What follows belongs to an exercise in optimizing a design on an open flow for a short achievable clock period and few clock cycles per item; a production flow would make more cautious choices. In this exercise RTL edits were held to simulation tests only and were not proved equivalent to the original. The series may have gaps, and a smaller design here may also do less where the tests do not look.

## flow/run.sh

```bash
#!/bin/bash
# synth_recipe.tcl (not shown) runs the flow's synth.tcl, then flattens the netlist and writes it again
# the make line also repeats each setting of config.mk as NAME=value (left out here)
make -C /OpenROAD-flow-scripts/flow DESIGN_CONFIG=/design/flow/config.mk WORK_HOME=/design/flow/orfs CLKGATE_MAP_FILE= SYNTH_SCRIPT=/design/flow/synth_recipe.tcl finish
```

## flow/config.mk

```make
export PLATFORM = sky130hd
export DESIGN_NAME = ALU
export DESIGN_NICKNAME = ALU
export VERILOG_FILES = /design/flow/design.v
export SDC_FILE = /design/flow/constraint.sdc
export NUM_CORES = 4
export LEC_CHECK = 0
export CAP_MARGIN = 20
export CORE_MARGIN = 2
export CORE_UTILIZATION = 40
export SLEW_MARGIN = 20
```

## flow/constraint.sdc

```tcl
create_clock -name core_clock -period 8.0 [get_ports {clk}]
set_input_delay 1.6000 -clock core_clock [delete_from_list [all_inputs] [get_ports {clk}]]
set_output_delay 1.6000 -clock core_clock [all_outputs]
set_load 0.01 [all_outputs]
```

## flow/design.v

```verilog
module ALU(
    clk,
    rst_n,
    valid,
    ready,
    mode,
    in_A,
    in_B,
    out
);
    input         clk, rst_n;
    input         valid;
    input  [1:0]  mode;  
    output        ready;
    input  [31:0] in_A, in_B;
    output [63:0] out;
    parameter IDLE = 3'd0;
    parameter MUL  = 3'd1;
    parameter DIV  = 3'd2;
    parameter AND = 3'd3;
    parameter OR = 3'd4;
    parameter OUT  = 3'd5;
    reg  [ 2:0] state, state_nxt;
    reg  [ 4:0] counter, counter_nxt;
    reg  [63:0] shreg, shreg_nxt;
    reg  [31:0] alu_in, alu_in_nxt;
    reg  [32:0] alu_out;
    reg         ready;
    assign out = shreg;
    always @(*) begin
        if(state==OUT) ready = 1;
        else ready = 0;
    end
    always @(*) begin
        case(state)
            IDLE: begin
                if(!valid)                state_nxt = IDLE;
                else if(valid && mode==0) state_nxt = MUL;
                else if(valid && mode==1) state_nxt = DIV;
                else if(valid && mode==2) state_nxt = AND;
                else                      state_nxt = OR;
            end
            MUL : state_nxt = (counter==31) ? OUT : MUL;
            DIV : state_nxt = (counter==31) ? OUT : DIV;
            AND : state_nxt = OUT;
            OR  : state_nxt = OUT;
            OUT : state_nxt = IDLE;
            default : state_nxt = IDLE;
        endcase
    end
    always @(*) begin
        if(state==MUL && counter<31) begin
            counter_nxt = counter + 1;
        end
        else if(state==DIV && counter<31) begin
            counter_nxt = counter + 1;
        end
        else begin
            counter_nxt = 0;
        end
    end
    always @(*) begin
        case(state)
            IDLE: begin
                if (valid) begin
                    alu_in_nxt = in_B;
                end
                else begin
                    alu_in_nxt = 0;
                end
            end
            OUT : begin
                alu_in_nxt = 0;
            end
            default: begin
                alu_in_nxt = alu_in;
            end
        endcase
    end
    always @(*) begin
        case(state)
            IDLE: alu_out = 0;
            MUL : begin
                if(shreg[0]==1)
                    alu_out = alu_in + shreg[63:32];
                else
                    alu_out = shreg[63:32];
            end
            DIV : begin
                if(shreg[62:31]>=alu_in) begin
                    alu_out = shreg[62:31] - alu_in;
                end
                else begin 
                    alu_out = shreg[62:31];
                end
            end
            AND : alu_out = shreg[31:0] & alu_in;
            OR  : alu_out = shreg[31:0] | alu_in;
            OUT : alu_out = 0;
            default : alu_out = 0;
        endcase
    end
    always @(*) begin
        case(state)
            IDLE: begin
                if (valid) begin
                    shreg_nxt[31:0] = in_A;
                    shreg_nxt[63:32] = 32'b0;
                end
                else begin
                    shreg_nxt[31:0] = 0;
                    shreg_nxt[63:32] = 32'b0;
                end
            end
            MUL : begin
                shreg_nxt = {alu_out, shreg[31:1]};
            end
            DIV : begin
                shreg_nxt = {alu_out[31:0], shreg[30:0], (shreg[62:31]>=alu_in)};
            end
            AND : shreg_nxt = {31'b0, alu_out};
            OR  : shreg_nxt = {31'b0, alu_out};
            OUT :  
            shreg_nxt = shreg;
            default :  
            shreg_nxt = shreg;
        endcase
    end
    always @(posedge clk or negedge rst_n) begin
        if (!rst_n) begin
            state <= IDLE;
            counter <= 0;
            shreg <= 0;
            alu_in <= 0;
        end
        else begin
            state <= state_nxt;
            counter <= counter_nxt;
            shreg <= shreg_nxt;
            alu_in <= alu_in_nxt;
        end
    end
endmodule
```

### Floorplan with the power grid, run 1

The bar under the picture is 50 um long. Pins as bars on the die edge.
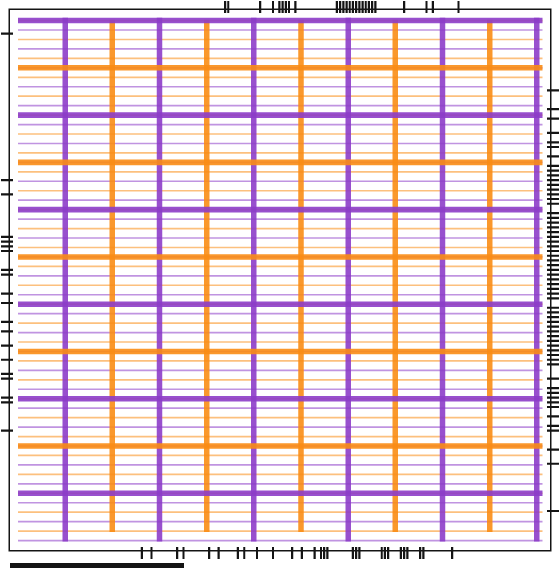
[VSS] purple
[VDD] orange
met1 rails: 56
signal pins: 134
met5 straps: 11
rows: 55

### Placement by cell class, run 1

The bar under the picture is 50 um long.
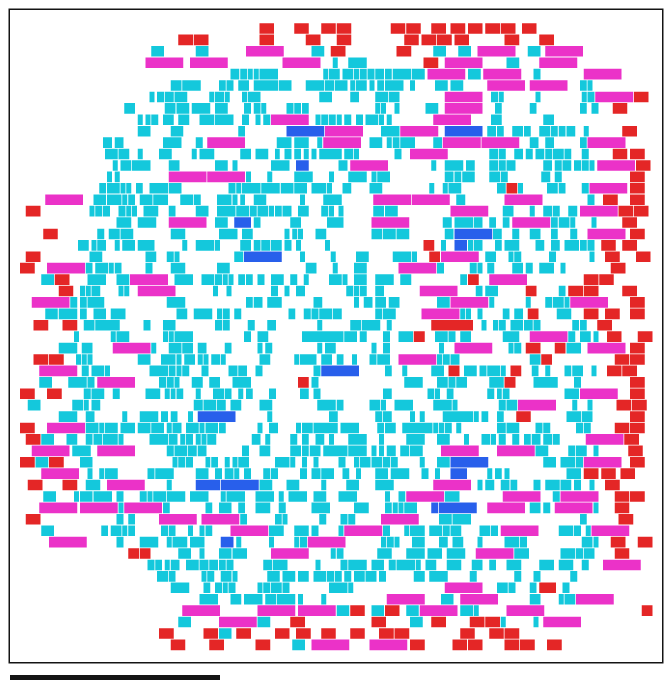
[clock drivers and dummy loads] blue | cells: 16 | share of their area: 2.8%
[remaining buffers and delay cells] red | cells: 150 | share of their area: 14%
[remaining logic cells] cyan | cells: 959 | share of their area: 59%
[sequential cells] magenta | cells: 104 | share of their area: 24%

### Routed clock nets over the placement, run 1

The bar under the picture is 50 um long.
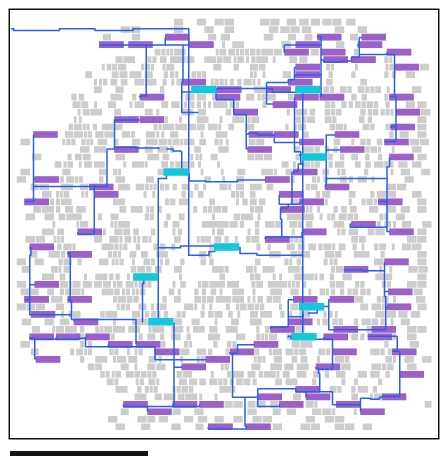
[flip-flops] purple | count: 104
[clock-net drivers] cyan | count: 9
[clock wires] blue | length: 1,710 um
routed clock nets: 10
flops lie: all over the die

==> out/metrics.cfg, run 1 <==
[setup_path]
r2r_end = shreg[39]
cp_max_fo = 25
endpoint = ready
start_kind = flop
critPathMaxStageDelay_ns = 0.91
reg2reg_depth = 11
reg2reg_from = alu_in[18]
path_buf_inv = 2
cp_cell_sequence = inv_1 -> nor3_1 -> clkdlybuf4s50_1
worst-path-stages = 3
end_kind = output port
startpoint = state[0]
cp.required_ns = 6.40
r2r_slack_ns = 4.37
cp_top_family = buffers and inverters

[floorplan]
io_pins = 134
core_sq_mm = 0.0226
start_util_pct = 40.6
n_tap_cell = 285
die_area_sq_mm = 0.0241
rows = 55
die_h_um = 155
die_w_um = 155

[final_layout]
final-seq-area_sq_mm = 0.00260
syn2layout_area_growth_pct = 20.6
num-multi-input-gates = 908
top_area_cell_class = multi-input combinational cells
top_register = shreg
clock_cell_area_share_pct = 2.67
final_cell_area_sq_mm = 0.0110
seq-cell-share_pct = 23.6
multiInputGateArea_sq_mm = 0.00612
drive_gt1_share_pct = 4.64
design.seq.count = 104
final_cell_mix = a21oi_1, clkdlybuf4s50_1, nand2_1
postLayoutCoreUtil_pct = 48.9
n_all_buffers = 150
multi_input_area_share_pct = 55.4
buf_share_pct = 13.4
fill_cells = 2232
diodes = 0
finalNetCount = 1361
largest_register_ffs = 64
clock_buffers = 9
mostFrequentLayoutCell = a21oi_1

[cts]
htree_num_levels = 3
numCtsBuffers = 9
root_buffer = clkbuf_16
ctsHoldBuffers = 0
cts_tree = built
postCtsResizedCells = 0
postCtsSetupRepairBufs = 0
clkTransAtPathRegs_ns = 0.09
clk_path_buf_depth = 2

[synthesis]
netlist_area_sq_mm = 0.00916
synth_xor_area_share_pct = 5.45
ys_top_cells_by_area = dfrtp_1, ha_1, a21oi_1, nand2_1, o21ai_0
synth_top_family_by_area = compound AO/OA/AOI/OAI gates
ys_ff_latch = 104
synth.area.mux_share_pct = 2.74
synthCells = 1129
yosysTopAreaCell = dfrtp_1
synth-edff-count = 0
async_flop_share_pct = 100
synthFlopType = dfrtp_1
yosys_warnings = 1
synth.most_common_cell = a21oi_1
syn_avg_cell_area_sq_um = 8.12
synth_cell_types = 67
synthTopCellsByCount = a21oi_1, nand2_1, dfrtp_1, nor2_1, ha_1
synth_compound_area_share_pct = 34.7
synthAdderAreaFrac_pct = 9.45
syn_nets = 1266
synth_sequential_area_ratio_pct = 28.4

[global_route]
grt_max_degree = 74
antenna_found_initial = 0
busiest_layer = met2
grt_pass1_vias = 8707
track_usage_pct = 26.1
overflow = 0
met1_usage_pct = 38.8
use_met3_pct = 3.26
grt_pass1_wl_mm = 49.7

[routing]
highest_layer = met4
wl_met2_mm = 13.8
drtIter0Drc = 650
drc = 0
met3_length_mm = 1.76
via_count = 9245
routed_wirelength_mm = 31.6
drt_pass1_iterations = 5
post_drt_wl_per_cell_um = 20.9
viasPerCell = 6.11
met1_length_mm = 15.3

[sta]
clock.fmax_mhz = 222
rsz0062_at_grt = no
hold_violations = 0
setup_violations = 0
holdWs_ns = 0.485
setup_tns_ns = 0
final.min_clock_period_ns = 4.50
skew_ns = 0.0161
tightest_slew_ns = 1.02

[placed_design]
globalplace.congestion = 0.890
pre_cts_ws_ns = 3.96
dp.cells = 1497
place_area_sq_mm = 0.0107

[worst_hold_path]
holdPathStages = 1
min-delay-start = counter[0]
holdCritPathClass = reg2reg

[flow_run]
drv_cap = 0

[outcome]
status = no timing/DRC/antenna violations

Testbench counts for the RTL of run 1, summed over its fixed seeds: cycles 35,675, items 1,920.
## Run 2: large edit since run 1, in outline
flow/design.v: 143 -> 1914 lines; modules unchanged: 0
  ALU: edited, 143 -> 1914 lines
--- a/flow/config.mk
+++ b/flow/config.mk
@@ -6,6 +6,8 @@
 export NUM_CORES = 4
 export LEC_CHECK = 0
-export CAP_MARGIN = 20
+export CAP_MARGIN = 30
 export CORE_MARGIN = 2
-export CORE_UTILIZATION = 40
-export SLEW_MARGIN = 20
+export CORE_UTILIZATION = 55
+export PLACE_DENSITY = 0.7
+export SETUP_SLACK_MARGIN = 3.5
+export SLEW_MARGIN = 30
==> out/metrics.cfg, run 2 <==
[outcome]
status = no timing/DRC/antenna violations  ; unchanged

[synthesis]
synth_top_family_by_area = compound AO/OA/AOI/OAI gates  ; unchanged
synth.most_common_cell = inv_1  ; was a21oi_1
synth.area.mux_share_pct = 0.191  ; was 2.74%
yosysTopAreaCell = ha_1  ; was dfrtp_1
synthCells = 11600  ; was 1,129
yosys_warnings = 1  ; unchanged
synthFlopType = dfxtp_1  ; was dfrtp_1
synth_compound_area_share_pct = 30.2  ; was 34.7%
ys_ff_latch = 716  ; was 104
synth_top_area_share_pct = 14.6  ; was 28.4%
synth_cell_types = 106  ; was 67
netlist_area_sq_mm = 0.0918  ; was 0.00916 sq mm
synthTopCellsByCount = inv_1, ha_1, a21oi_1, nor2_1, o21ai_0  ; was a21oi_1, nand2_1, dfrtp_1, nor2_1, ha_1
syn_nets = 13200  ; was 1,266
ys_top_cells_by_area = ha_1, dfxtp_1, fa_1, a21oi_1, xnor2_1  ; was dfrtp_1, ha_1, a21oi_1, nand2_1, o21ai_0
synth-simple-area-share_pct = 12.0  ; was 14.2%
synthAdderAreaFrac_pct = 26.3  ; was 9.45%
syn_avg_cell_area_sq_um = 7.94  ; was 8.12 sq um
synth-edff-count = 71  ; was 0
async_flop_share_pct = 0.978  ; was 100%
synth_xor_area_share_pct = 7.02  ; was 5.45%
synth_sequential_area_ratio_pct = 16.4  ; was 28.4%

[setup_path]
reg2reg_from = mp_31_0  ; was alu_in[18]
start_kind = flop  ; unchanged
path_buf_inv = 3  ; was 2
critPathMaxStageDelay_ns = 0.56  ; was 0.91 ns
cp_max_fo = 6  ; was 25
cp_top_family = adder cells  ; was buffers and inverters
end_kind = flop  ; was output port
worst-setup-path-type = reg2reg  ; was reg2out
startpoint = mp_31_0  ; was state[0]
worst_ep_arrival_time_ns = 6.00  ; was 2.90 ns
r2r_end = out_r[63]  ; was shreg[39]
reg2reg_depth = 18  ; was 11
worst-path-stages = 18  ; was 3
endpoint = out_r[63]  ; was ready
cp_cell_sequence = inv_1 -> fa_1 -> fa_1 -> inv_1 -> fa_1 -> ha_2 -> and3_1 -> nand4_1 -> o22ai_2 -> a31oi_2 -> nor4bb_4 -> o311ai_2 -> buf_4 -> a31oi_4 -> a211oi_2 -> xnor2_1 -> a221oi_2 -> a31oi_1  ; was inv_1 -> nor3_1 -> clkdlybuf4s50_1
cpMaxStageDelayCell = fa_1  ; was dfrtp_1
r2r_slack_ns = 2.63  ; was 4.37 ns
cp.required_ns = 8.62  ; was 6.40 ns
crit_top_cell = fa_1

[sta]
clock.fmax_mhz = 186  ; was 222 MHz
period_share_pct = 67.2  ; was 56.3%
tightest_slew_ns = 1.14  ; was 1.02 ns
setup_ws_ns = 2.63  ; was 3.50 ns
hold_violations = 0  ; unchanged
rsz0062_at_grt = yes  ; was no
setup_violations = 0  ; unchanged
max_slew_margin_pct = 23.4  ; was 31.8%
drv_slew = 0  ; unchanged
setup_tns_ns = 0  ; unchanged
skew_ns = 0.0377  ; was 0.0161 ns
holdWs_ns = 0.432  ; was 0.485 ns
final.min_clock_period_ns = 5.37  ; was 4.50 ns

[placed_design]
globalplace.congestion = 1.11  ; was 0.890
pre_cts_ws_ns = 1.13  ; was 3.96 ns
io_buffer_count = 133  ; unchanged
dp.cells = 13500  ; was 1,497
dp_hpwl_mm = 323  ; was 22.9 mm
place_area_sq_mm = 0.0959  ; was 0.0107 sq mm

[final_layout]
clock_cell_area_share_pct = 3.06  ; was 2.67%
fill_cells = 14300  ; was 2,232
clock_buffers = 123  ; was 9
final_cells = 13900  ; was 1,514
design.seq.count = 716  ; was 104
multi_input_area_share_pct = 69.7  ; was 55.4%
reg_top3 = out_r (64), m15_r (36), m13_r (35)  ; was shreg (64), alu_in (32), counter (5)
inverters = 1147  ; was 51
largest_register_ffs = 64  ; unchanged
mostFrequentLayoutCell = inv_1  ; was a21oi_1
final_cell_mix = inv_1, ha_1, nor2_1  ; was a21oi_1, clkdlybuf4s50_1, nand2_1
top_register = out_r  ; was shreg
n_all_buffers = 731  ; was 150
postLayoutCoreUtil_pct = 63.5  ; was 48.9%
top_area_cell_class = multi-input combinational cells  ; unchanged
seq-cell-share_pct = 14.4  ; was 23.6%
diodes = 20  ; was 0
finalNetCount = 13300  ; was 1,361
syn2layout_area_growth_pct = 14.4  ; was 20.6%
final_cell_area_sq_mm = 0.105  ; was 0.0110 sq mm
buf_share_pct = 5.90  ; was 13.4%
drive_gt1_share_pct = 12.6  ; was 4.64%
final-seq-area_sq_mm = 0.0151  ; was 0.00260 sq mm
multiInputGateArea_sq_mm = 0.0733  ; was 0.00612 sq mm
num-multi-input-gates = 8927  ; was 908

[floorplan]
n_tap_cell = 2189  ; was 285
die_area_sq_mm = 0.170  ; was 0.0241 sq mm
io_pins = 134  ; unchanged
core_sq_mm = 0.165  ; was 0.0226 sq mm
die_w_um = 413  ; was 155 um
rows = 149  ; was 55
die_h_um = 413  ; was 155 um
start_util_pct = 55.5  ; was 40.6%

[cts]
htree_num_levels = 3  ; unchanged
postCtsSetupRepairBufs = 160  ; was 0
insertion_delay_ns = 0.80  ; was 0.38 ns
root_buffer = clkbuf_16  ; unchanged
clkSinkCount = 716  ; was 104
clkTransAtPathRegs_ns = 0.07  ; was 0.09 ns
numCtsBuffers = 94  ; was 9
ctsHoldBuffers = 0  ; unchanged
clk_path_buf_depth = 3  ; was 2
cts_tree = built  ; unchanged
postCtsResizedCells = 632  ; was 0

[routing]
met1_length_mm = 151  ; was 15.3 mm
met3_length_mm = 64.6  ; was 1.76 mm
highest_layer = met5  ; was met4
drtIter0Drc = 16600  ; was 650
wl_met2_mm = 186  ; was 13.8 mm
viasPerCell = 7.15  ; was 6.11
via_count = 99400  ; was 9,245
ant_nets = 0  ; unchanged
post_drt_wl_per_cell_um = 32.5  ; was 20.9 um
drt_pass1_iterations = 17  ; was 5
drc = 0  ; unchanged

[flow_run]
drv_cap = 0  ; unchanged

[worst_hold_path]
min_to = out_r[22]  ; was counter[0]
min-delay-start = out_r[18]  ; was counter[0]
holdCritPathClass = reg2reg  ; unchanged
holdPathStages = 2  ; was 1

[global_route]
use_met3_pct = 19.5  ; was 3.26%
grt_max_degree = 64  ; was 74
busiest_layer = met2  ; unchanged
antenna_found_initial = 31  ; was 0
grt_pass1_wl_mm = 642  ; was 49.7 mm
overflow = 0  ; unchanged
grt_pass1_vias = 95700  ; was 8,707
met1_usage_pct = 58.2  ; was 38.8%
grt_use_met2_pct = 76.3  ; was 39.7%

Testbench counts for the RTL of run 2, summed over its fixed seeds: cycles 5,002, items 1,920.
### Signal wires by layer, run 2

The bar under the picture is 100 um long. Only two layers are drawn.
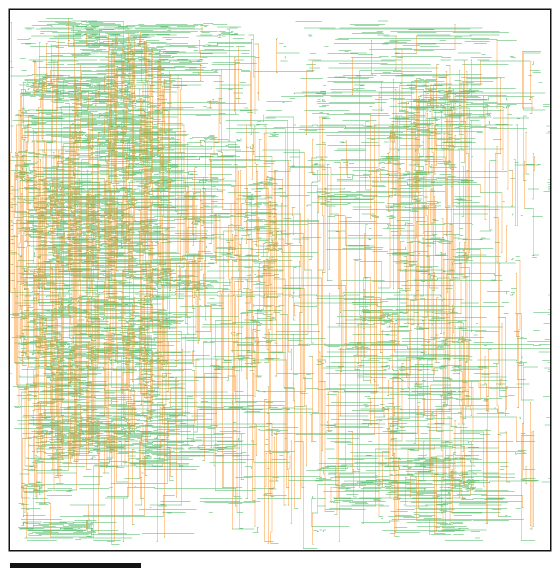
[M4] orange | wire length: 49.3 mm
[M3] green | wire length: 64.6 mm
final WL: 452 mm
gr usage total: 51.3%

### Floorplan with the power grid, run 2

The bar under the picture is 100 um long. Pins as bars on the die edge.
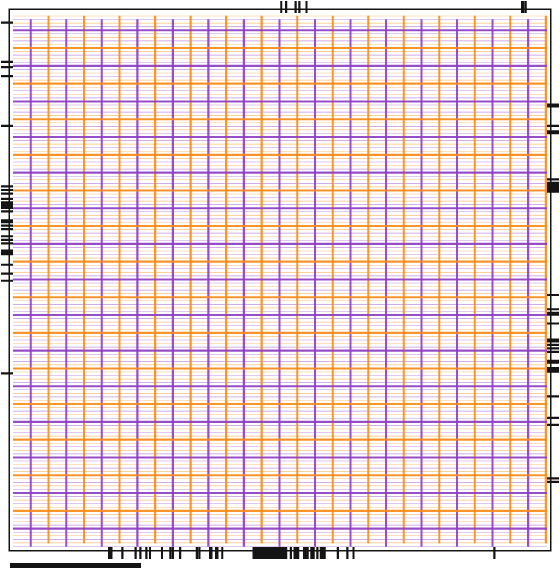
[VSS] purple
[VDD] orange
rows: 149
met1 rails: 150
met4 straps: 30
signal pins: 134

## Run 3: what changed since run 2
--- a/flow/design.v
+++ b/flow/design.v
@@ -16,3 +16,3 @@
     output [63:0] out;
-    localparam IDLE = 2'd0, MUL2 = 2'd1, DIVN = 2'd2, DIVD = 2'd3;
+    localparam IDLE = 2'd0, MUL2 = 2'd1, DIVD = 2'd2;
     reg  [1:0]  state;
@@ -1787,31 +1787,31 @@
     wire [63:0] mul_res = mrow_a + mrow_b;
-    reg  [31:0] a_r;
-    reg  [35:0] b_r;
-    reg  [6:0]  fits_r;
-    wire [6:0]  fits;    
-    generate
-        for (gi = 1; gi < 8; gi = gi + 1) begin : g_fit
-            assign fits[gi-1] = (in_A >> (4*gi)) < in_B;
-        end
-    endgenerate
+    wire [34:0] b1 = {3'b0, in_B};
+    reg  [34:0] b_r, m3_r, m5_r, m7_r;
     always @(posedge clk) begin
         if (idle) begin
-            a_r    <= in_A;
-            b_r    <= {4'b0, in_B};
-            fits_r <= fits;
+            b_r  <= b1;
+            m3_r <= (b1 << 1) + b1;
+            m5_r <= (b1 << 2) + b1;
+            m7_r <= (b1 << 3) - b1;
         end
     end
-    reg  [35:0] m3_r, m5_r, m7_r, m9_r, m11_r, m13_r, m15_r;
-    always @(posedge clk) begin
-        m3_r  <= (b_r << 1) + b_r;
-        m5_r  <= (b_r << 2) + b_r;
-        m7_r  <= (b_r << 3) - b_r;
-        m9_r  <= (b_r << 3) + b_r;
-        m11_r <= (b_r << 3) + (b_r << 1) + b_r;
-        m13_r <= (b_r << 3) + (b_r << 2) + b_r;
-        m15_r <= (b_r << 4) - b_r;
-    end
-    wire [7:0] fa8  = {1'b1, fits_r};
-    wire [7:0] dsel = fa8 & ~{fa8[6:0], 1'b0};    
-    reg  [63:0] ashift;
+    wire [31:0] bhi;    
+    generate
+        for (gi = 0; gi < 32; gi = gi + 1) begin : g_bhi
+            if (gi == 31) begin : g_top
+                assign bhi[gi] = 1'b0;
+            end else begin : g_rest
+                assign bhi[gi] = |in_B[31:gi+1];
+            end
+        end
+    endgenerate
+    wire [10:0] fits;    
+    generate
+        for (gi = 1; gi < 11; gi = gi + 1) begin : g_fit
+            assign fits[gi-1] = ~|((in_A >> (3*gi)) & ~bhi) & |in_B;
+        end
+    endgenerate
+    assign fits[10] = 1'b1;
+    wire [10:0] dsel = fits & ~{fits[9:0], 1'b0};    
+    reg  [64:0] ashift;     
     reg  [3:0]  ndig;
@@ -1819,6 +1819,6 @@
     always @(*) begin
-        ashift = 64'b0;
+        ashift = 65'b0;
         ndig   = 4'd0;
-        for (dk = 0; dk < 8; dk = dk + 1) begin
-            ashift = ashift | ({64{dsel[dk]}} & ({32'b0, a_r} << (28 - 4*dk)));
+        for (dk = 0; dk < 11; dk = dk + 1) begin
+            ashift = ashift | ({65{dsel[dk]}} & ({33'b0, in_A} << (30 - 3*dk)));
             ndig   = ndig   | ({4{dsel[dk]}} & (dk + 1));
@@ -1829,34 +1829,19 @@
     wire [31:0] a_minus_b = in_A - in_B;
-    wire [63:0] div0_val = {(ge1 ? a_minus_b : in_A), 31'b0, ge1};
-    wire [35:0] w = {out_r[63:32], out_r[31:28]};
-    wire [36:0] t1  = {1'b0, w} - {1'b0, b_r};
-    wire [36:0] t2  = {1'b0, w} - {1'b0, b_r << 1};
-    wire [36:0] t3  = {1'b0, w} - {1'b0, m3_r};
-    wire [36:0] t4  = {1'b0, w} - {1'b0, b_r << 2};
-    wire [36:0] t5  = {1'b0, w} - {1'b0, m5_r};
-    wire [36:0] t6  = {1'b0, w} - {1'b0, m3_r << 1};
-    wire [36:0] t7  = {1'b0, w} - {1'b0, m7_r};
-    wire [36:0] t8  = {1'b0, w} - {1'b0, b_r << 3};
-    wire [36:0] t9  = {1'b0, w} - {1'b0, m9_r};
-    wire [36:0] t10 = {1'b0, w} - {1'b0, m5_r << 1};
-    wire [36:0] t11 = {1'b0, w} - {1'b0, m11_r};
-    wire [36:0] t12 = {1'b0, w} - {1'b0, m3_r << 2};
-    wire [36:0] t13 = {1'b0, w} - {1'b0, m13_r};
-    wire [36:0] t14 = {1'b0, w} - {1'b0, m7_r << 1};
-    wire [36:0] t15 = {1'b0, w} - {1'b0, m15_r};
-    wire [15:0] ge = {~t15[36], ~t14[36], ~t13[36], ~t12[36], ~t11[36], ~t10[36], ~t9[36], ~t8[36],
-                      ~t7[36], ~t6[36], ~t5[36], ~t4[36], ~t3[36], ~t2[36], ~t1[36], 1'b1};
-    wire [15:0] sel = ge & ~{1'b0, ge[15:1]};
-    wire [3:0]  qd = {ge[8], ge[12] | (ge[4] & ~ge[8]),
-                      ge[14] | (ge[10] & ~ge[12]) | (ge[6] & ~ge[8]) | (ge[2] & ~ge[4]),
-                      sel[15] | sel[13] | sel[11] | sel[9] | sel[7] | sel[5] | sel[3] | sel[1]};
-    wire [31:0] rd = ({32{sel[0]}}  & w[31:0])    | ({32{sel[1]}}  & t1[31:0])  |
-                     ({32{sel[2]}}  & t2[31:0])   | ({32{sel[3]}}  & t3[31:0])  |
-                     ({32{sel[4]}}  & t4[31:0])   | ({32{sel[5]}}  & t5[31:0])  |
-                     ({32{sel[6]}}  & t6[31:0])   | ({32{sel[7]}}  & t7[31:0])  |
-                     ({32{sel[8]}}  & t8[31:0])   | ({32{sel[9]}}  & t9[31:0])  |
-                     ({32{sel[10]}} & t10[31:0])  | ({32{sel[11]}} & t11[31:0]) |
-                     ({32{sel[12]}} & t12[31:0])  | ({32{sel[13]}} & t13[31:0]) |
-                     ({32{sel[14]}} & t14[31:0])  | ({32{sel[15]}} & t15[31:0]);
-    wire [63:0] divd_val = {rd, out_r[27:0], qd};
+    wire [64:0] div0_val = qsmall ? {(ge1 ? a_minus_b : in_A), 32'b0, ge1} : ashift;
+    reg         qtop_r;
+    wire [34:0] w = {out_r[63:32], qtop_r, out_r[31:30]};
+    wire [35:0] t1 = {1'b0, w} - {1'b0, b_r};
+    wire [35:0] t2 = {1'b0, w} - {1'b0, b_r << 1};
+    wire [35:0] t3 = {1'b0, w} - {1'b0, m3_r};
+    wire [35:0] t4 = {1'b0, w} - {1'b0, b_r << 2};
+    wire [35:0] t5 = {1'b0, w} - {1'b0, m5_r};
+    wire [35:0] t6 = {1'b0, w} - {1'b0, m3_r << 1};
+    wire [35:0] t7 = {1'b0, w} - {1'b0, m7_r};
+    wire [7:0]  ge = {~t7[35], ~t6[35], ~t5[35], ~t4[35], ~t3[35], ~t2[35], ~t1[35], 1'b1};
+    wire [7:0]  sel = ge & ~{1'b0, ge[7:1]};
+    wire [2:0]  qd = {ge[4], ge[6] | (ge[2] & ~ge[4]), sel[7] | sel[5] | sel[3] | sel[1]};
+    wire [31:0] rd = ({32{sel[0]}} & w[31:0])  | ({32{sel[1]}} & t1[31:0]) |
+                     ({32{sel[2]}} & t2[31:0]) | ({32{sel[3]}} & t3[31:0]) |
+                     ({32{sel[4]}} & t4[31:0]) | ({32{sel[5]}} & t5[31:0]) |
+                     ({32{sel[6]}} & t6[31:0]) | ({32{sel[7]}} & t7[31:0]);
     wire [31:0] logic_res;
@@ -1867,12 +1852,22 @@
     endgenerate
+    reg [63:0] mul_r;
     always @(posedge clk) begin
         case (state)
-            IDLE:    out_r <= mode[1] ? {32'b0, logic_res} : div0_val;
-            MUL2:    out_r <= mul_res;
-            DIVN:    out_r <= ashift;
-            default: out_r <= divd_val;
+            IDLE: begin
+                out_r  <= mode[1] ? {32'b0, logic_res} : {div0_val[64:33], div0_val[31:0]};
+                qtop_r <= div0_val[32];
+            end
+            MUL2: begin
+                out_r  <= 64'b0;
+                qtop_r <= 1'b0;
+            end
+            default: begin
+                out_r  <= {rd, out_r[28:0], qd};
+                qtop_r <= out_r[29];
+            end
         endcase
+        mul_r <= (state == MUL2) ? mul_res : 64'b0;
     end
     assign ready = ready_r;
-    assign out   = out_r;
+    assign out   = out_r | mul_r;
     always @(posedge clk or negedge rst_n) begin
@@ -1886,2 +1881,3 @@
                 IDLE: begin
+                    cnt <= ndig;
                     if (valid) begin
@@ -1890,3 +1886,3 @@
                         else if (mode == 2'd1 && !qsmall)
-                            state <= DIVN;
+                            state <= DIVD;
                         else
@@ -1899,6 +1895,2 @@
                 end
-                DIVN: begin
-                    state <= DIVD;
-                    cnt   <= ndig;
-                end
                 default: begin
--- a/flow/config.mk
+++ b/flow/config.mk
@@ -9,4 +9,4 @@
 export CORE_MARGIN = 2
-export CORE_UTILIZATION = 55
-export PLACE_DENSITY = 0.7
+export CORE_UTILIZATION = 45
+export PLACE_DENSITY = 0.6
 export SETUP_SLACK_MARGIN = 3.5
==> out/metrics.cfg, run 3 <==
[routing]
met3_length_mm = 38.9  ; was 64.6 mm
viasPerCell = 6.53  ; was 7.15
wl_met2_mm = 124  ; was 186 mm
via_count = 62300  ; was 99,400
drc = 0  ; unchanged
post_drt_wl_per_cell_um = 31.9  ; was 32.5 um
drtIter0Drc = 8794  ; was 16,600
highest_layer = met5  ; unchanged
routed_wirelength_mm = 304  ; was 452 mm
ant_nets = 0  ; unchanged
drt_pass1_iterations = 10  ; was 17
met1_length_mm = 122  ; was 151 mm

[cts]
clkTransAtPathRegs_ns = 0.06  ; was 0.07 ns
postCtsResizedCells = 511  ; was 632
insertion_delay_ns = 0.74  ; was 0.80 ns
clk_path_buf_depth = 3  ; unchanged
postCtsSetupRepairBufs = 133  ; was 160
cts_tree = built  ; unchanged
ctsHoldBuffers = 0  ; unchanged

[global_route]
grt_max_degree = 62  ; was 64
grt_pass1_wl_mm = 432  ; was 642 mm
grt_use_met2_pct = 57.6  ; was 76.3%
overflow = 0  ; unchanged
antenna_found_initial = 29  ; was 31
use_met3_pct = 11.9  ; was 19.5%
met1_usage_pct = 54.0  ; was 58.2%
grt_pass1_vias = 60500  ; was 95,700
busiest_layer = met2  ; unchanged
track_usage_pct = 40.2  ; was 51.3%

[setup_path]
startpoint = mp_16_1  ; was mp_31_0
worst_ep_arrival_time_ns = 5.47  ; was 6.00 ns
cp.required_ns = 8.66  ; was 8.62 ns
end_kind = flop  ; unchanged
critPathMaxStageDelay_ns = 0.56  ; about the same
worst-path-stages = 19  ; was 18
path_buf_inv = 4  ; was 3
start_kind = flop  ; unchanged
r2r_slack_ns = 3.19  ; was 2.63 ns
r2r_end = mul_r[60]  ; was out_r[63]
reg2reg_from = mp_16_1  ; was mp_31_0
crit_top_cell = fa_1  ; unchanged
worst-setup-path-type = reg2reg  ; unchanged
cp_max_fo = 4  ; was 6
cpMaxStageDelayCell = fa_1  ; unchanged
cp_cell_sequence = inv_2 -> fa_1 -> fa_1 -> inv_1 -> fa_1 -> ha_4 -> nand4_1 -> nor2_2 -> nand3_2 -> a211oi_4 -> o211ai_1 -> buf_4 -> a2111oi_4 -> buf_4 -> nor3_4 -> o21ai_2 -> nor3b_2 -> a21oi_2 -> mux2i_1  ; was inv_1 -> fa_1 -> fa_1 -> inv_1 -> fa_1 -> ha_2 -> and3_1 -> nand4_1 -> o22ai_2 -> a31oi_2 -> nor4bb_4 -> o311ai_2 -> buf_4 -> a31oi_4 -> a211oi_2 -> xnor2_1 -> a221oi_2 -> a31oi_1
reg2reg_depth = 19  ; was 18

[sta]
skew_ns = 0.0369  ; was 0.0377 ns
rsz0062_at_grt = yes  ; unchanged
setup_ws_ns = 3.19  ; was 2.63 ns
final.min_clock_period_ns = 4.81  ; was 5.37 ns
setup_violations = 0  ; unchanged
hold_violations = 0  ; unchanged
clock.fmax_mhz = 208  ; was 186 MHz
holdWs_ns = 0.479  ; was 0.432 ns
max_slew_margin_pct = 15.6  ; was 23.4%
drv_slew = 0  ; unchanged
tightest_slew_ns = 1.25  ; was 1.14 ns
setup_tns_ns = 0  ; unchanged
period_share_pct = 60.1  ; was 67.2%

[synthesis]
synth.most_common_cell = inv_1  ; unchanged
synthAdderAreaFrac_pct = 26.4  ; was 26.3%
synthFlopType = dfxtp_1  ; unchanged
yosysTopAreaCell = dfxtp_1  ; was ha_1
synth_cell_types = 100  ; was 106
synth_top_family_by_area = adder cells  ; was compound AO/OA/AOI/OAI gates
yosys_warnings = 1  ; unchanged
syn_avg_cell_area_sq_um = 8.79  ; was 7.94 sq um
synth-edff-count = 131  ; was 71
synth-simple-area-share_pct = 10.5  ; was 12.0%
synth_sequential_area_ratio_pct = 20.6  ; was 16.4%
netlist_area_sq_mm = 0.0653  ; was 0.0918 sq mm
synth.area.mux_share_pct = 0.406  ; was 0.191%
synth_xor_area_share_pct = 11.6  ; was 7.02%
ys_ff_latch = 606  ; was 716
ys_top_cells_by_area = dfxtp_1, fa_1, ha_1, xnor2_1, a22oi_1  ; was ha_1, dfxtp_1, fa_1, a21oi_1, xnor2_1
synthCells = 7433  ; was 11,600
async_flop_share_pct = 1.16  ; was 0.978%
synth_compound_area_share_pct = 22.9  ; was 30.2%
synthTopCellsByCount = inv_1, xnor2_1, ha_1, a22oi_1, dfxtp_1  ; was inv_1, ha_1, a21oi_1, nor2_1, o21ai_0
syn_nets = 8601  ; was 13,200

[final_layout]
inverters = 829  ; was 1,147
final_cells = 9538  ; was 13,900
top_area_cell_class = multi-input combinational cells  ; unchanged
clock_cell_area_share_pct = 3.64  ; was 3.06%
design.seq.count = 606  ; was 716
finalNetCount = 8729  ; was 13,300
final-seq-area_sq_mm = 0.0135  ; was 0.0151 sq mm
n_all_buffers = 521  ; was 731
clock_buffers = 104  ; was 123
diodes = 8  ; was 20
fill_cells = 13300  ; was 14,300
syn2layout_area_growth_pct = 17.1  ; was 14.4%
multi_input_area_share_pct = 65.1  ; was 69.7%
drive_gt1_share_pct = 15.2  ; was 12.6%
buf_share_pct = 6.11  ; was 5.90%
multiInputGateArea_sq_mm = 0.0498  ; was 0.0733 sq mm
num-multi-input-gates = 5524  ; was 8,927
final_cell_mix = inv_1, xnor2_1, ha_1  ; was inv_1, ha_1, nor2_1
reg_top3 = mul_r (64), out_r (64), m5_r (35)  ; was out_r (64), m15_r (36), m13_r (35)
mostFrequentLayoutCell = inv_1  ; unchanged

[floorplan]
die_h_um = 385  ; was 413 um
io_pins = 134  ; unchanged
die_w_um = 385  ; was 413 um
start_util_pct = 45.4  ; was 55.5%
die_area_sq_mm = 0.148  ; was 0.170 sq mm
n_tap_cell = 1903  ; was 2,189

[placed_design]
globalplace.congestion = 1.04  ; was 1.11
dp_hpwl_mm = 215  ; was 323 mm
io_buffer_count = 133  ; unchanged
place_area_sq_mm = 0.0689  ; was 0.0959 sq mm
dp.cells = 9176  ; was 13,500
pre_cts_ws_ns = 1.18  ; was 1.13 ns

[outcome]
status = no timing/DRC/antenna violations  ; unchanged

[worst_hold_path]
holdCritPathClass = reg2reg  ; unchanged
min_to = out_r[29]  ; was out_r[22]
holdPathStages = 1  ; was 2
min-delay-start = out_r[26]  ; was out_r[18]

[flow_run]
drv_cap = 0  ; unchanged

Testbench counts for the RTL of run 3, summed over its fixed seeds: cycles 5,003, items 1,920.
### CTS result over the die, run 3

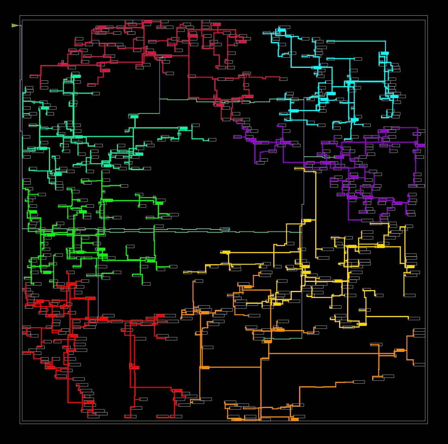
CTS HTree Levels: 3
# clock sinks: 606
total CTS buffers: 79

### Placement by cell class, run 3

The bar under the picture is 100 um long.
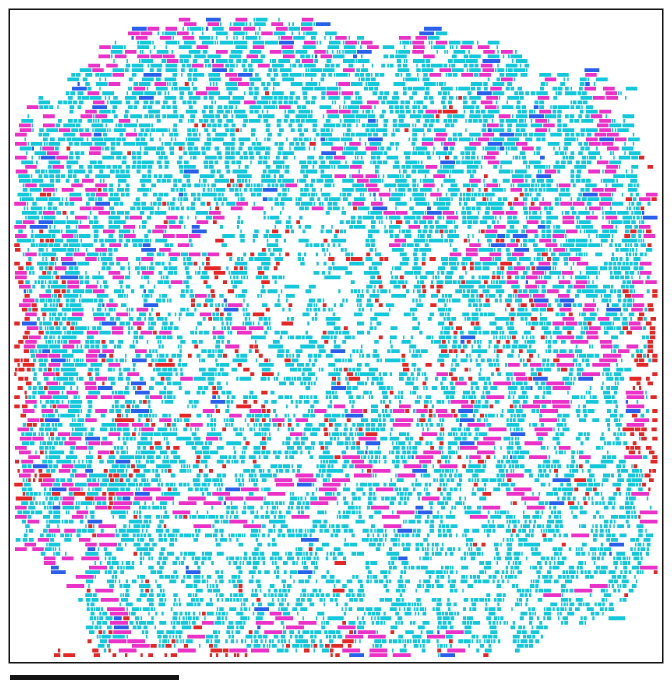
[clock drivers and dummy loads] blue | cells: 147 | share of their area: 3.8%
[remaining buffers and delay cells] red | cells: 521 | share of their area: 6.3%
[sequential cells] magenta | cells: 606 | share of their area: 18%
[remaining logic cells] cyan | cells: 6,353 | share of their area: 72%
design area: 0.0765 sq mm
fin util: 53.2%
Rows: 139
Core ar.: 0.144 sq mm

## Run 4: what changed since run 3
--- a/flow/design.v
+++ b/flow/design.v
@@ -1786,3 +1786,6 @@
     wire [63:0] mrow_b = {s1053, s1051, s1049, s1047, s1045, s1043, s1041, s1039, s1037, s1035, s1033, s1031, s1029, s1027, s1025, s1023, s1021, s1019, s1017, s1015, s1013, s1011, s1009, s1007, s1005, s1003, s1001, s999, s997, s995, s993, s991, s989, s987, s985, s983, s981, s979, s977, s975, s973, s971, s969, s967, s965, s963, s961, s959, s957, s955, s953, s951, s949, s947, s945, s943, s941, s939, s937, s935, s933, mp_2_2, 1'b0, mp_0_1};
-    wire [63:0] mul_res = mrow_a + mrow_b;
+    wire [32:0] mul_lo  = {1'b0, mrow_a[31:0]} + {1'b0, mrow_b[31:0]};
+    wire [31:0] mul_hi0 = mrow_a[63:32] + mrow_b[63:32];
+    wire [32:0] mul_hi1x = {mrow_a[63:32], 1'b1} + {mrow_b[63:32], 1'b1};
+    wire [31:0] mul_hi1 = mul_hi1x[32:1];
     wire [34:0] b1 = {3'b0, in_B};
@@ -1852,3 +1855,4 @@
     endgenerate
-    reg [63:0] mul_r;
+    reg [31:0] mlo_r, mhi0_r, mhi1_r;
+    reg        mc_r;
     always @(posedge clk) begin
@@ -1868,6 +1872,9 @@
         endcase
-        mul_r <= (state == MUL2) ? mul_res : 64'b0;
+        mlo_r  <= (state == MUL2) ? mul_lo[31:0] : 32'b0;
+        mhi0_r <= (state == MUL2) ? mul_hi0 : 32'b0;
+        mhi1_r <= (state == MUL2) ? mul_hi1 : 32'b0;
+        mc_r   <= mul_lo[32];
     end
     assign ready = ready_r;
-    assign out   = out_r | mul_r;
+    assign out   = out_r | {(mc_r ? mhi1_r : mhi0_r), mlo_r};
     always @(posedge clk or negedge rst_n) begin
--- a/flow/config.mk
+++ b/flow/config.mk
@@ -11,3 +11,3 @@
 export PLACE_DENSITY = 0.6
-export SETUP_SLACK_MARGIN = 3.5
+export SETUP_SLACK_MARGIN = 4
 export SLEW_MARGIN = 30
==> out/metrics.cfg, run 4 <==
[global_route]
antenna_found_initial = 29  ; unchanged
busiest_layer = met2  ; unchanged
met1_usage_pct = 54.4  ; was 54.0%
overflow = 0  ; unchanged
grt_pass1_wl_mm = 464  ; was 432 mm
grt_max_degree = 77  ; was 62

[synthesis]
synth_sequential_area_ratio_pct = 21.0  ; was 20.6%
syn_avg_cell_area_sq_um = 8.77  ; was 8.79 sq um
synth_xor_area_share_pct = 11.8  ; was 11.6%
syn_nets = 8827  ; was 8,601
synthFlopType = dfxtp_1  ; unchanged
yosysTopAreaCell = dfxtp_1  ; unchanged
netlist_area_sq_mm = 0.0672  ; was 0.0653 sq mm
synth-edff-count = 131  ; unchanged
synth_cell_types = 108  ; was 100
synthAdderAreaFrac_pct = 25.8  ; was 26.4%
synth_top_family_by_area = adder cells  ; unchanged
synth_top_area_share_pct = 14.9  ; was 14.3%
synth-simple-area-share_pct = 10.1  ; was 10.5%

[sta]
drv_slew = 0  ; unchanged
final.min_clock_period_ns = 4.67  ; was 4.81 ns
period_share_pct = 58.4  ; was 60.1%
rsz0062_at_grt = yes  ; unchanged
hold_violations = 0  ; unchanged
setup_ws_ns = 3.33  ; was 3.19 ns

[routing]
drt_pass1_iterations = 14  ; was 10
wl_met2_mm = 135  ; was 124 mm
viasPerCell = 6.52  ; was 6.53
drtIter0Drc = 9160  ; was 8,794

[floorplan]
core_sq_mm = 0.148  ; was 0.144 sq mm
die_h_um = 390  ; was 385 um
n_tap_cell = 1930  ; was 1,903
die_area_sq_mm = 0.152  ; was 0.148 sq mm

[placed_design]
globalplace.congestion = 1.01  ; was 1.04
dp_hpwl_mm = 221  ; was 215 mm
pre_cts_ws_ns = 1.68  ; was 1.18 ns

[worst_hold_path]
min_to = out_r[8]  ; was out_r[29]
holdCritPathClass = reg2reg  ; unchanged

[setup_path]
r2r_end = mlo_r[30]  ; was mul_r[60]
critPathMaxStageDelay_ns = 0.56  ; about the same
worst-setup-path-type = reg2reg  ; unchanged
startpoint = mp_9_0  ; was mp_16_1
cp_max_fo = 3  ; was 4
endpoint = mlo_r[30]  ; was mul_r[60]
cp_top_family = compound AO/OA/AOI/OAI gates  ; was adder cells
cp.required_ns = 8.58  ; was 8.66 ns
cp_cell_sequence = fa_1 -> inv_2 -> fa_1 -> inv_2 -> fa_1 -> ha_4 -> a21o_1 -> a21o_1 -> a21oi_2 -> o41ai_4 -> a31oi_4 -> o21ai_4 -> o41a_1 -> a41o_1 -> o41a_1 -> xnor2_2 -> nor2_1  ; was inv_2 -> fa_1 -> fa_1 -> inv_1 -> fa_1 -> ha_4 -> nand4_1 -> nor2_2 -> nand3_2 -> a211oi_4 -> o211ai_1 -> buf_4 -> a2111oi_4 -> buf_4 -> nor3_4 -> o21ai_2 -> nor3b_2 -> a21oi_2 -> mux2i_1

[final_layout]
final_cells = 10100  ; was 9,538
postLayoutCoreUtil_pct = 58.6  ; was 53.2%
final-seq-area_sq_mm = 0.0142  ; was 0.0135 sq mm
final_cell_area_sq_mm = 0.0867  ; was 0.0765 sq mm
seq-cell-share_pct = 16.4  ; was 17.7%
clock_buffers = 106  ; was 104
drive_gt1_share_pct = 25.5  ; was 15.2%
num-multi-input-gates = 5677  ; was 5,524
reg_top3 = out_r (64), m5_r (35)  ; was mul_r (64), out_r (64), m5_r (35)
design.seq.count = 639  ; was 606
final_cell_mix = inv_1, xnor2_1, buf_4  ; was inv_1, xnor2_1, ha_1

[cts]
ctsHoldBuffers = 0  ; unchanged
clkTransAtPathRegs_ns = 0.06  ; about the same
clk_path_buf_depth = 3  ; unchanged
postCtsResizedCells = 955  ; was 511
clkSinkCount = 639  ; was 606

[flow_run]
drv_cap = 0  ; unchanged

[outcome]
status = no timing/DRC/antenna violations  ; unchanged

Testbench counts for the RTL of run 4, summed over its fixed seeds: cycles 5,003, items 1,920.
### Signal wires by layer, run 4

The bar under the picture is 100 um long. Only two layers are drawn.
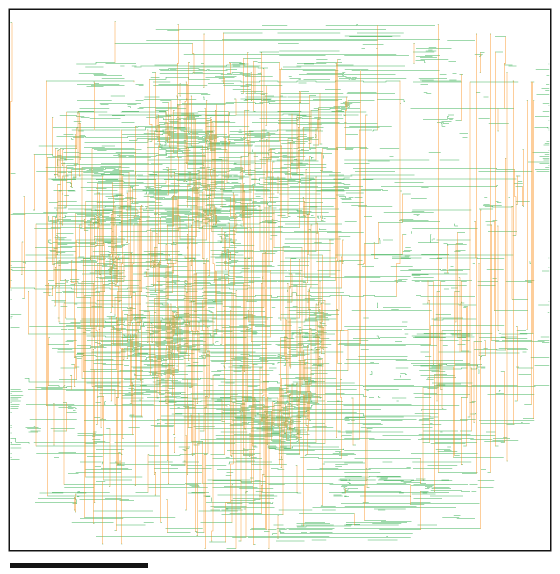
[M3] green | wire length: 40.1 mm
[M4] orange | wire length: 28.5 mm
final WL: 330 mm
gr usage total: 42.1%
Avg WL per Cell: 32.6 um
DR vias: 66,100

### Routed clock nets over the placement, run 4

The bar under the picture is 100 um long.
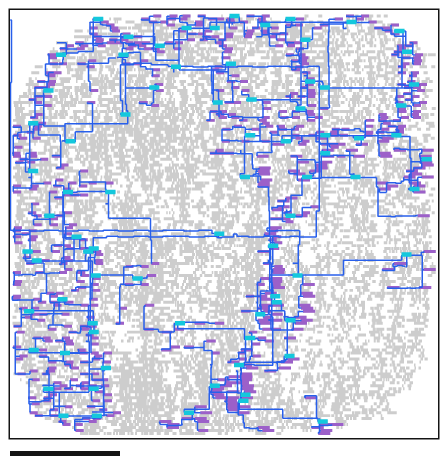
[clock wires] blue | length: 10,600 um
[flip-flops] purple | count: 639
[clock-net drivers] cyan | count: 79
flops lie: all over the die
routed clock nets: 80
Worst Skew: 0.0376 ns
clock latency on the worst-skew pair: 0.74 ns

## Run 5: what changed since run 4
--- a/flow/design.v
+++ b/flow/design.v
@@ -20,3 +20,3 @@
     reg  [63:0] out_r;
-    reg  [3:0]  cnt;
+    reg  [10:0] cnt;    
     wire idle = (state == IDLE);
@@ -1819,3 +1819,2 @@
     reg  [64:0] ashift;     
-    reg  [3:0]  ndig;
     integer dk;
@@ -1823,6 +1822,4 @@
         ashift = 65'b0;
-        ndig   = 4'd0;
         for (dk = 0; dk < 11; dk = dk + 1) begin
             ashift = ashift | ({65{dsel[dk]}} & ({33'b0, in_A} << (30 - 3*dk)));
-            ndig   = ndig   | ({4{dsel[dk]}} & (dk + 1));
         end
@@ -1832,3 +1829,3 @@
     wire [31:0] a_minus_b = in_A - in_B;
-    wire [64:0] div0_val = qsmall ? {(ge1 ? a_minus_b : in_A), 32'b0, ge1} : ashift;
+    wire [64:0] div0_val = ashift;
     reg         qtop_r;
@@ -1855,26 +1852,28 @@
     endgenerate
-    reg [31:0] mlo_r, mhi0_r, mhi1_r;
-    reg        mc_r;
+    reg [31:0] lg_r;                   
+    reg [31:0] amb_r, a_r;             
+    reg [31:0] mlo_r, mhi0_r, mhi1_r;  
+    reg        os_lg, os_s0, os_s1, os_dv, os_m, os_m0, os_m1;
     always @(posedge clk) begin
-        case (state)
-            IDLE: begin
-                out_r  <= mode[1] ? {32'b0, logic_res} : {div0_val[64:33], div0_val[31:0]};
-                qtop_r <= div0_val[32];
-            end
-            MUL2: begin
-                out_r  <= 64'b0;
-                qtop_r <= 1'b0;
-            end
-            default: begin
-                out_r  <= {rd, out_r[28:0], qd};
-                qtop_r <= out_r[29];
-            end
-        endcase
-        mlo_r  <= (state == MUL2) ? mul_lo[31:0] : 32'b0;
-        mhi0_r <= (state == MUL2) ? mul_hi0 : 32'b0;
-        mhi1_r <= (state == MUL2) ? mul_hi1 : 32'b0;
-        mc_r   <= mul_lo[32];
+        lg_r   <= logic_res;
+        amb_r  <= a_minus_b;
+        a_r    <= in_A;
+        mlo_r  <= mul_lo[31:0];
+        mhi0_r <= mul_hi0;
+        mhi1_r <= mul_hi1;
+        if (idle) begin
+            out_r  <= {div0_val[64:33], div0_val[31:0]};
+            qtop_r <= div0_val[32];
+        end else begin
+            out_r  <= {rd, out_r[28:0], qd};
+            qtop_r <= out_r[29];
+        end
     end
     assign ready = ready_r;
-    assign out   = out_r | {(mc_r ? mhi1_r : mhi0_r), mlo_r};
+    assign out[63:32] = ({32{os_s1}} & amb_r) | ({32{os_s0}} & a_r) |
+                        ({32{os_dv}} & out_r[63:32]) |
+                        ({32{os_m0}} & mhi0_r) | ({32{os_m1}} & mhi1_r);
+    assign out[31:0]  = ({32{os_lg}} & lg_r) | {31'b0, os_s1} |
+                        ({32{os_dv}} & out_r[31:0]) | ({32{os_m}} & mlo_r);
+    wire go = idle & valid;
     always @(posedge clk or negedge rst_n) begin
@@ -1883,4 +1882,18 @@
             ready_r <= 1'b0;
-            cnt     <= 4'd0;
+            cnt     <= 11'd0;
+            os_lg   <= 1'b0;
+            os_s0   <= 1'b0;
+            os_s1   <= 1'b0;
+            os_m    <= 1'b0;
+            os_dv   <= 1'b0;
+            os_m0   <= 1'b0;
+            os_m1   <= 1'b0;
         end else begin
+            os_lg <= go & mode[1];
+            os_s0 <= go & (mode == 2'd1) & qsmall & ~ge1;
+            os_s1 <= go & (mode == 2'd1) & qsmall & ge1;
+            os_m  <= (state == MUL2);
+            os_dv <= (state == DIVD) & cnt[0];
+            os_m0 <= (state == MUL2) & ~mul_lo[32];
+            os_m1 <= (state == MUL2) & mul_lo[32];
             ready_r <= 1'b0;
@@ -1888,3 +1901,3 @@
                 IDLE: begin
-                    cnt <= ndig;
+                    cnt <= dsel;
                     if (valid) begin
@@ -1903,4 +1916,4 @@
                 default: begin
-                    cnt <= cnt - 4'd1;
-                    if (cnt == 4'd1) begin
+                    cnt <= cnt >> 1;
+                    if (cnt[0]) begin
                         state   <= IDLE;
==> out/metrics.cfg, run 5 <==
[outcome]
status = no timing/DRC/antenna violations  ; unchanged

[synthesis]
synthAdderAreaFrac_pct = 25.1  ; was 25.8%
syn_avg_cell_area_sq_um = 9.01  ; was 8.77 sq um
synth_top_family_by_area = adder cells  ; unchanged
syn_nets = 8829  ; was 8,827
yosysTopAreaCell = dfxtp_1  ; unchanged
synth-edff-count = 131  ; unchanged
ys_ff_latch = 748  ; was 639
synth_top_area_share_pct = 17.3  ; was 14.9%
yosys_warnings = 1  ; unchanged
synthCells = 7660  ; was 7,657
ys_top_cells_by_area = dfxtp_1, fa_1, ha_1, xnor2_1, a22oi_1  ; unchanged
synth_sequential_area_ratio_pct = 23.7  ; was 21.0%
synth.area.mux_share_pct = 0.484  ; was 0.427%
synth.most_common_cell = inv_1  ; unchanged
synth_cell_types = 117  ; was 108

[final_layout]
multiInputGateArea_sq_mm = 0.0522  ; was 0.0543 sq mm
mostFrequentLayoutCell = inv_1  ; unchanged
inverters = 920  ; was 864
clock_buffers = 130  ; was 106
final_cell_mix = inv_1, xnor2_1, dfxtp_1  ; was inv_1, xnor2_1, buf_4
multi_input_area_share_pct = 60.5  ; was 62.7%
finalNetCount = 9204  ; was 9,303
num-multi-input-gates = 5529  ; was 5,677
top_register = out_r  ; unchanged
largest_register_ffs = 64  ; unchanged
postLayoutCoreUtil_pct = 56.7  ; was 58.6%
design.seq.count = 748  ; was 639
final-seq-area_sq_mm = 0.0165  ; was 0.0142 sq mm
diodes = 20  ; was 18
syn2layout_area_growth_pct = 25.0  ; was 29.0%
drive_gt1_share_pct = 22.3  ; was 25.5%
fill_cells = 13500  ; was 12,900
seq-cell-share_pct = 19.1  ; was 16.4%
reg_top3 = out_r (64), m5_r (35), m7_r (34)  ; was out_r (64), m5_r (35)

[floorplan]
die_h_um = 396  ; was 390 um
rows = 143  ; was 141
die_w_um = 396  ; was 390 um
n_tap_cell = 2030  ; was 1,930
start_util_pct = 45.4  ; about the same
io_pins = 134  ; unchanged
core_sq_mm = 0.152  ; was 0.148 sq mm

[routing]
ant_nets = 0  ; unchanged
via_count = 66400  ; was 66,100
drc = 0  ; unchanged
wl_met2_mm = 136  ; was 135 mm
met3_length_mm = 45.4  ; was 40.1 mm
highest_layer = met5  ; unchanged
drtIter0Drc = 9524  ; was 9,160

[setup_path]
end_kind = output port  ; was flop
path_buf_inv = 2  ; unchanged
cp.required_ns = 6.40  ; was 8.58 ns
worst-setup-path-type = reg2out  ; was reg2reg
cp_max_fo = 11  ; was 3
start_kind = flop  ; unchanged
worst_ep_arrival_time_ns = 2.89  ; was 5.25 ns
endpoint = out[40]  ; was mlo_r[30]
cpMaxStageDelayCell = a222oi_1  ; was fa_1
cp_cell_sequence = buf_12 -> a222oi_1 -> nand2_1 -> buf_2  ; was fa_1 -> inv_2 -> fa_1 -> inv_2 -> fa_1 -> ha_4 -> a21o_1 -> a21o_1 -> a21oi_2 -> o41ai_4 -> a31oi_4 -> o21ai_4 -> o41a_1 -> a41o_1 -> o41a_1 -> xnor2_2 -> nor2_1
critPathMaxStageDelay_ns = 0.82  ; was 0.56 ns

[global_route]
overflow = 0  ; unchanged
busiest_layer = met2  ; unchanged
met1_usage_pct = 52.7  ; was 54.4%
track_usage_pct = 40.9  ; was 42.1%
grt_use_met2_pct = 58.2  ; was 61.0%
grt_pass1_vias = 63100  ; was 64,200
use_met3_pct = 13.1  ; was 11.5%
antenna_found_initial = 30  ; was 29
grt_pass1_wl_mm = 463  ; was 464 mm
grt_max_degree = 84  ; was 77

[sta]
period_share_pct = 56.2  ; was 58.4%
clock.fmax_mhz = 223  ; was 214 MHz
rsz0062_at_grt = yes  ; unchanged
setup_violations = 0  ; unchanged
hold_violations = 0  ; unchanged
skew_ns = 0.0506  ; was 0.0376 ns
holdWs_ns = 0.453  ; was 0.490 ns
tightest_slew_ns = 1.03  ; was 1.32 ns

[flow_run]
drv_cap = 0  ; unchanged

[placed_design]
globalplace.congestion = 1.00  ; was 1.01
dp.cells = 9482  ; was 9,382
pre_cts_ws_ns = 1.65  ; was 1.68 ns
dp_hpwl_mm = 218  ; was 221 mm
place_area_sq_mm = 0.0736  ; was 0.0719 sq mm

[cts]
insertion_delay_ns = 0.77  ; was 0.74 ns
cts_tree = built  ; unchanged
clkTransAtPathRegs_ns = 0.06  ; about the same
htree_num_levels = 3  ; unchanged
ctsHoldBuffers = 0  ; unchanged
postCtsSetupRepairBufs = 232  ; was 392

[worst_hold_path]
min-delay-start = mp_0_1  ; was out_r[5]

Testbench counts for the RTL of run 5, summed over its fixed seeds: cycles 5,003, items 1,920.
### Floorplan with the power grid, run 5

The bar under the picture is 100 um long. Pins as bars on the die edge.
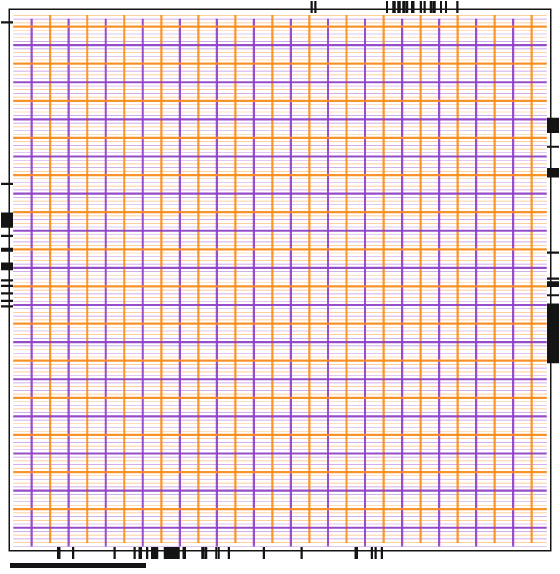
[VDD] orange
[VSS] purple
met1 rails: 144
signal pins: 134
rows: 143
met5 straps: 28
met4 straps: 28

### Placement by cell class, run 5

The bar under the picture is 100 um long.
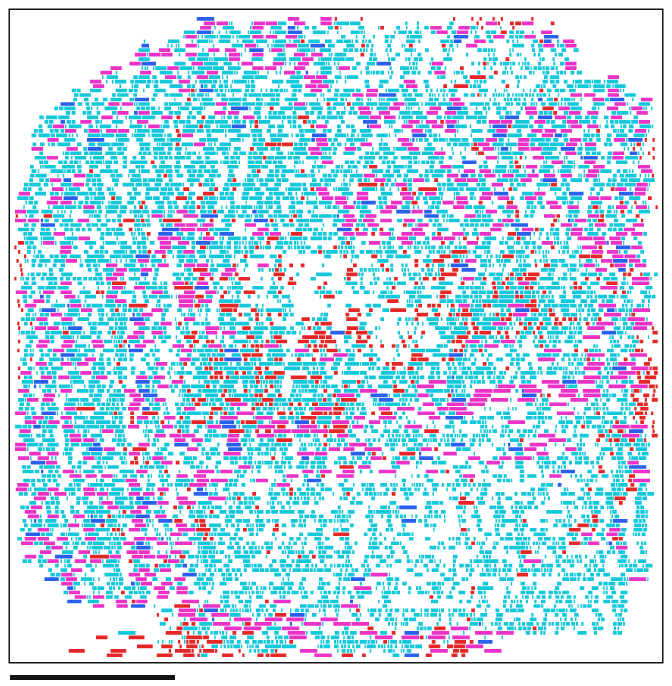
[remaining logic cells] cyan | cells: 6,449 | share of their area: 67%
[clock drivers and dummy loads] blue | cells: 177 | share of their area: 4.1%
[remaining buffers and delay cells] red | cells: 741 | share of their area: 9.2%
[sequential cells] magenta | cells: 748 | share of their area: 20%

## Run 6: what changed since run 5
--- a/flow/config.mk
+++ b/flow/config.mk
@@ -11,3 +11,3 @@
 export PLACE_DENSITY = 0.6
-export SETUP_SLACK_MARGIN = 4
+export SETUP_SLACK_MARGIN = 4.6
 export SLEW_MARGIN = 30
==> out/metrics.cfg, run 6 <==
[final_layout]
syn2layout_area_growth_pct = 38.8  ; was 25.0%
drive_gt1_share_pct = 34.7  ; was 22.3%
inverters = 921  ; was 920
fill_cells = 12300  ; was 13,500
design.seq.count = 748  ; unchanged
multiInputGateArea_sq_mm = 0.0564  ; was 0.0522 sq mm
diodes = 44  ; was 20
num-multi-input-gates = 5538  ; was 5,529
final_cells = 10600  ; was 10,200
postLayoutCoreUtil_pct = 63.0  ; was 56.7%
clock_cell_area_share_pct = 3.31  ; was 3.98%
n_all_buffers = 1159  ; was 741
buf_share_pct = 13.8  ; was 8.97%
largest_register_ffs = 64  ; unchanged
final-seq-area_sq_mm = 0.0165  ; unchanged
reg_top3 = out_r (64), m5_r (35), m7_r (34)  ; unchanged
top_register = out_r  ; unchanged
final_cell_mix = inv_1, xnor2_1, dfxtp_1, buf_4, ha_1  ; was inv_1, xnor2_1, dfxtp_1
final_cell_area_sq_mm = 0.0958  ; was 0.0863 sq mm

[setup_path]
cpMaxStageDelayCell = a222oi_1  ; unchanged
cp_max_fo = 11  ; unchanged
end_kind = output port  ; unchanged
r2r_end = os_m0  ; unchanged
critPathMaxStageDelay_ns = 1.02  ; was 0.82 ns
worst-path-stages = 4  ; unchanged
path_buf_inv = 2  ; unchanged
startpoint = os_s1  ; unchanged
start_kind = flop  ; unchanged
cp_top_family = compound AO/OA/AOI/OAI gates  ; unchanged
endpoint = out[34]  ; was out[40]
worst-setup-path-type = reg2out  ; unchanged

[routing]
drt_pass1_iterations = 17  ; was 10
ant_nets = 0  ; unchanged
met3_length_mm = 56.3  ; was 45.4 mm
highest_layer = met5  ; unchanged
post_drt_wl_per_cell_um = 35.6  ; was 33.3 um
via_count = 70600  ; was 66,400
met1_length_mm = 137  ; was 128 mm

[flow_run]
drv_cap = 0  ; unchanged

[global_route]
track_usage_pct = 45.9  ; was 40.9%
grt_pass1_wl_mm = 510  ; was 463 mm
use_met3_pct = 19.1  ; was 13.1%
busiest_layer = met2  ; unchanged
met1_usage_pct = 56.9  ; was 52.7%
grt_max_degree = 77  ; was 84
antenna_found_initial = 34  ; was 30
overflow = 0  ; unchanged

[floorplan]
core_sq_mm = 0.152  ; unchanged
die_area_sq_mm = 0.157  ; unchanged
n_tap_cell = 2030  ; unchanged
rows = 143  ; unchanged
die_h_um = 396  ; unchanged
start_util_pct = 45.4  ; unchanged

[cts]
ctsHoldBuffers = 0  ; unchanged
root_buffer = clkbuf_16  ; unchanged
htree_num_levels = 3  ; unchanged
numCtsBuffers = 91  ; was 95
clk_path_buf_depth = 3  ; unchanged
postCtsResizedCells = 1723  ; was 851
clkTransAtPathRegs_ns = 0.07  ; was 0.06 ns
insertion_delay_ns = 0.79  ; was 0.77 ns
postCtsSetupRepairBufs = 617  ; was 232

[synthesis]
synth_cell_types = 117  ; unchanged
synthFlopType = dfxtp_1  ; unchanged
netlist_area_sq_mm = 0.0690  ; unchanged
synth_sequential_area_ratio_pct = 23.7  ; unchanged
async_flop_share_pct = 2.81  ; unchanged
ys_top_cells_by_area = dfxtp_1, fa_1, ha_1, xnor2_1, a22oi_1  ; unchanged
synth-edff-count = 131  ; unchanged
synth-simple-area-share_pct = 8.25  ; unchanged
synth_xor_area_share_pct = 11.4  ; unchanged
synthAdderAreaFrac_pct = 25.1  ; unchanged
yosys_warnings = 1  ; unchanged

[worst_hold_path]
min-delay-start = mp_0_1  ; unchanged
holdCritPathClass = reg2reg  ; unchanged

[sta]
tightest_slew_ns = 1.18  ; was 1.03 ns
holdWs_ns = 0.453  ; about the same
rsz0062_at_grt = yes  ; unchanged
setup_violations = 0  ; unchanged
setup_ws_ns = 3.40  ; was 3.51 ns
skew_ns = 0.0657  ; was 0.0506 ns
drv_slew = 0  ; unchanged
period_share_pct = 57.6  ; was 56.2%

[placed_design]
dp_hpwl_mm = 220  ; was 218 mm
dp.cells = 9482  ; unchanged

[outcome]
status = no timing/DRC/antenna violations  ; unchanged

### Placement by cell class, run 6

The bar under the picture is 100 um long.
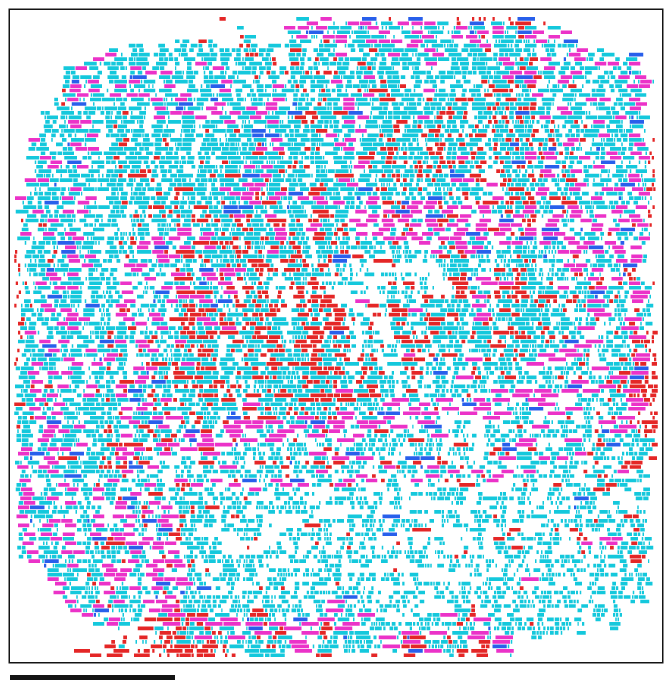
[sequential cells] magenta | cells: 748 | share of their area: 18%
[remaining buffers and delay cells] red | cells: 1,159 | share of their area: 14%
[clock drivers and dummy loads] blue | cells: 170 | share of their area: 3.4%
[remaining logic cells] cyan | cells: 6,459 | share of their area: 65%

### Routed clock nets over the placement, run 6

The bar under the picture is 100 um long.
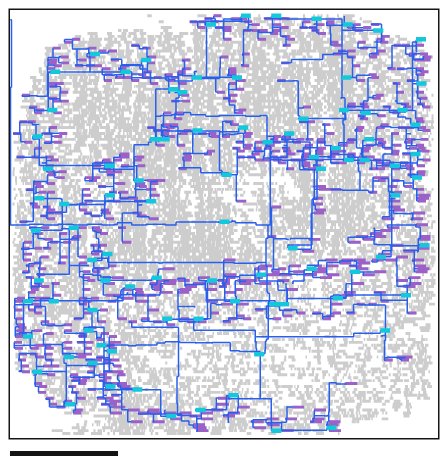
[flip-flops] purple | count: 748
[clock wires] blue | length: 12,300 um
[clock-net drivers] cyan | count: 91
routed clock nets: 92

## Run 7: what changed since run 6
--- a/flow/design.v
+++ b/flow/design.v
@@ -1853,9 +1853,8 @@
     reg [31:0] lg_r;                   
-    reg [31:0] amb_r, a_r;             
+    reg [31:0] scr_r;                  
     reg [31:0] mlo_r, mhi0_r, mhi1_r;  
-    reg        os_lg, os_s0, os_s1, os_dv, os_m, os_m0, os_m1;
+    reg        os_lg, os_sc, os_s1, os_dv, os_m, os_m0, os_m1;
     always @(posedge clk) begin
         lg_r   <= logic_res;
-        amb_r  <= a_minus_b;
-        a_r    <= in_A;
+        scr_r  <= ge1 ? a_minus_b : in_A;
         mlo_r  <= mul_lo[31:0];
@@ -1872,3 +1871,3 @@
     assign ready = ready_r;
-    assign out[63:32] = ({32{os_s1}} & amb_r) | ({32{os_s0}} & a_r) |
+    assign out[63:32] = ({32{os_sc}} & scr_r) |
                         ({32{os_dv}} & out_r[63:32]) |
@@ -1884,3 +1883,3 @@
             os_lg   <= 1'b0;
-            os_s0   <= 1'b0;
+            os_sc   <= 1'b0;
             os_s1   <= 1'b0;
@@ -1892,3 +1891,3 @@
             os_lg <= go & mode[1];
-            os_s0 <= go & (mode == 2'd1) & qsmall & ~ge1;
+            os_sc <= go & (mode == 2'd1) & qsmall;
             os_s1 <= go & (mode == 2'd1) & qsmall & ge1;
--- a/flow/config.mk
+++ b/flow/config.mk
@@ -11,3 +11,3 @@
 export PLACE_DENSITY = 0.6
-export SETUP_SLACK_MARGIN = 4.6
+export SETUP_SLACK_MARGIN = 4
 export SLEW_MARGIN = 30
==> out/metrics.cfg, run 7 <==
[sta]
period_share_pct = 53.5  ; was 57.6%
tightest_slew_ns = 1.06  ; was 1.18 ns
max_slew_margin_pct = 29.1  ; was 21.0%
setup_ws_ns = 3.72  ; was 3.40 ns
setup_violations = 0  ; unchanged
clock.fmax_mhz = 234  ; was 217 MHz
rsz0062_at_grt = yes  ; unchanged
final.min_clock_period_ns = 4.28  ; was 4.60 ns
setup_tns_ns = 0  ; unchanged

[routing]
highest_layer = met5  ; unchanged
routed_wirelength_mm = 341  ; was 377 mm
via_count = 67100  ; was 70,600
met3_length_mm = 45.6  ; was 56.3 mm
viasPerCell = 6.57  ; was 6.66
wl_met2_mm = 137  ; was 149 mm
drc = 0  ; unchanged
drt_pass1_iterations = 13  ; was 17
met1_length_mm = 126  ; was 137 mm
drtIter0Drc = 9361  ; was 11,000
ant_nets = 0  ; unchanged

[placed_design]
io_buffer_count = 133  ; unchanged
globalplace.congestion = 1.01  ; was 0.995
place_area_sq_mm = 0.0733  ; was 0.0750 sq mm
pre_cts_ws_ns = 1.49  ; was 1.82 ns
dp.cells = 9563  ; was 9,482
dp_hpwl_mm = 222  ; was 220 mm

[global_route]
use_met3_pct = 13.6  ; was 19.1%
grt_use_met2_pct = 59.7  ; was 63.8%
overflow = 0  ; unchanged
antenna_found_initial = 27  ; was 34
grt_pass1_wl_mm = 472  ; was 510 mm
met1_usage_pct = 52.7  ; was 56.9%
grt_max_degree = 99  ; was 77
busiest_layer = met2  ; unchanged
track_usage_pct = 41.9  ; was 45.9%
grt_pass1_vias = 64300  ; was 66,700

[synthesis]
synth_compound_area_share_pct = 23.1  ; about the same
synth_xor_area_share_pct = 11.3  ; was 11.4%
synth_top_family_by_area = adder cells  ; unchanged
synthAdderAreaFrac_pct = 25.2  ; was 25.1%
synth.area.mux_share_pct = 0.937  ; was 0.484%
synthTopCellsByCount = inv_1, xnor2_1, ha_1, a22oi_1, dfxtp_1  ; was inv_1, xnor2_1, ha_1, dfxtp_1, a22oi_1
synthFlopType = dfxtp_1  ; unchanged
yosys_warnings = 1  ; unchanged
synth_sequential_area_ratio_pct = 22.9  ; was 23.7%
syn_avg_cell_area_sq_um = 8.90  ; was 9.01 sq um
synthCells = 7723  ; was 7,660
synth-simple-area-share_pct = 8.56  ; was 8.25%
yosysTopAreaCell = dfxtp_1  ; unchanged
synth_cell_types = 98  ; was 117
synth-edff-count = 131  ; unchanged
ys_top_cells_by_area = dfxtp_1, fa_1, ha_1, xnor2_1, a22oi_1  ; unchanged
synth_top_area_share_pct = 16.4  ; was 17.3%
synth.most_common_cell = inv_1  ; unchanged

[cts]
htree_num_levels = 3  ; unchanged
clkTransAtPathRegs_ns = 0.06  ; was 0.07 ns
cts_tree = built  ; unchanged
clk_path_buf_depth = 3  ; unchanged
postCtsResizedCells = 810  ; was 1,723
postCtsSetupRepairBufs = 257  ; was 617

[final_layout]
largest_register_ffs = 64  ; unchanged
multi_input_area_share_pct = 61.3  ; was 58.9%
num-multi-input-gates = 5594  ; was 5,538
fill_cells = 13400  ; was 12,300
clock_cell_area_share_pct = 3.70  ; was 3.31%
buf_share_pct = 8.91  ; was 13.8%
drive_gt1_share_pct = 21.5  ; was 34.7%
reg_top3 = out_r (64), m5_r (35)  ; was out_r (64), m5_r (35), m7_r (34)
finalNetCount = 9259  ; was 9,628
clock_buffers = 135  ; was 127
top_area_cell_class = multi-input combinational cells  ; unchanged
postLayoutCoreUtil_pct = 56.3  ; was 63.0%
seq-cell-share_pct = 18.5  ; was 17.2%
final_cell_mix = inv_1, xnor2_1, dfxtp_1  ; was inv_1, xnor2_1, dfxtp_1, buf_4, ha_1
final_cells = 10200  ; was 10,600
inverters = 940  ; was 921
final-seq-area_sq_mm = 0.0158  ; was 0.0165 sq mm
syn2layout_area_growth_pct = 24.4  ; was 38.8%
diodes = 18  ; was 44
mostFrequentLayoutCell = inv_1  ; unchanged

[setup_path]
cp.required_ns = 6.40  ; about the same
worst_ep_arrival_time_ns = 2.68  ; was 3.00 ns
cpMaxStageDelayCell = a222oi_1  ; unchanged
critPathMaxStageDelay_ns = 0.79  ; was 1.02 ns
startpoint = os_dv  ; was os_s1
cp_cell_sequence = buf_12 -> buf_16 -> buf_8 -> a222oi_1 -> inv_1 -> buf_2  ; was buf_12 -> a222oi_1 -> nand2_2 -> buf_6
start_kind = flop  ; unchanged
end_kind = output port  ; unchanged
worst-path-stages = 6  ; was 4
r2r_end = mlo_r[31]  ; was os_m0
cp_top_family = compound AO/OA/AOI/OAI gates  ; unchanged
r2r_slack_ns = 3.81  ; was 3.72 ns
worst-setup-path-type = reg2out  ; unchanged
cp_max_fo = 3  ; was 11
endpoint = out[28]  ; was out[34]

[worst_hold_path]
holdPathStages = 1  ; unchanged
min-delay-start = mp_0_1  ; unchanged
holdCritPathClass = reg2reg  ; unchanged

[floorplan]
n_tap_cell = 2030  ; unchanged
die_w_um = 395  ; was 396 um
core_sq_mm = 0.152  ; about the same
start_util_pct = 45.3  ; was 45.4%
io_pins = 134  ; unchanged
die_h_um = 395  ; was 396 um
die_area_sq_mm = 0.156  ; was 0.157 sq mm
rows = 143  ; unchanged

[outcome]
status = no timing/DRC/antenna violations  ; unchanged

[flow_run]
drv_cap = 0  ; unchanged

Testbench counts for the RTL of run 7, summed over its fixed seeds: cycles 5,003, items 1,920.
### CTS result over the die, run 7

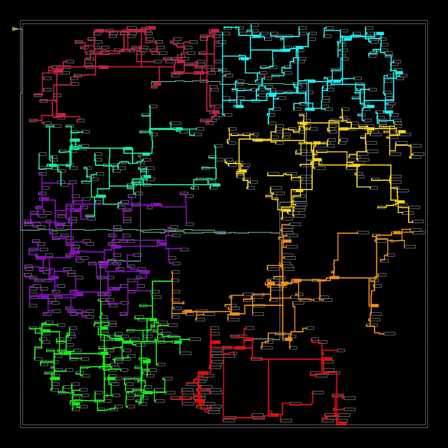
total CTS buffers: 91
# clock sinks: 716
Seq cells: 716
Root Buffer: clkbuf_16

### Routed clock nets over the placement, run 7

The bar under the picture is 100 um long.
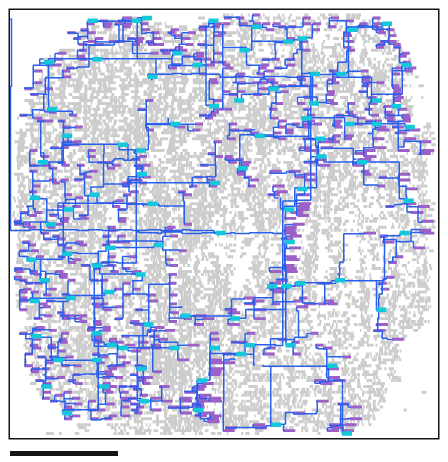
[clock-net drivers] cyan | count: 91
[flip-flops] purple | count: 716
[clock wires] blue | length: 12,200 um
routed clock nets: 92
clock latency on the worst-skew pair: 0.78 ns
Worst Skew: 0.0586 ns

## Run 8: what changed since run 7
--- a/flow/config.mk
+++ b/flow/config.mk
@@ -9,4 +9,4 @@
 export CORE_MARGIN = 2
-export CORE_UTILIZATION = 45
-export PLACE_DENSITY = 0.6
+export CORE_UTILIZATION = 40
+export PLACE_DENSITY = 0.55
 export SETUP_SLACK_MARGIN = 4
==> out/metrics.cfg, run 8 <==
[final_layout]
final_cell_mix = inv_1, xnor2_1, dfxtp_1  ; unchanged
num-multi-input-gates = 5597  ; was 5,594
clock_buffers = 132  ; was 135
seq-cell-share_pct = 18.5  ; about the same
buf_share_pct = 8.96  ; was 8.91%
top_register = out_r  ; unchanged
mostFrequentLayoutCell = inv_1  ; unchanged
fill_cells = 15900  ; was 13,400
final-seq-area_sq_mm = 0.0158  ; about the same
largest_register_ffs = 64  ; unchanged
n_all_buffers = 739  ; was 747
finalNetCount = 9261  ; was 9,259

[cts]
ctsHoldBuffers = 0  ; unchanged
numCtsBuffers = 92  ; was 91
htree_num_levels = 3  ; unchanged
clkSinkCount = 716  ; unchanged
clk_path_buf_depth = 3  ; unchanged
postCtsResizedCells = 793  ; was 810

[setup_path]
r2r_slack_ns = 3.70  ; was 3.81 ns
critPathMaxStageDelay_ns = 0.89  ; was 0.79 ns
start_kind = flop  ; unchanged
r2r_end = mlo_r[25]  ; was mlo_r[31]
endpoint = out[22]  ; was out[28]
cp_top_family = compound AO/OA/AOI/OAI gates  ; unchanged
reg2reg_from = mp_8_2  ; unchanged
worst-setup-path-type = reg2out  ; unchanged
crit_top_cell = buf_12
cpMaxStageDelayCell = a222oi_1  ; unchanged
cp_max_fo = 4  ; was 3

[placed_design]
dp.cells = 9770  ; was 9,563
globalplace.congestion = 1.02  ; was 1.01
place_area_sq_mm = 0.0735  ; was 0.0733 sq mm

[floorplan]
io_pins = 134  ; unchanged
start_util_pct = 40.2  ; was 45.3%
rows = 152  ; was 143

[global_route]
grt_pass1_wl_mm = 476  ; was 472 mm
grt_use_met2_pct = 56.4  ; was 59.7%
track_usage_pct = 37.8  ; was 41.9%
use_met3_pct = 9.05  ; was 13.6%
grt_max_degree = 95  ; was 99
antenna_found_initial = 13  ; was 27

[sta]
drv_slew = 0  ; unchanged
clock.fmax_mhz = 226  ; was 234 MHz
holdWs_ns = 0.450  ; was 0.448 ns
tightest_slew_ns = 1.10  ; was 1.06 ns
setup_violations = 0  ; unchanged
skew_ns = 0.0463  ; was 0.0586 ns
period_share_pct = 55.2  ; was 53.5%

[synthesis]
synth_xor_area_share_pct = 11.3  ; unchanged
synth_top_family_by_area = adder cells  ; unchanged
synth-simple-area-share_pct = 8.56  ; unchanged
syn_nets = 8892  ; unchanged
synthTopCellsByCount = inv_1, xnor2_1, ha_1, a22oi_1, dfxtp_1  ; unchanged
synth_cell_types = 98  ; unchanged
synth_sequential_area_ratio_pct = 22.9  ; unchanged
synth_compound_area_share_pct = 23.1  ; unchanged
ys_ff_latch = 716  ; unchanged
netlist_area_sq_mm = 0.0688  ; unchanged

[routing]
wl_met2_mm = 144  ; was 137 mm
drc = 0  ; unchanged

[worst_hold_path]
holdCritPathClass = reg2reg  ; unchanged
min-delay-start = mp_0_1  ; unchanged

[outcome]
status = no timing/DRC/antenna violations  ; unchanged

### Signal wires by layer, run 8

The bar under the picture is 100 um long. Only two layers are drawn.
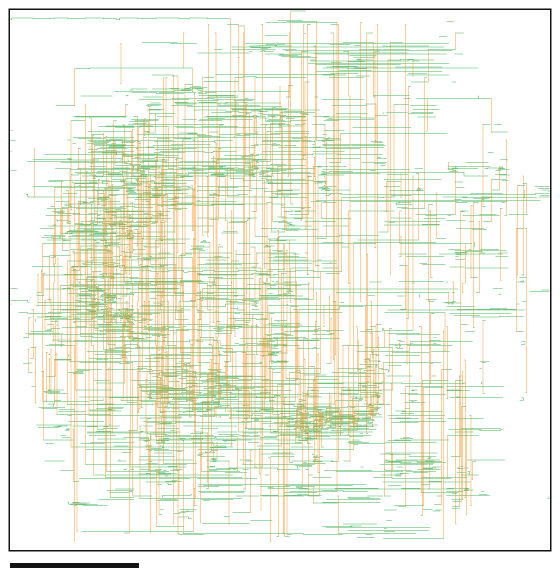
[M4] orange | wire length: 32.6 mm
[M3] green | wire length: 38.1 mm

### Floorplan with the power grid, run 8

The bar under the picture is 100 um long. Pins as bars on the die edge.
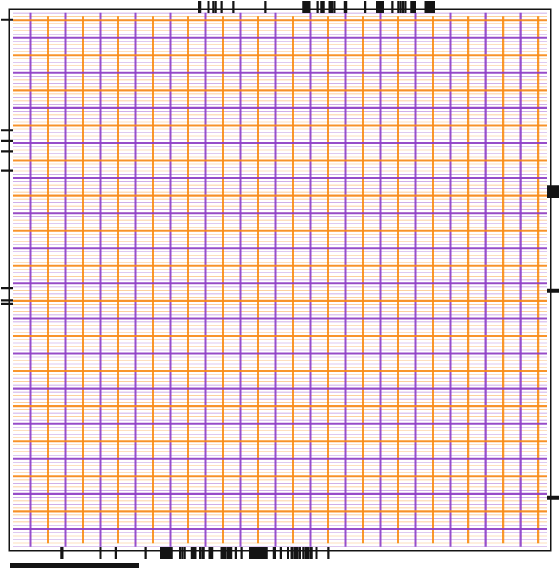
[VDD] orange
[VSS] purple
met1 rails: 153
rows: 152
met5 straps: 30
Die Y-Extent: 419 um
Core ar.: 0.171 sq mm
Die Span X: 419 um

## Run 9: what changed since run 8
--- a/flow/config.mk
+++ b/flow/config.mk
@@ -9,4 +9,4 @@
 export CORE_MARGIN = 2
-export CORE_UTILIZATION = 40
-export PLACE_DENSITY = 0.55
+export CORE_UTILIZATION = 50
+export PLACE_DENSITY = 0.62
 export SETUP_SLACK_MARGIN = 4
==> out/metrics.cfg, run 9 <==
[floorplan]
die_area_sq_mm = 0.141  ; was 0.175 sq mm
die_h_um = 375  ; was 419 um
die_w_um = 375  ; was 419 um
start_util_pct = 50.2  ; was 40.2%
n_tap_cell = 1794  ; was 2,233

[final_layout]
finalNetCount = 9280  ; was 9,261
clock_buffers = 117  ; was 132
largest_register_ffs = 64  ; unchanged
design.seq.count = 716  ; unchanged
mostFrequentLayoutCell = inv_1  ; unchanged
reg_top3 = out_r (64), m5_r (35)  ; unchanged
buf_share_pct = 9.26  ; was 8.96%
multiInputGateArea_sq_mm = 0.0529  ; was 0.0522 sq mm
final_cell_mix = inv_1, xnor2_1, dfxtp_1  ; unchanged
n_all_buffers = 769  ; was 739
fill_cells = 11400  ; was 15,900
multi_input_area_share_pct = 61.5  ; was 61.0%
inverters = 941  ; was 946
clock_cell_area_share_pct = 3.76  ; was 3.62%
final-seq-area_sq_mm = 0.0158  ; about the same
final_cell_area_sq_mm = 0.0860  ; was 0.0856 sq mm

[synthesis]
synth-simple-area-share_pct = 8.56  ; unchanged
yosysTopAreaCell = dfxtp_1  ; unchanged
synth.most_common_cell = inv_1  ; unchanged
synth_sequential_area_ratio_pct = 22.9  ; unchanged
synth_top_area_share_pct = 16.4  ; unchanged
syn_avg_cell_area_sq_um = 8.90  ; unchanged
synth_xor_area_share_pct = 11.3  ; unchanged
netlist_area_sq_mm = 0.0688  ; unchanged
synth_cell_types = 98  ; unchanged
syn_nets = 8892  ; unchanged
synth_top_family_by_area = adder cells  ; unchanged
ys_ff_latch = 716  ; unchanged
async_flop_share_pct = 2.93  ; unchanged

[cts]
root_buffer = clkbuf_16  ; unchanged
clk_path_buf_depth = 3  ; unchanged
clkSinkCount = 716  ; unchanged
cts_tree = built  ; unchanged
clkTransAtPathRegs_ns = 0.06  ; about the same
numCtsBuffers = 90  ; was 92
ctsHoldBuffers = 0  ; unchanged
postCtsSetupRepairBufs = 308  ; was 217

[placed_design]
dp.cells = 9321  ; was 9,770
dp_hpwl_mm = 221  ; was 230 mm

[sta]
tightest_slew_ns = 1.10  ; about the same
max_slew_margin_pct = 26.2  ; was 26.8%
rsz0062_at_grt = yes  ; unchanged
period_share_pct = 53.4  ; was 55.2%
final.min_clock_period_ns = 4.27  ; was 4.42 ns
drv_slew = 0  ; unchanged
hold_violations = 0  ; unchanged
setup_ws_ns = 3.73  ; was 3.58 ns
clock.fmax_mhz = 234  ; was 226 MHz
holdWs_ns = 0.461  ; was 0.450 ns

[setup_path]
r2r_slack_ns = 3.82  ; was 3.70 ns
worst-setup-path-type = reg2out  ; unchanged
end_kind = output port  ; unchanged
startpoint = os_dv  ; unchanged
cp.required_ns = 6.40  ; about the same
cp_max_fo = 9  ; was 4
critPathMaxStageDelay_ns = 0.71  ; was 0.89 ns
reg2reg_depth = 16  ; was 17

[outcome]
status = no timing/DRC/antenna violations  ; unchanged

[routing]
met3_length_mm = 46.5  ; was 38.1 mm
routed_wirelength_mm = 341  ; was 346 mm
via_count = 67600  ; was 66,000

[flow_run]
drv_cap = 0  ; unchanged

[global_route]
overflow = 0  ; unchanged
grt_pass1_wl_mm = 473  ; was 476 mm
antenna_found_initial = 20  ; was 13

### Floorplan with the power grid, run 9

The bar under the picture is 100 um long. Pins as bars on the die edge.
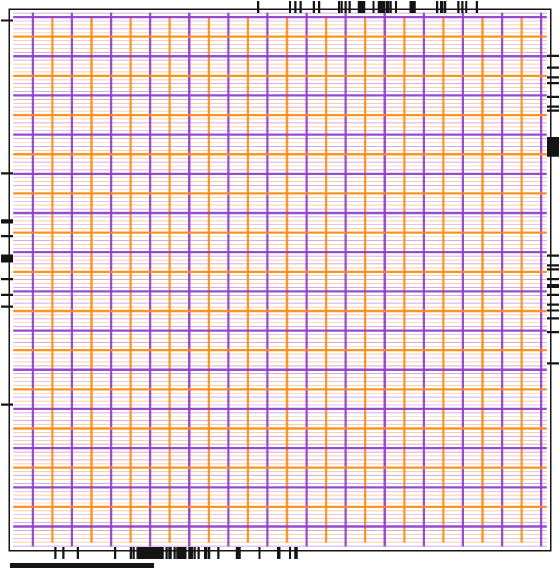
[VSS] purple
[VDD] orange
met5 straps: 27
met4 straps: 27
signal pins: 134

### Placement by cell class, run 9

The bar under the picture is 100 um long.
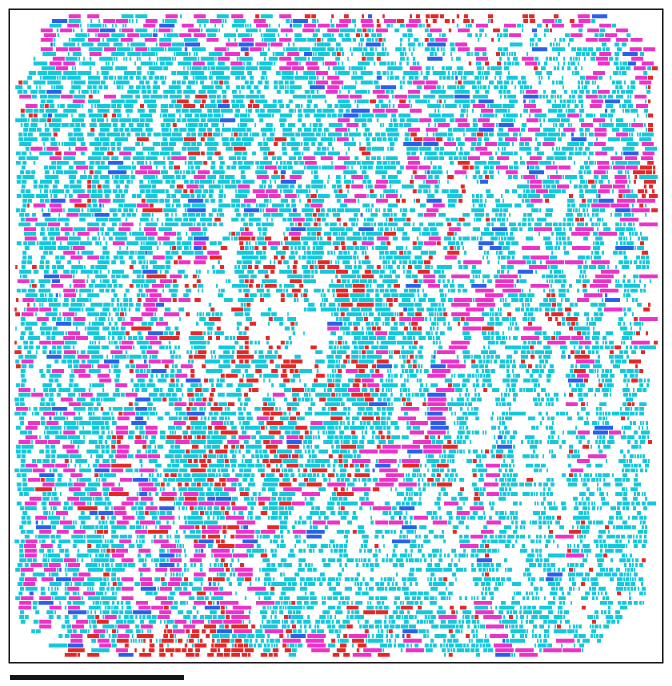
[clock drivers and dummy loads] blue | cells: 167 | share of their area: 3.9%
[remaining logic cells] cyan | cells: 6,534 | share of their area: 68%
[sequential cells] magenta | cells: 716 | share of their area: 19%
[remaining buffers and delay cells] red | cells: 769 | share of their area: 9.5%
fin util: 62.8%
Core ar.: 0.137 sq mm
Rows: 136

## Run 10: what changed since run 9
--- a/flow/config.mk
+++ b/flow/config.mk
@@ -9,4 +9,4 @@
 export CORE_MARGIN = 2
-export CORE_UTILIZATION = 50
-export PLACE_DENSITY = 0.62
+export CORE_UTILIZATION = 54
+export PLACE_DENSITY = 0.65
 export SETUP_SLACK_MARGIN = 4
==> out/metrics.cfg, run 10 <==
[outcome]
status = no timing/DRC/antenna violations  ; unchanged

[setup_path]
critPathMaxStageDelay_ns = 0.57  ; was 0.71 ns
cp_top_family = buffers and inverters  ; was compound AO/OA/AOI/OAI gates
end_kind = output port  ; unchanged
cp_cell_sequence = buf_6 -> buf_16 -> buf_4 -> a22oi_2 -> nand2_2 -> buf_6  ; was buf_12 -> buf_4 -> a22oi_2 -> nand2_1 -> clkbuf_2
path_buf_inv = 4  ; was 3
reg2reg_from = mp_10_0  ; was mp_12_2
crit_top_cell = buf_6
cp.required_ns = 6.40  ; about the same
reg2reg_depth = 16  ; unchanged
worst-path-stages = 6  ; was 5
r2r_slack_ns = 3.82  ; about the same
cp_max_fo = 7  ; was 9
worst_ep_arrival_time_ns = 2.70  ; was 2.67 ns
endpoint = out[37]  ; was out[35]
r2r_end = mlo_r[31]  ; unchanged
worst-setup-path-type = reg2out  ; unchanged

[synthesis]
synthFlopType = dfxtp_1  ; unchanged
synth_xor_area_share_pct = 11.3  ; unchanged
netlist_area_sq_mm = 0.0688  ; unchanged
syn_avg_cell_area_sq_um = 8.90  ; unchanged
synth_compound_area_share_pct = 23.1  ; unchanged
synth-edff-count = 131  ; unchanged
syn_nets = 8892  ; unchanged
ys_ff_latch = 716  ; unchanged
synthAdderAreaFrac_pct = 25.2  ; unchanged
synth.most_common_cell = inv_1  ; unchanged
async_flop_share_pct = 2.93  ; unchanged
synthCells = 7723  ; unchanged
synth_top_family_by_area = adder cells  ; unchanged

[floorplan]
n_tap_cell = 1650  ; was 1,794
io_pins = 134  ; unchanged
die_w_um = 361  ; was 375 um
start_util_pct = 54.5  ; was 50.2%
core_sq_mm = 0.126  ; was 0.137 sq mm

[final_layout]
num-multi-input-gates = 5590  ; was 5,593
drive_gt1_share_pct = 23.0  ; was 22.3%
top_area_cell_class = multi-input combinational cells  ; unchanged
reg_top3 = out_r (64), m5_r (35)  ; unchanged
finalNetCount = 9271  ; was 9,280
largest_register_ffs = 64  ; unchanged
final_cell_mix = inv_1, xnor2_1, dfxtp_1  ; unchanged
buf_share_pct = 9.46  ; was 9.26%
multi_input_area_share_pct = 61.6  ; was 61.5%
multiInputGateArea_sq_mm = 0.0529  ; about the same
final_cells = 9836  ; was 9,987
final_cell_area_sq_mm = 0.0859  ; was 0.0860 sq mm
diodes = 12  ; was 7

[sta]
clock.fmax_mhz = 233  ; was 234 MHz
drv_slew = 0  ; unchanged
max_slew_margin_pct = 27.6  ; was 26.2%
holdWs_ns = 0.456  ; was 0.461 ns
tightest_slew_ns = 1.09  ; was 1.10 ns

[global_route]
antenna_found_initial = 19  ; was 20
busiest_layer = met2  ; unchanged
track_usage_pct = 49.2  ; was 46.7%
grt_pass1_wl_mm = 463  ; was 473 mm
met1_usage_pct = 60.6  ; was 58.5%
grt_use_met2_pct = 68.4  ; was 66.0%

[cts]
ctsHoldBuffers = 0  ; unchanged
clkSinkCount = 716  ; unchanged
postCtsSetupRepairBufs = 274  ; was 308
insertion_delay_ns = 0.76  ; about the same
htree_num_levels = 3  ; unchanged
cts_tree = built  ; unchanged
clkTransAtPathRegs_ns = 0.06  ; about the same

[placed_design]
dp_hpwl_mm = 218  ; was 221 mm
io_buffer_count = 133  ; unchanged

[worst_hold_path]
min_to = mlo_r[0]  ; unchanged
min-delay-start = mp_0_1  ; was mp_0_0

[routing]
post_drt_wl_per_cell_um = 34.1  ; was 34.2 um
viasPerCell = 6.95  ; was 6.77
drt_pass1_iterations = 14  ; unchanged
wl_met2_mm = 132  ; was 137 mm
drc = 0  ; unchanged

### Signal wires by layer, run 10

The bar under the picture is 100 um long. Only two layers are drawn.
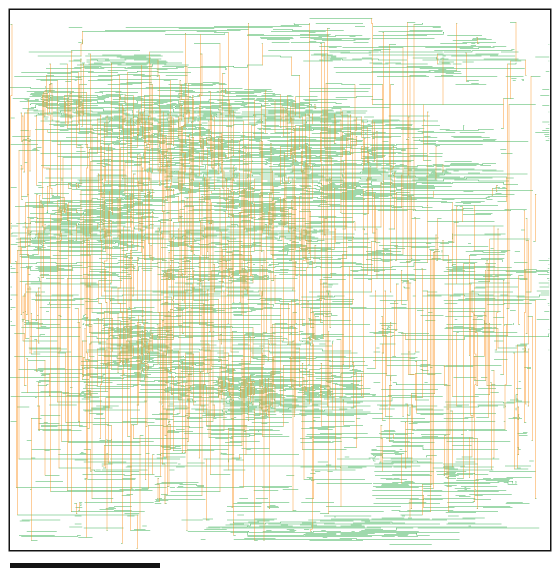
[M3] green | wire length: 50.8 mm
[M4] orange | wire length: 32.4 mm
DR vias: 68,300
final WL: 335 mm

### CTS result over the die, run 10

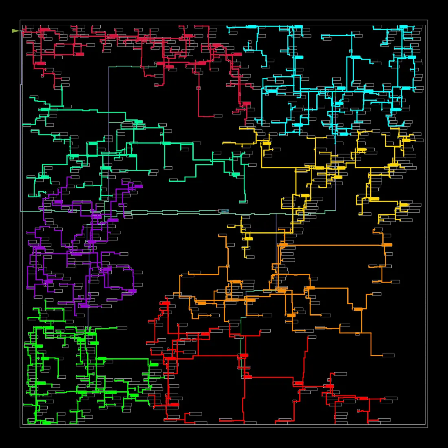
total CTS buffers: 89

## Run 11: what changed since run 10
--- a/flow/config.mk
+++ b/flow/config.mk
@@ -9,5 +9,5 @@
 export CORE_MARGIN = 2
-export CORE_UTILIZATION = 54
-export PLACE_DENSITY = 0.65
-export SETUP_SLACK_MARGIN = 4
+export CORE_UTILIZATION = 45
+export PLACE_DENSITY = 0.6
+export SETUP_SLACK_MARGIN = 3.7
 export SLEW_MARGIN = 30
==> out/metrics.cfg, run 11 <==
[outcome]
status = no timing/DRC/antenna violations  ; unchanged

[sta]
holdWs_ns = 0.460  ; was 0.456 ns
rsz0062_at_grt = yes  ; unchanged
drv_slew = 0  ; unchanged
setup_violations = 0  ; unchanged
skew_ns = 0.0501  ; was 0.0392 ns
setup_ws_ns = 3.66  ; was 3.70 ns
final.min_clock_period_ns = 4.34  ; was 4.30 ns
setup_tns_ns = 0  ; unchanged
max_slew_margin_pct = 31.7  ; was 27.6%
hold_violations = 0  ; unchanged
period_share_pct = 54.3  ; was 53.7%

[final_layout]
design.seq.count = 716  ; unchanged
top_register = out_r  ; unchanged
buf_share_pct = 5.43  ; was 9.46%
final_cells = 9925  ; was 9,836
n_all_buffers = 475  ; was 766
largest_register_ffs = 64  ; unchanged
fill_cells = 14100  ; was 10,000
num-multi-input-gates = 5588  ; was 5,590
final-seq-area_sq_mm = 0.0158  ; about the same
finalNetCount = 8978  ; was 9,271
drive_gt1_share_pct = 13.3  ; was 23.0%
final_cell_mix = inv_1, xnor2_1, ha_1  ; was inv_1, xnor2_1, dfxtp_1
diodes = 10  ; was 12
multiInputGateArea_sq_mm = 0.0500  ; was 0.0529 sq mm
clock_buffers = 130  ; was 114
clock_cell_area_share_pct = 4.10  ; was 3.57%
reg_top3 = out_r (64), m5_r (35)  ; unchanged
mostFrequentLayoutCell = inv_1  ; unchanged
multi_input_area_share_pct = 62.7  ; was 61.6%
top_area_cell_class = multi-input combinational cells  ; unchanged

[routing]
routed_wirelength_mm = 322  ; was 335 mm
viasPerCell = 6.51  ; was 6.95
ant_nets = 0  ; unchanged
met1_length_mm = 126  ; was 119 mm
met3_length_mm = 38.5  ; was 50.8 mm
via_count = 64600  ; was 68,300
drc = 0  ; unchanged
wl_met2_mm = 130  ; was 132 mm
highest_layer = met5  ; unchanged
drt_pass1_iterations = 14  ; unchanged

[synthesis]
synthTopCellsByCount = inv_1, xnor2_1, ha_1, a22oi_1, dfxtp_1  ; unchanged
synth_top_family_by_area = adder cells  ; unchanged
synth.area.mux_share_pct = 0.937  ; unchanged
synth_top_area_share_pct = 16.4  ; unchanged
synthFlopType = dfxtp_1  ; unchanged
yosys_warnings = 1  ; unchanged
synth.most_common_cell = inv_1  ; unchanged
synthCells = 7723  ; unchanged
netlist_area_sq_mm = 0.0688  ; unchanged
synth-simple-area-share_pct = 8.56  ; unchanged
synthAdderAreaFrac_pct = 25.2  ; unchanged
synth_compound_area_share_pct = 23.1  ; unchanged
synth_sequential_area_ratio_pct = 22.9  ; unchanged
yosysTopAreaCell = dfxtp_1  ; unchanged
async_flop_share_pct = 2.93  ; unchanged
synth_xor_area_share_pct = 11.3  ; unchanged
ys_ff_latch = 716  ; unchanged
synth-edff-count = 131  ; unchanged
syn_avg_cell_area_sq_um = 8.90  ; unchanged

[setup_path]
r2r_end = mhi0_r[30]  ; was mlo_r[31]
start_kind = input pin  ; was flop
worst-setup-path-type = in2reg  ; was reg2out
reg2reg_depth = 12  ; was 16
reg2reg_from = mp_32_0  ; was mp_10_0
r2r_slack_ns = 3.71  ; was 3.82 ns
cp_top_family = adder cells  ; was buffers and inverters
worst_ep_arrival_time_ns = 4.94  ; was 2.70 ns
critPathMaxStageDelay_ns = 0.56  ; was 0.57 ns
cp_cell_sequence = buf_2 -> buf_8 -> ha_1 -> mux2_8 -> a22oi_2 -> xnor2_1 -> fa_1 -> inv_1 -> fa_1 -> fa_2  ; was buf_6 -> buf_16 -> buf_4 -> a22oi_2 -> nand2_2 -> buf_6
startpoint = in_B[19]  ; was os_dv
endpoint = mp_35_5  ; was out[37]
crit_top_cell = fa_1  ; was buf_6
worst-path-stages = 10  ; was 6
cp.required_ns = 8.60  ; was 6.40 ns
cpMaxStageDelayCell = fa_1  ; was dfrtp_4
path_buf_inv = 3  ; was 4

[floorplan]
die_area_sq_mm = 0.156  ; was 0.130 sq mm
die_h_um = 395  ; was 361 um
die_w_um = 395  ; was 361 um
start_util_pct = 45.3  ; was 54.5%
n_tap_cell = 2030  ; was 1,650

[placed_design]
dp_hpwl_mm = 223  ; was 218 mm
pre_cts_ws_ns = 1.49  ; was 1.46 ns
place_area_sq_mm = 0.0728  ; was 0.0726 sq mm
globalplace.congestion = 1.03  ; was 1.02
dp.cells = 9571  ; was 9,166

[cts]
postCtsSetupRepairBufs = 117  ; was 274
cts_tree = built  ; unchanged
clkTransAtPathRegs_ns = 0.06  ; about the same
ctsHoldBuffers = 0  ; unchanged
root_buffer = clkbuf_16  ; unchanged
htree_num_levels = 3  ; unchanged
clk_path_buf_depth = 3  ; unchanged
postCtsResizedCells = 355  ; was 918
clkSinkCount = 716  ; unchanged

[worst_hold_path]
holdCritPathClass = reg2reg  ; unchanged
min_to = mlo_r[0]  ; unchanged
min-delay-start = mp_0_0  ; was mp_0_1
holdPathStages = 1  ; unchanged

[global_route]
track_usage_pct = 39.8  ; was 49.2%
overflow = 0  ; unchanged
grt_max_degree = 109  ; was 88
antenna_found_initial = 19  ; unchanged
busiest_layer = met2  ; unchanged
use_met3_pct = 10.1  ; was 19.3%
grt_pass1_wl_mm = 453  ; was 463 mm

### Placement by cell class, run 11

The bar under the picture is 100 um long.
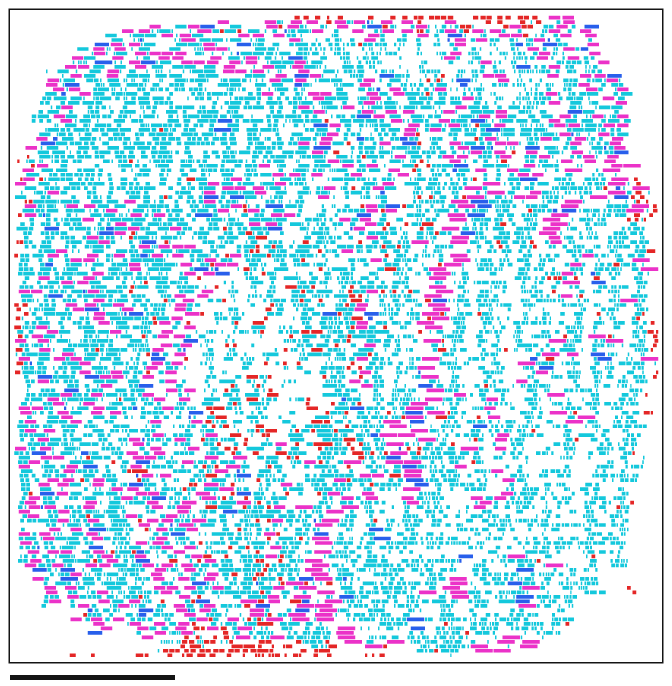
[clock drivers and dummy loads] blue | cells: 168 | share of their area: 4.2%
[remaining buffers and delay cells] red | cells: 475 | share of their area: 5.6%
[sequential cells] magenta | cells: 716 | share of their area: 20%
[remaining logic cells] cyan | cells: 6,526 | share of their area: 70%
Core ar.: 0.152 sq mm
design area: 0.0797 sq mm
Rows: 143
fin util: 52.5%
sequential cell area share: 19.8%

### CTS result over the die, run 11

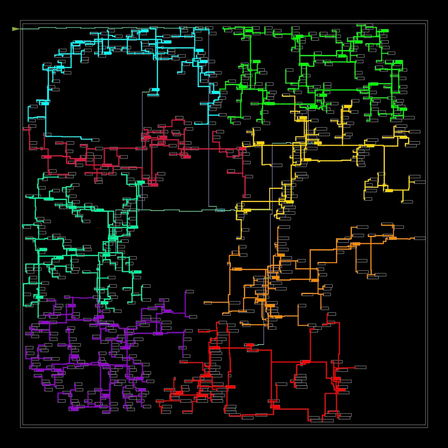
total CTS buffers: 90


==> notes/layouts.md <==
Pictures saved along the way, in no particular order.

Routed clock nets over the placement.
The bar under the picture is 100 um long.
picture 1
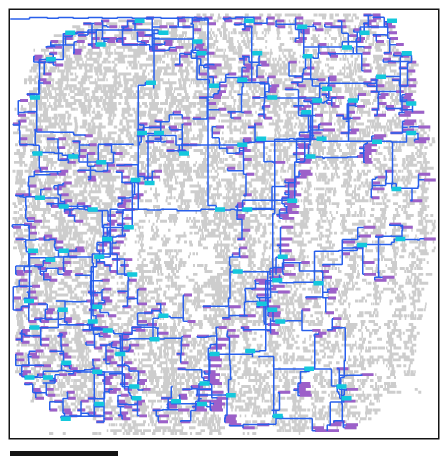
picture 2
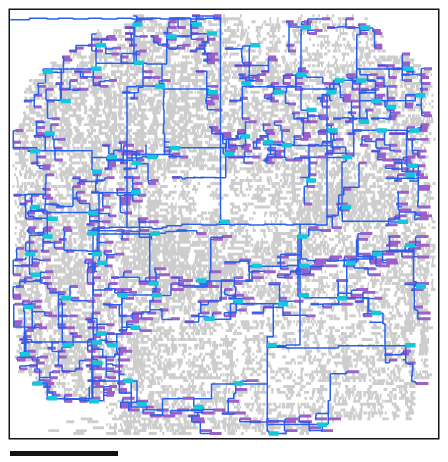
picture 3
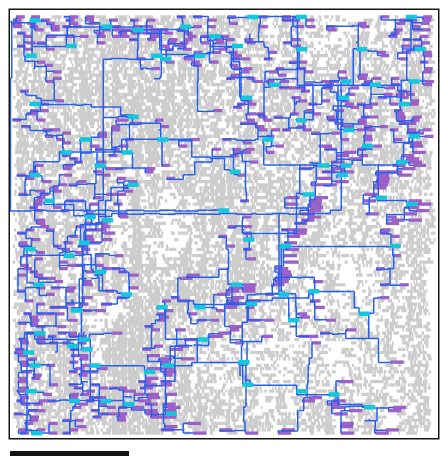
picture 4
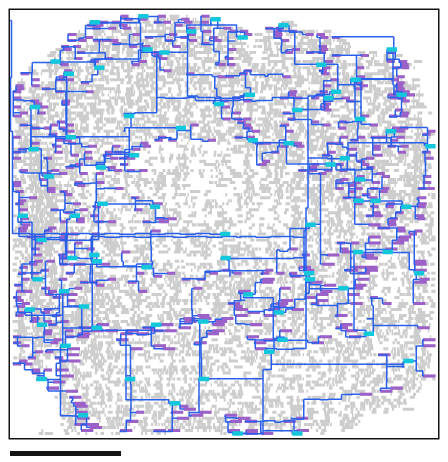
picture 5
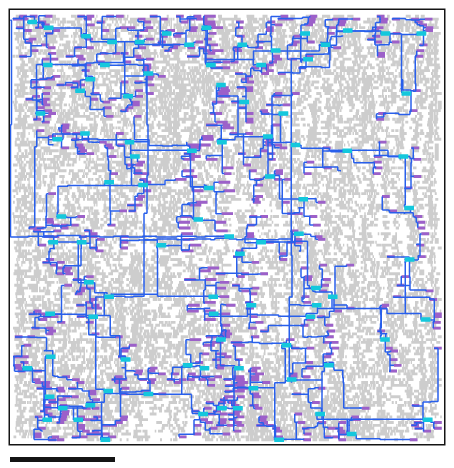
For run 3, see picture 4.
For run 2, see picture 5.
For run 5, see picture 2.
For run 10, see picture 3.
For run 11, see picture 1.

Key to picture 2:
[clock-net drivers] cyan | count: 95
[clock wires] blue | length: 12,100 um
[flip-flops] purple | count: 748
routed clock nets: 96


## Gallery

Signal wires by layer.
image #1
The bar under the picture is 100 um long. Only two layers are drawn.
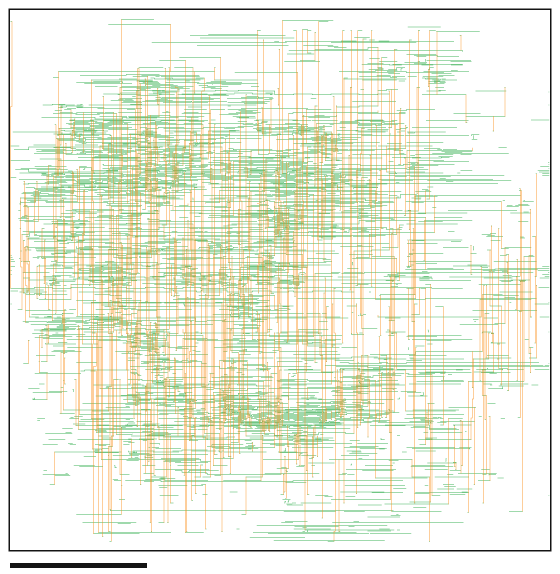
image #2
The bar under the picture is 100 um long. Only two layers are drawn.
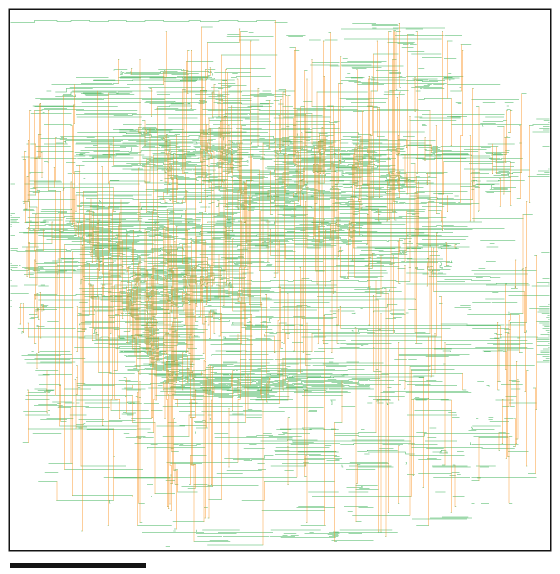
image #3
The bar under the picture is 50 um long. Only two layers are drawn.
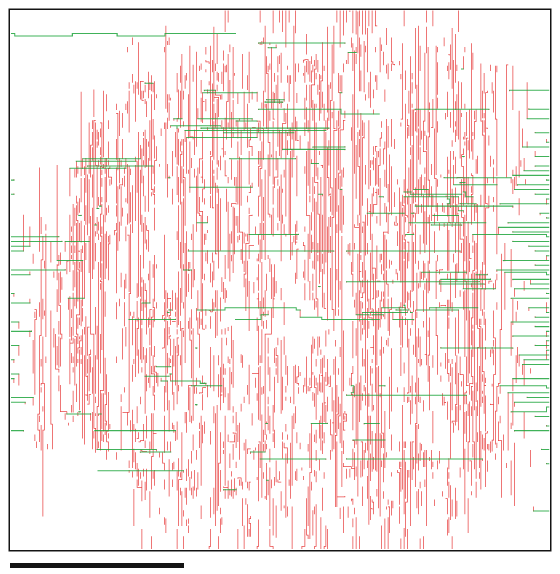
- image #3 = run 1
- image #1 = run 7
- image #2 = run 5

[port drivers added, routing unchanged]
In the flow no input, the clock included, has a driving cell. The finished layouts below were timed again as built, in two steps. Step 1 assumes that a clkbuf_16 drives the clock port and a buf_2 every other input. Step 2, shift: input delay + t, output delay - t, t = (earliest + latest rising clock arrival at the registers) / 2. This alone moves slack from input paths to output paths. Slacks: no drivers / after step 1 / after step 2; pairs: no drivers / after step 1.
| run | shift t [ns] | slack for setup (ns) | worst register clock-pin slew, ns | pins driven straight from the clock port |
|---|---|---|---|---|
| run 1 | 0.416 | 3.497 / 3.448 / 3.865 | 0.09 / 0.09 | 1 |
| run 2 | 0.873 | 2.626 / 2.626 / 1.979 | 0.07 / 0.07 | 1 |
| run 3 | 0.808 | 3.188 / 3.188 / 2.717 | 0.07 / 0.07 | 1 |
| run 4 | 0.801 | 3.328 / 3.328 / 2.908 | 0.07 / 0.07 | 1 |
| run 5 | 0.833 | 3.507 / 3.420 / 2.952 | 0.07 / 0.07 | 1 |
| run 6 | 0.843 | 3.396 / 3.308 / 2.947 | 0.08 / 0.08 | 1 |
| run 7 | 0.835 | 3.722 / 3.635 / 2.972 | 0.07 / 0.07 | 1 |
| run 8 | 0.823 | 3.583 / 3.498 / 2.857 | 0.07 / 0.07 | 1 |
| run 9 | 0.835 | 3.727 / 3.640 / 3.083 | 0.07 / 0.07 | 1 |
| run 10 | 0.832 | 3.702 / 3.589 / 2.757 | 0.07 / 0.07 | 1 |
| run 11 | 0.795 | 3.658 / 3.577 / 2.782 | 0.07 / 0.07 | 1 |
After both steps setup and hold are still met in every run listed. For run 10, which loses most, drivers alone change the setup slack by -0.113 ns; drivers and shift together by -0.945 ns.
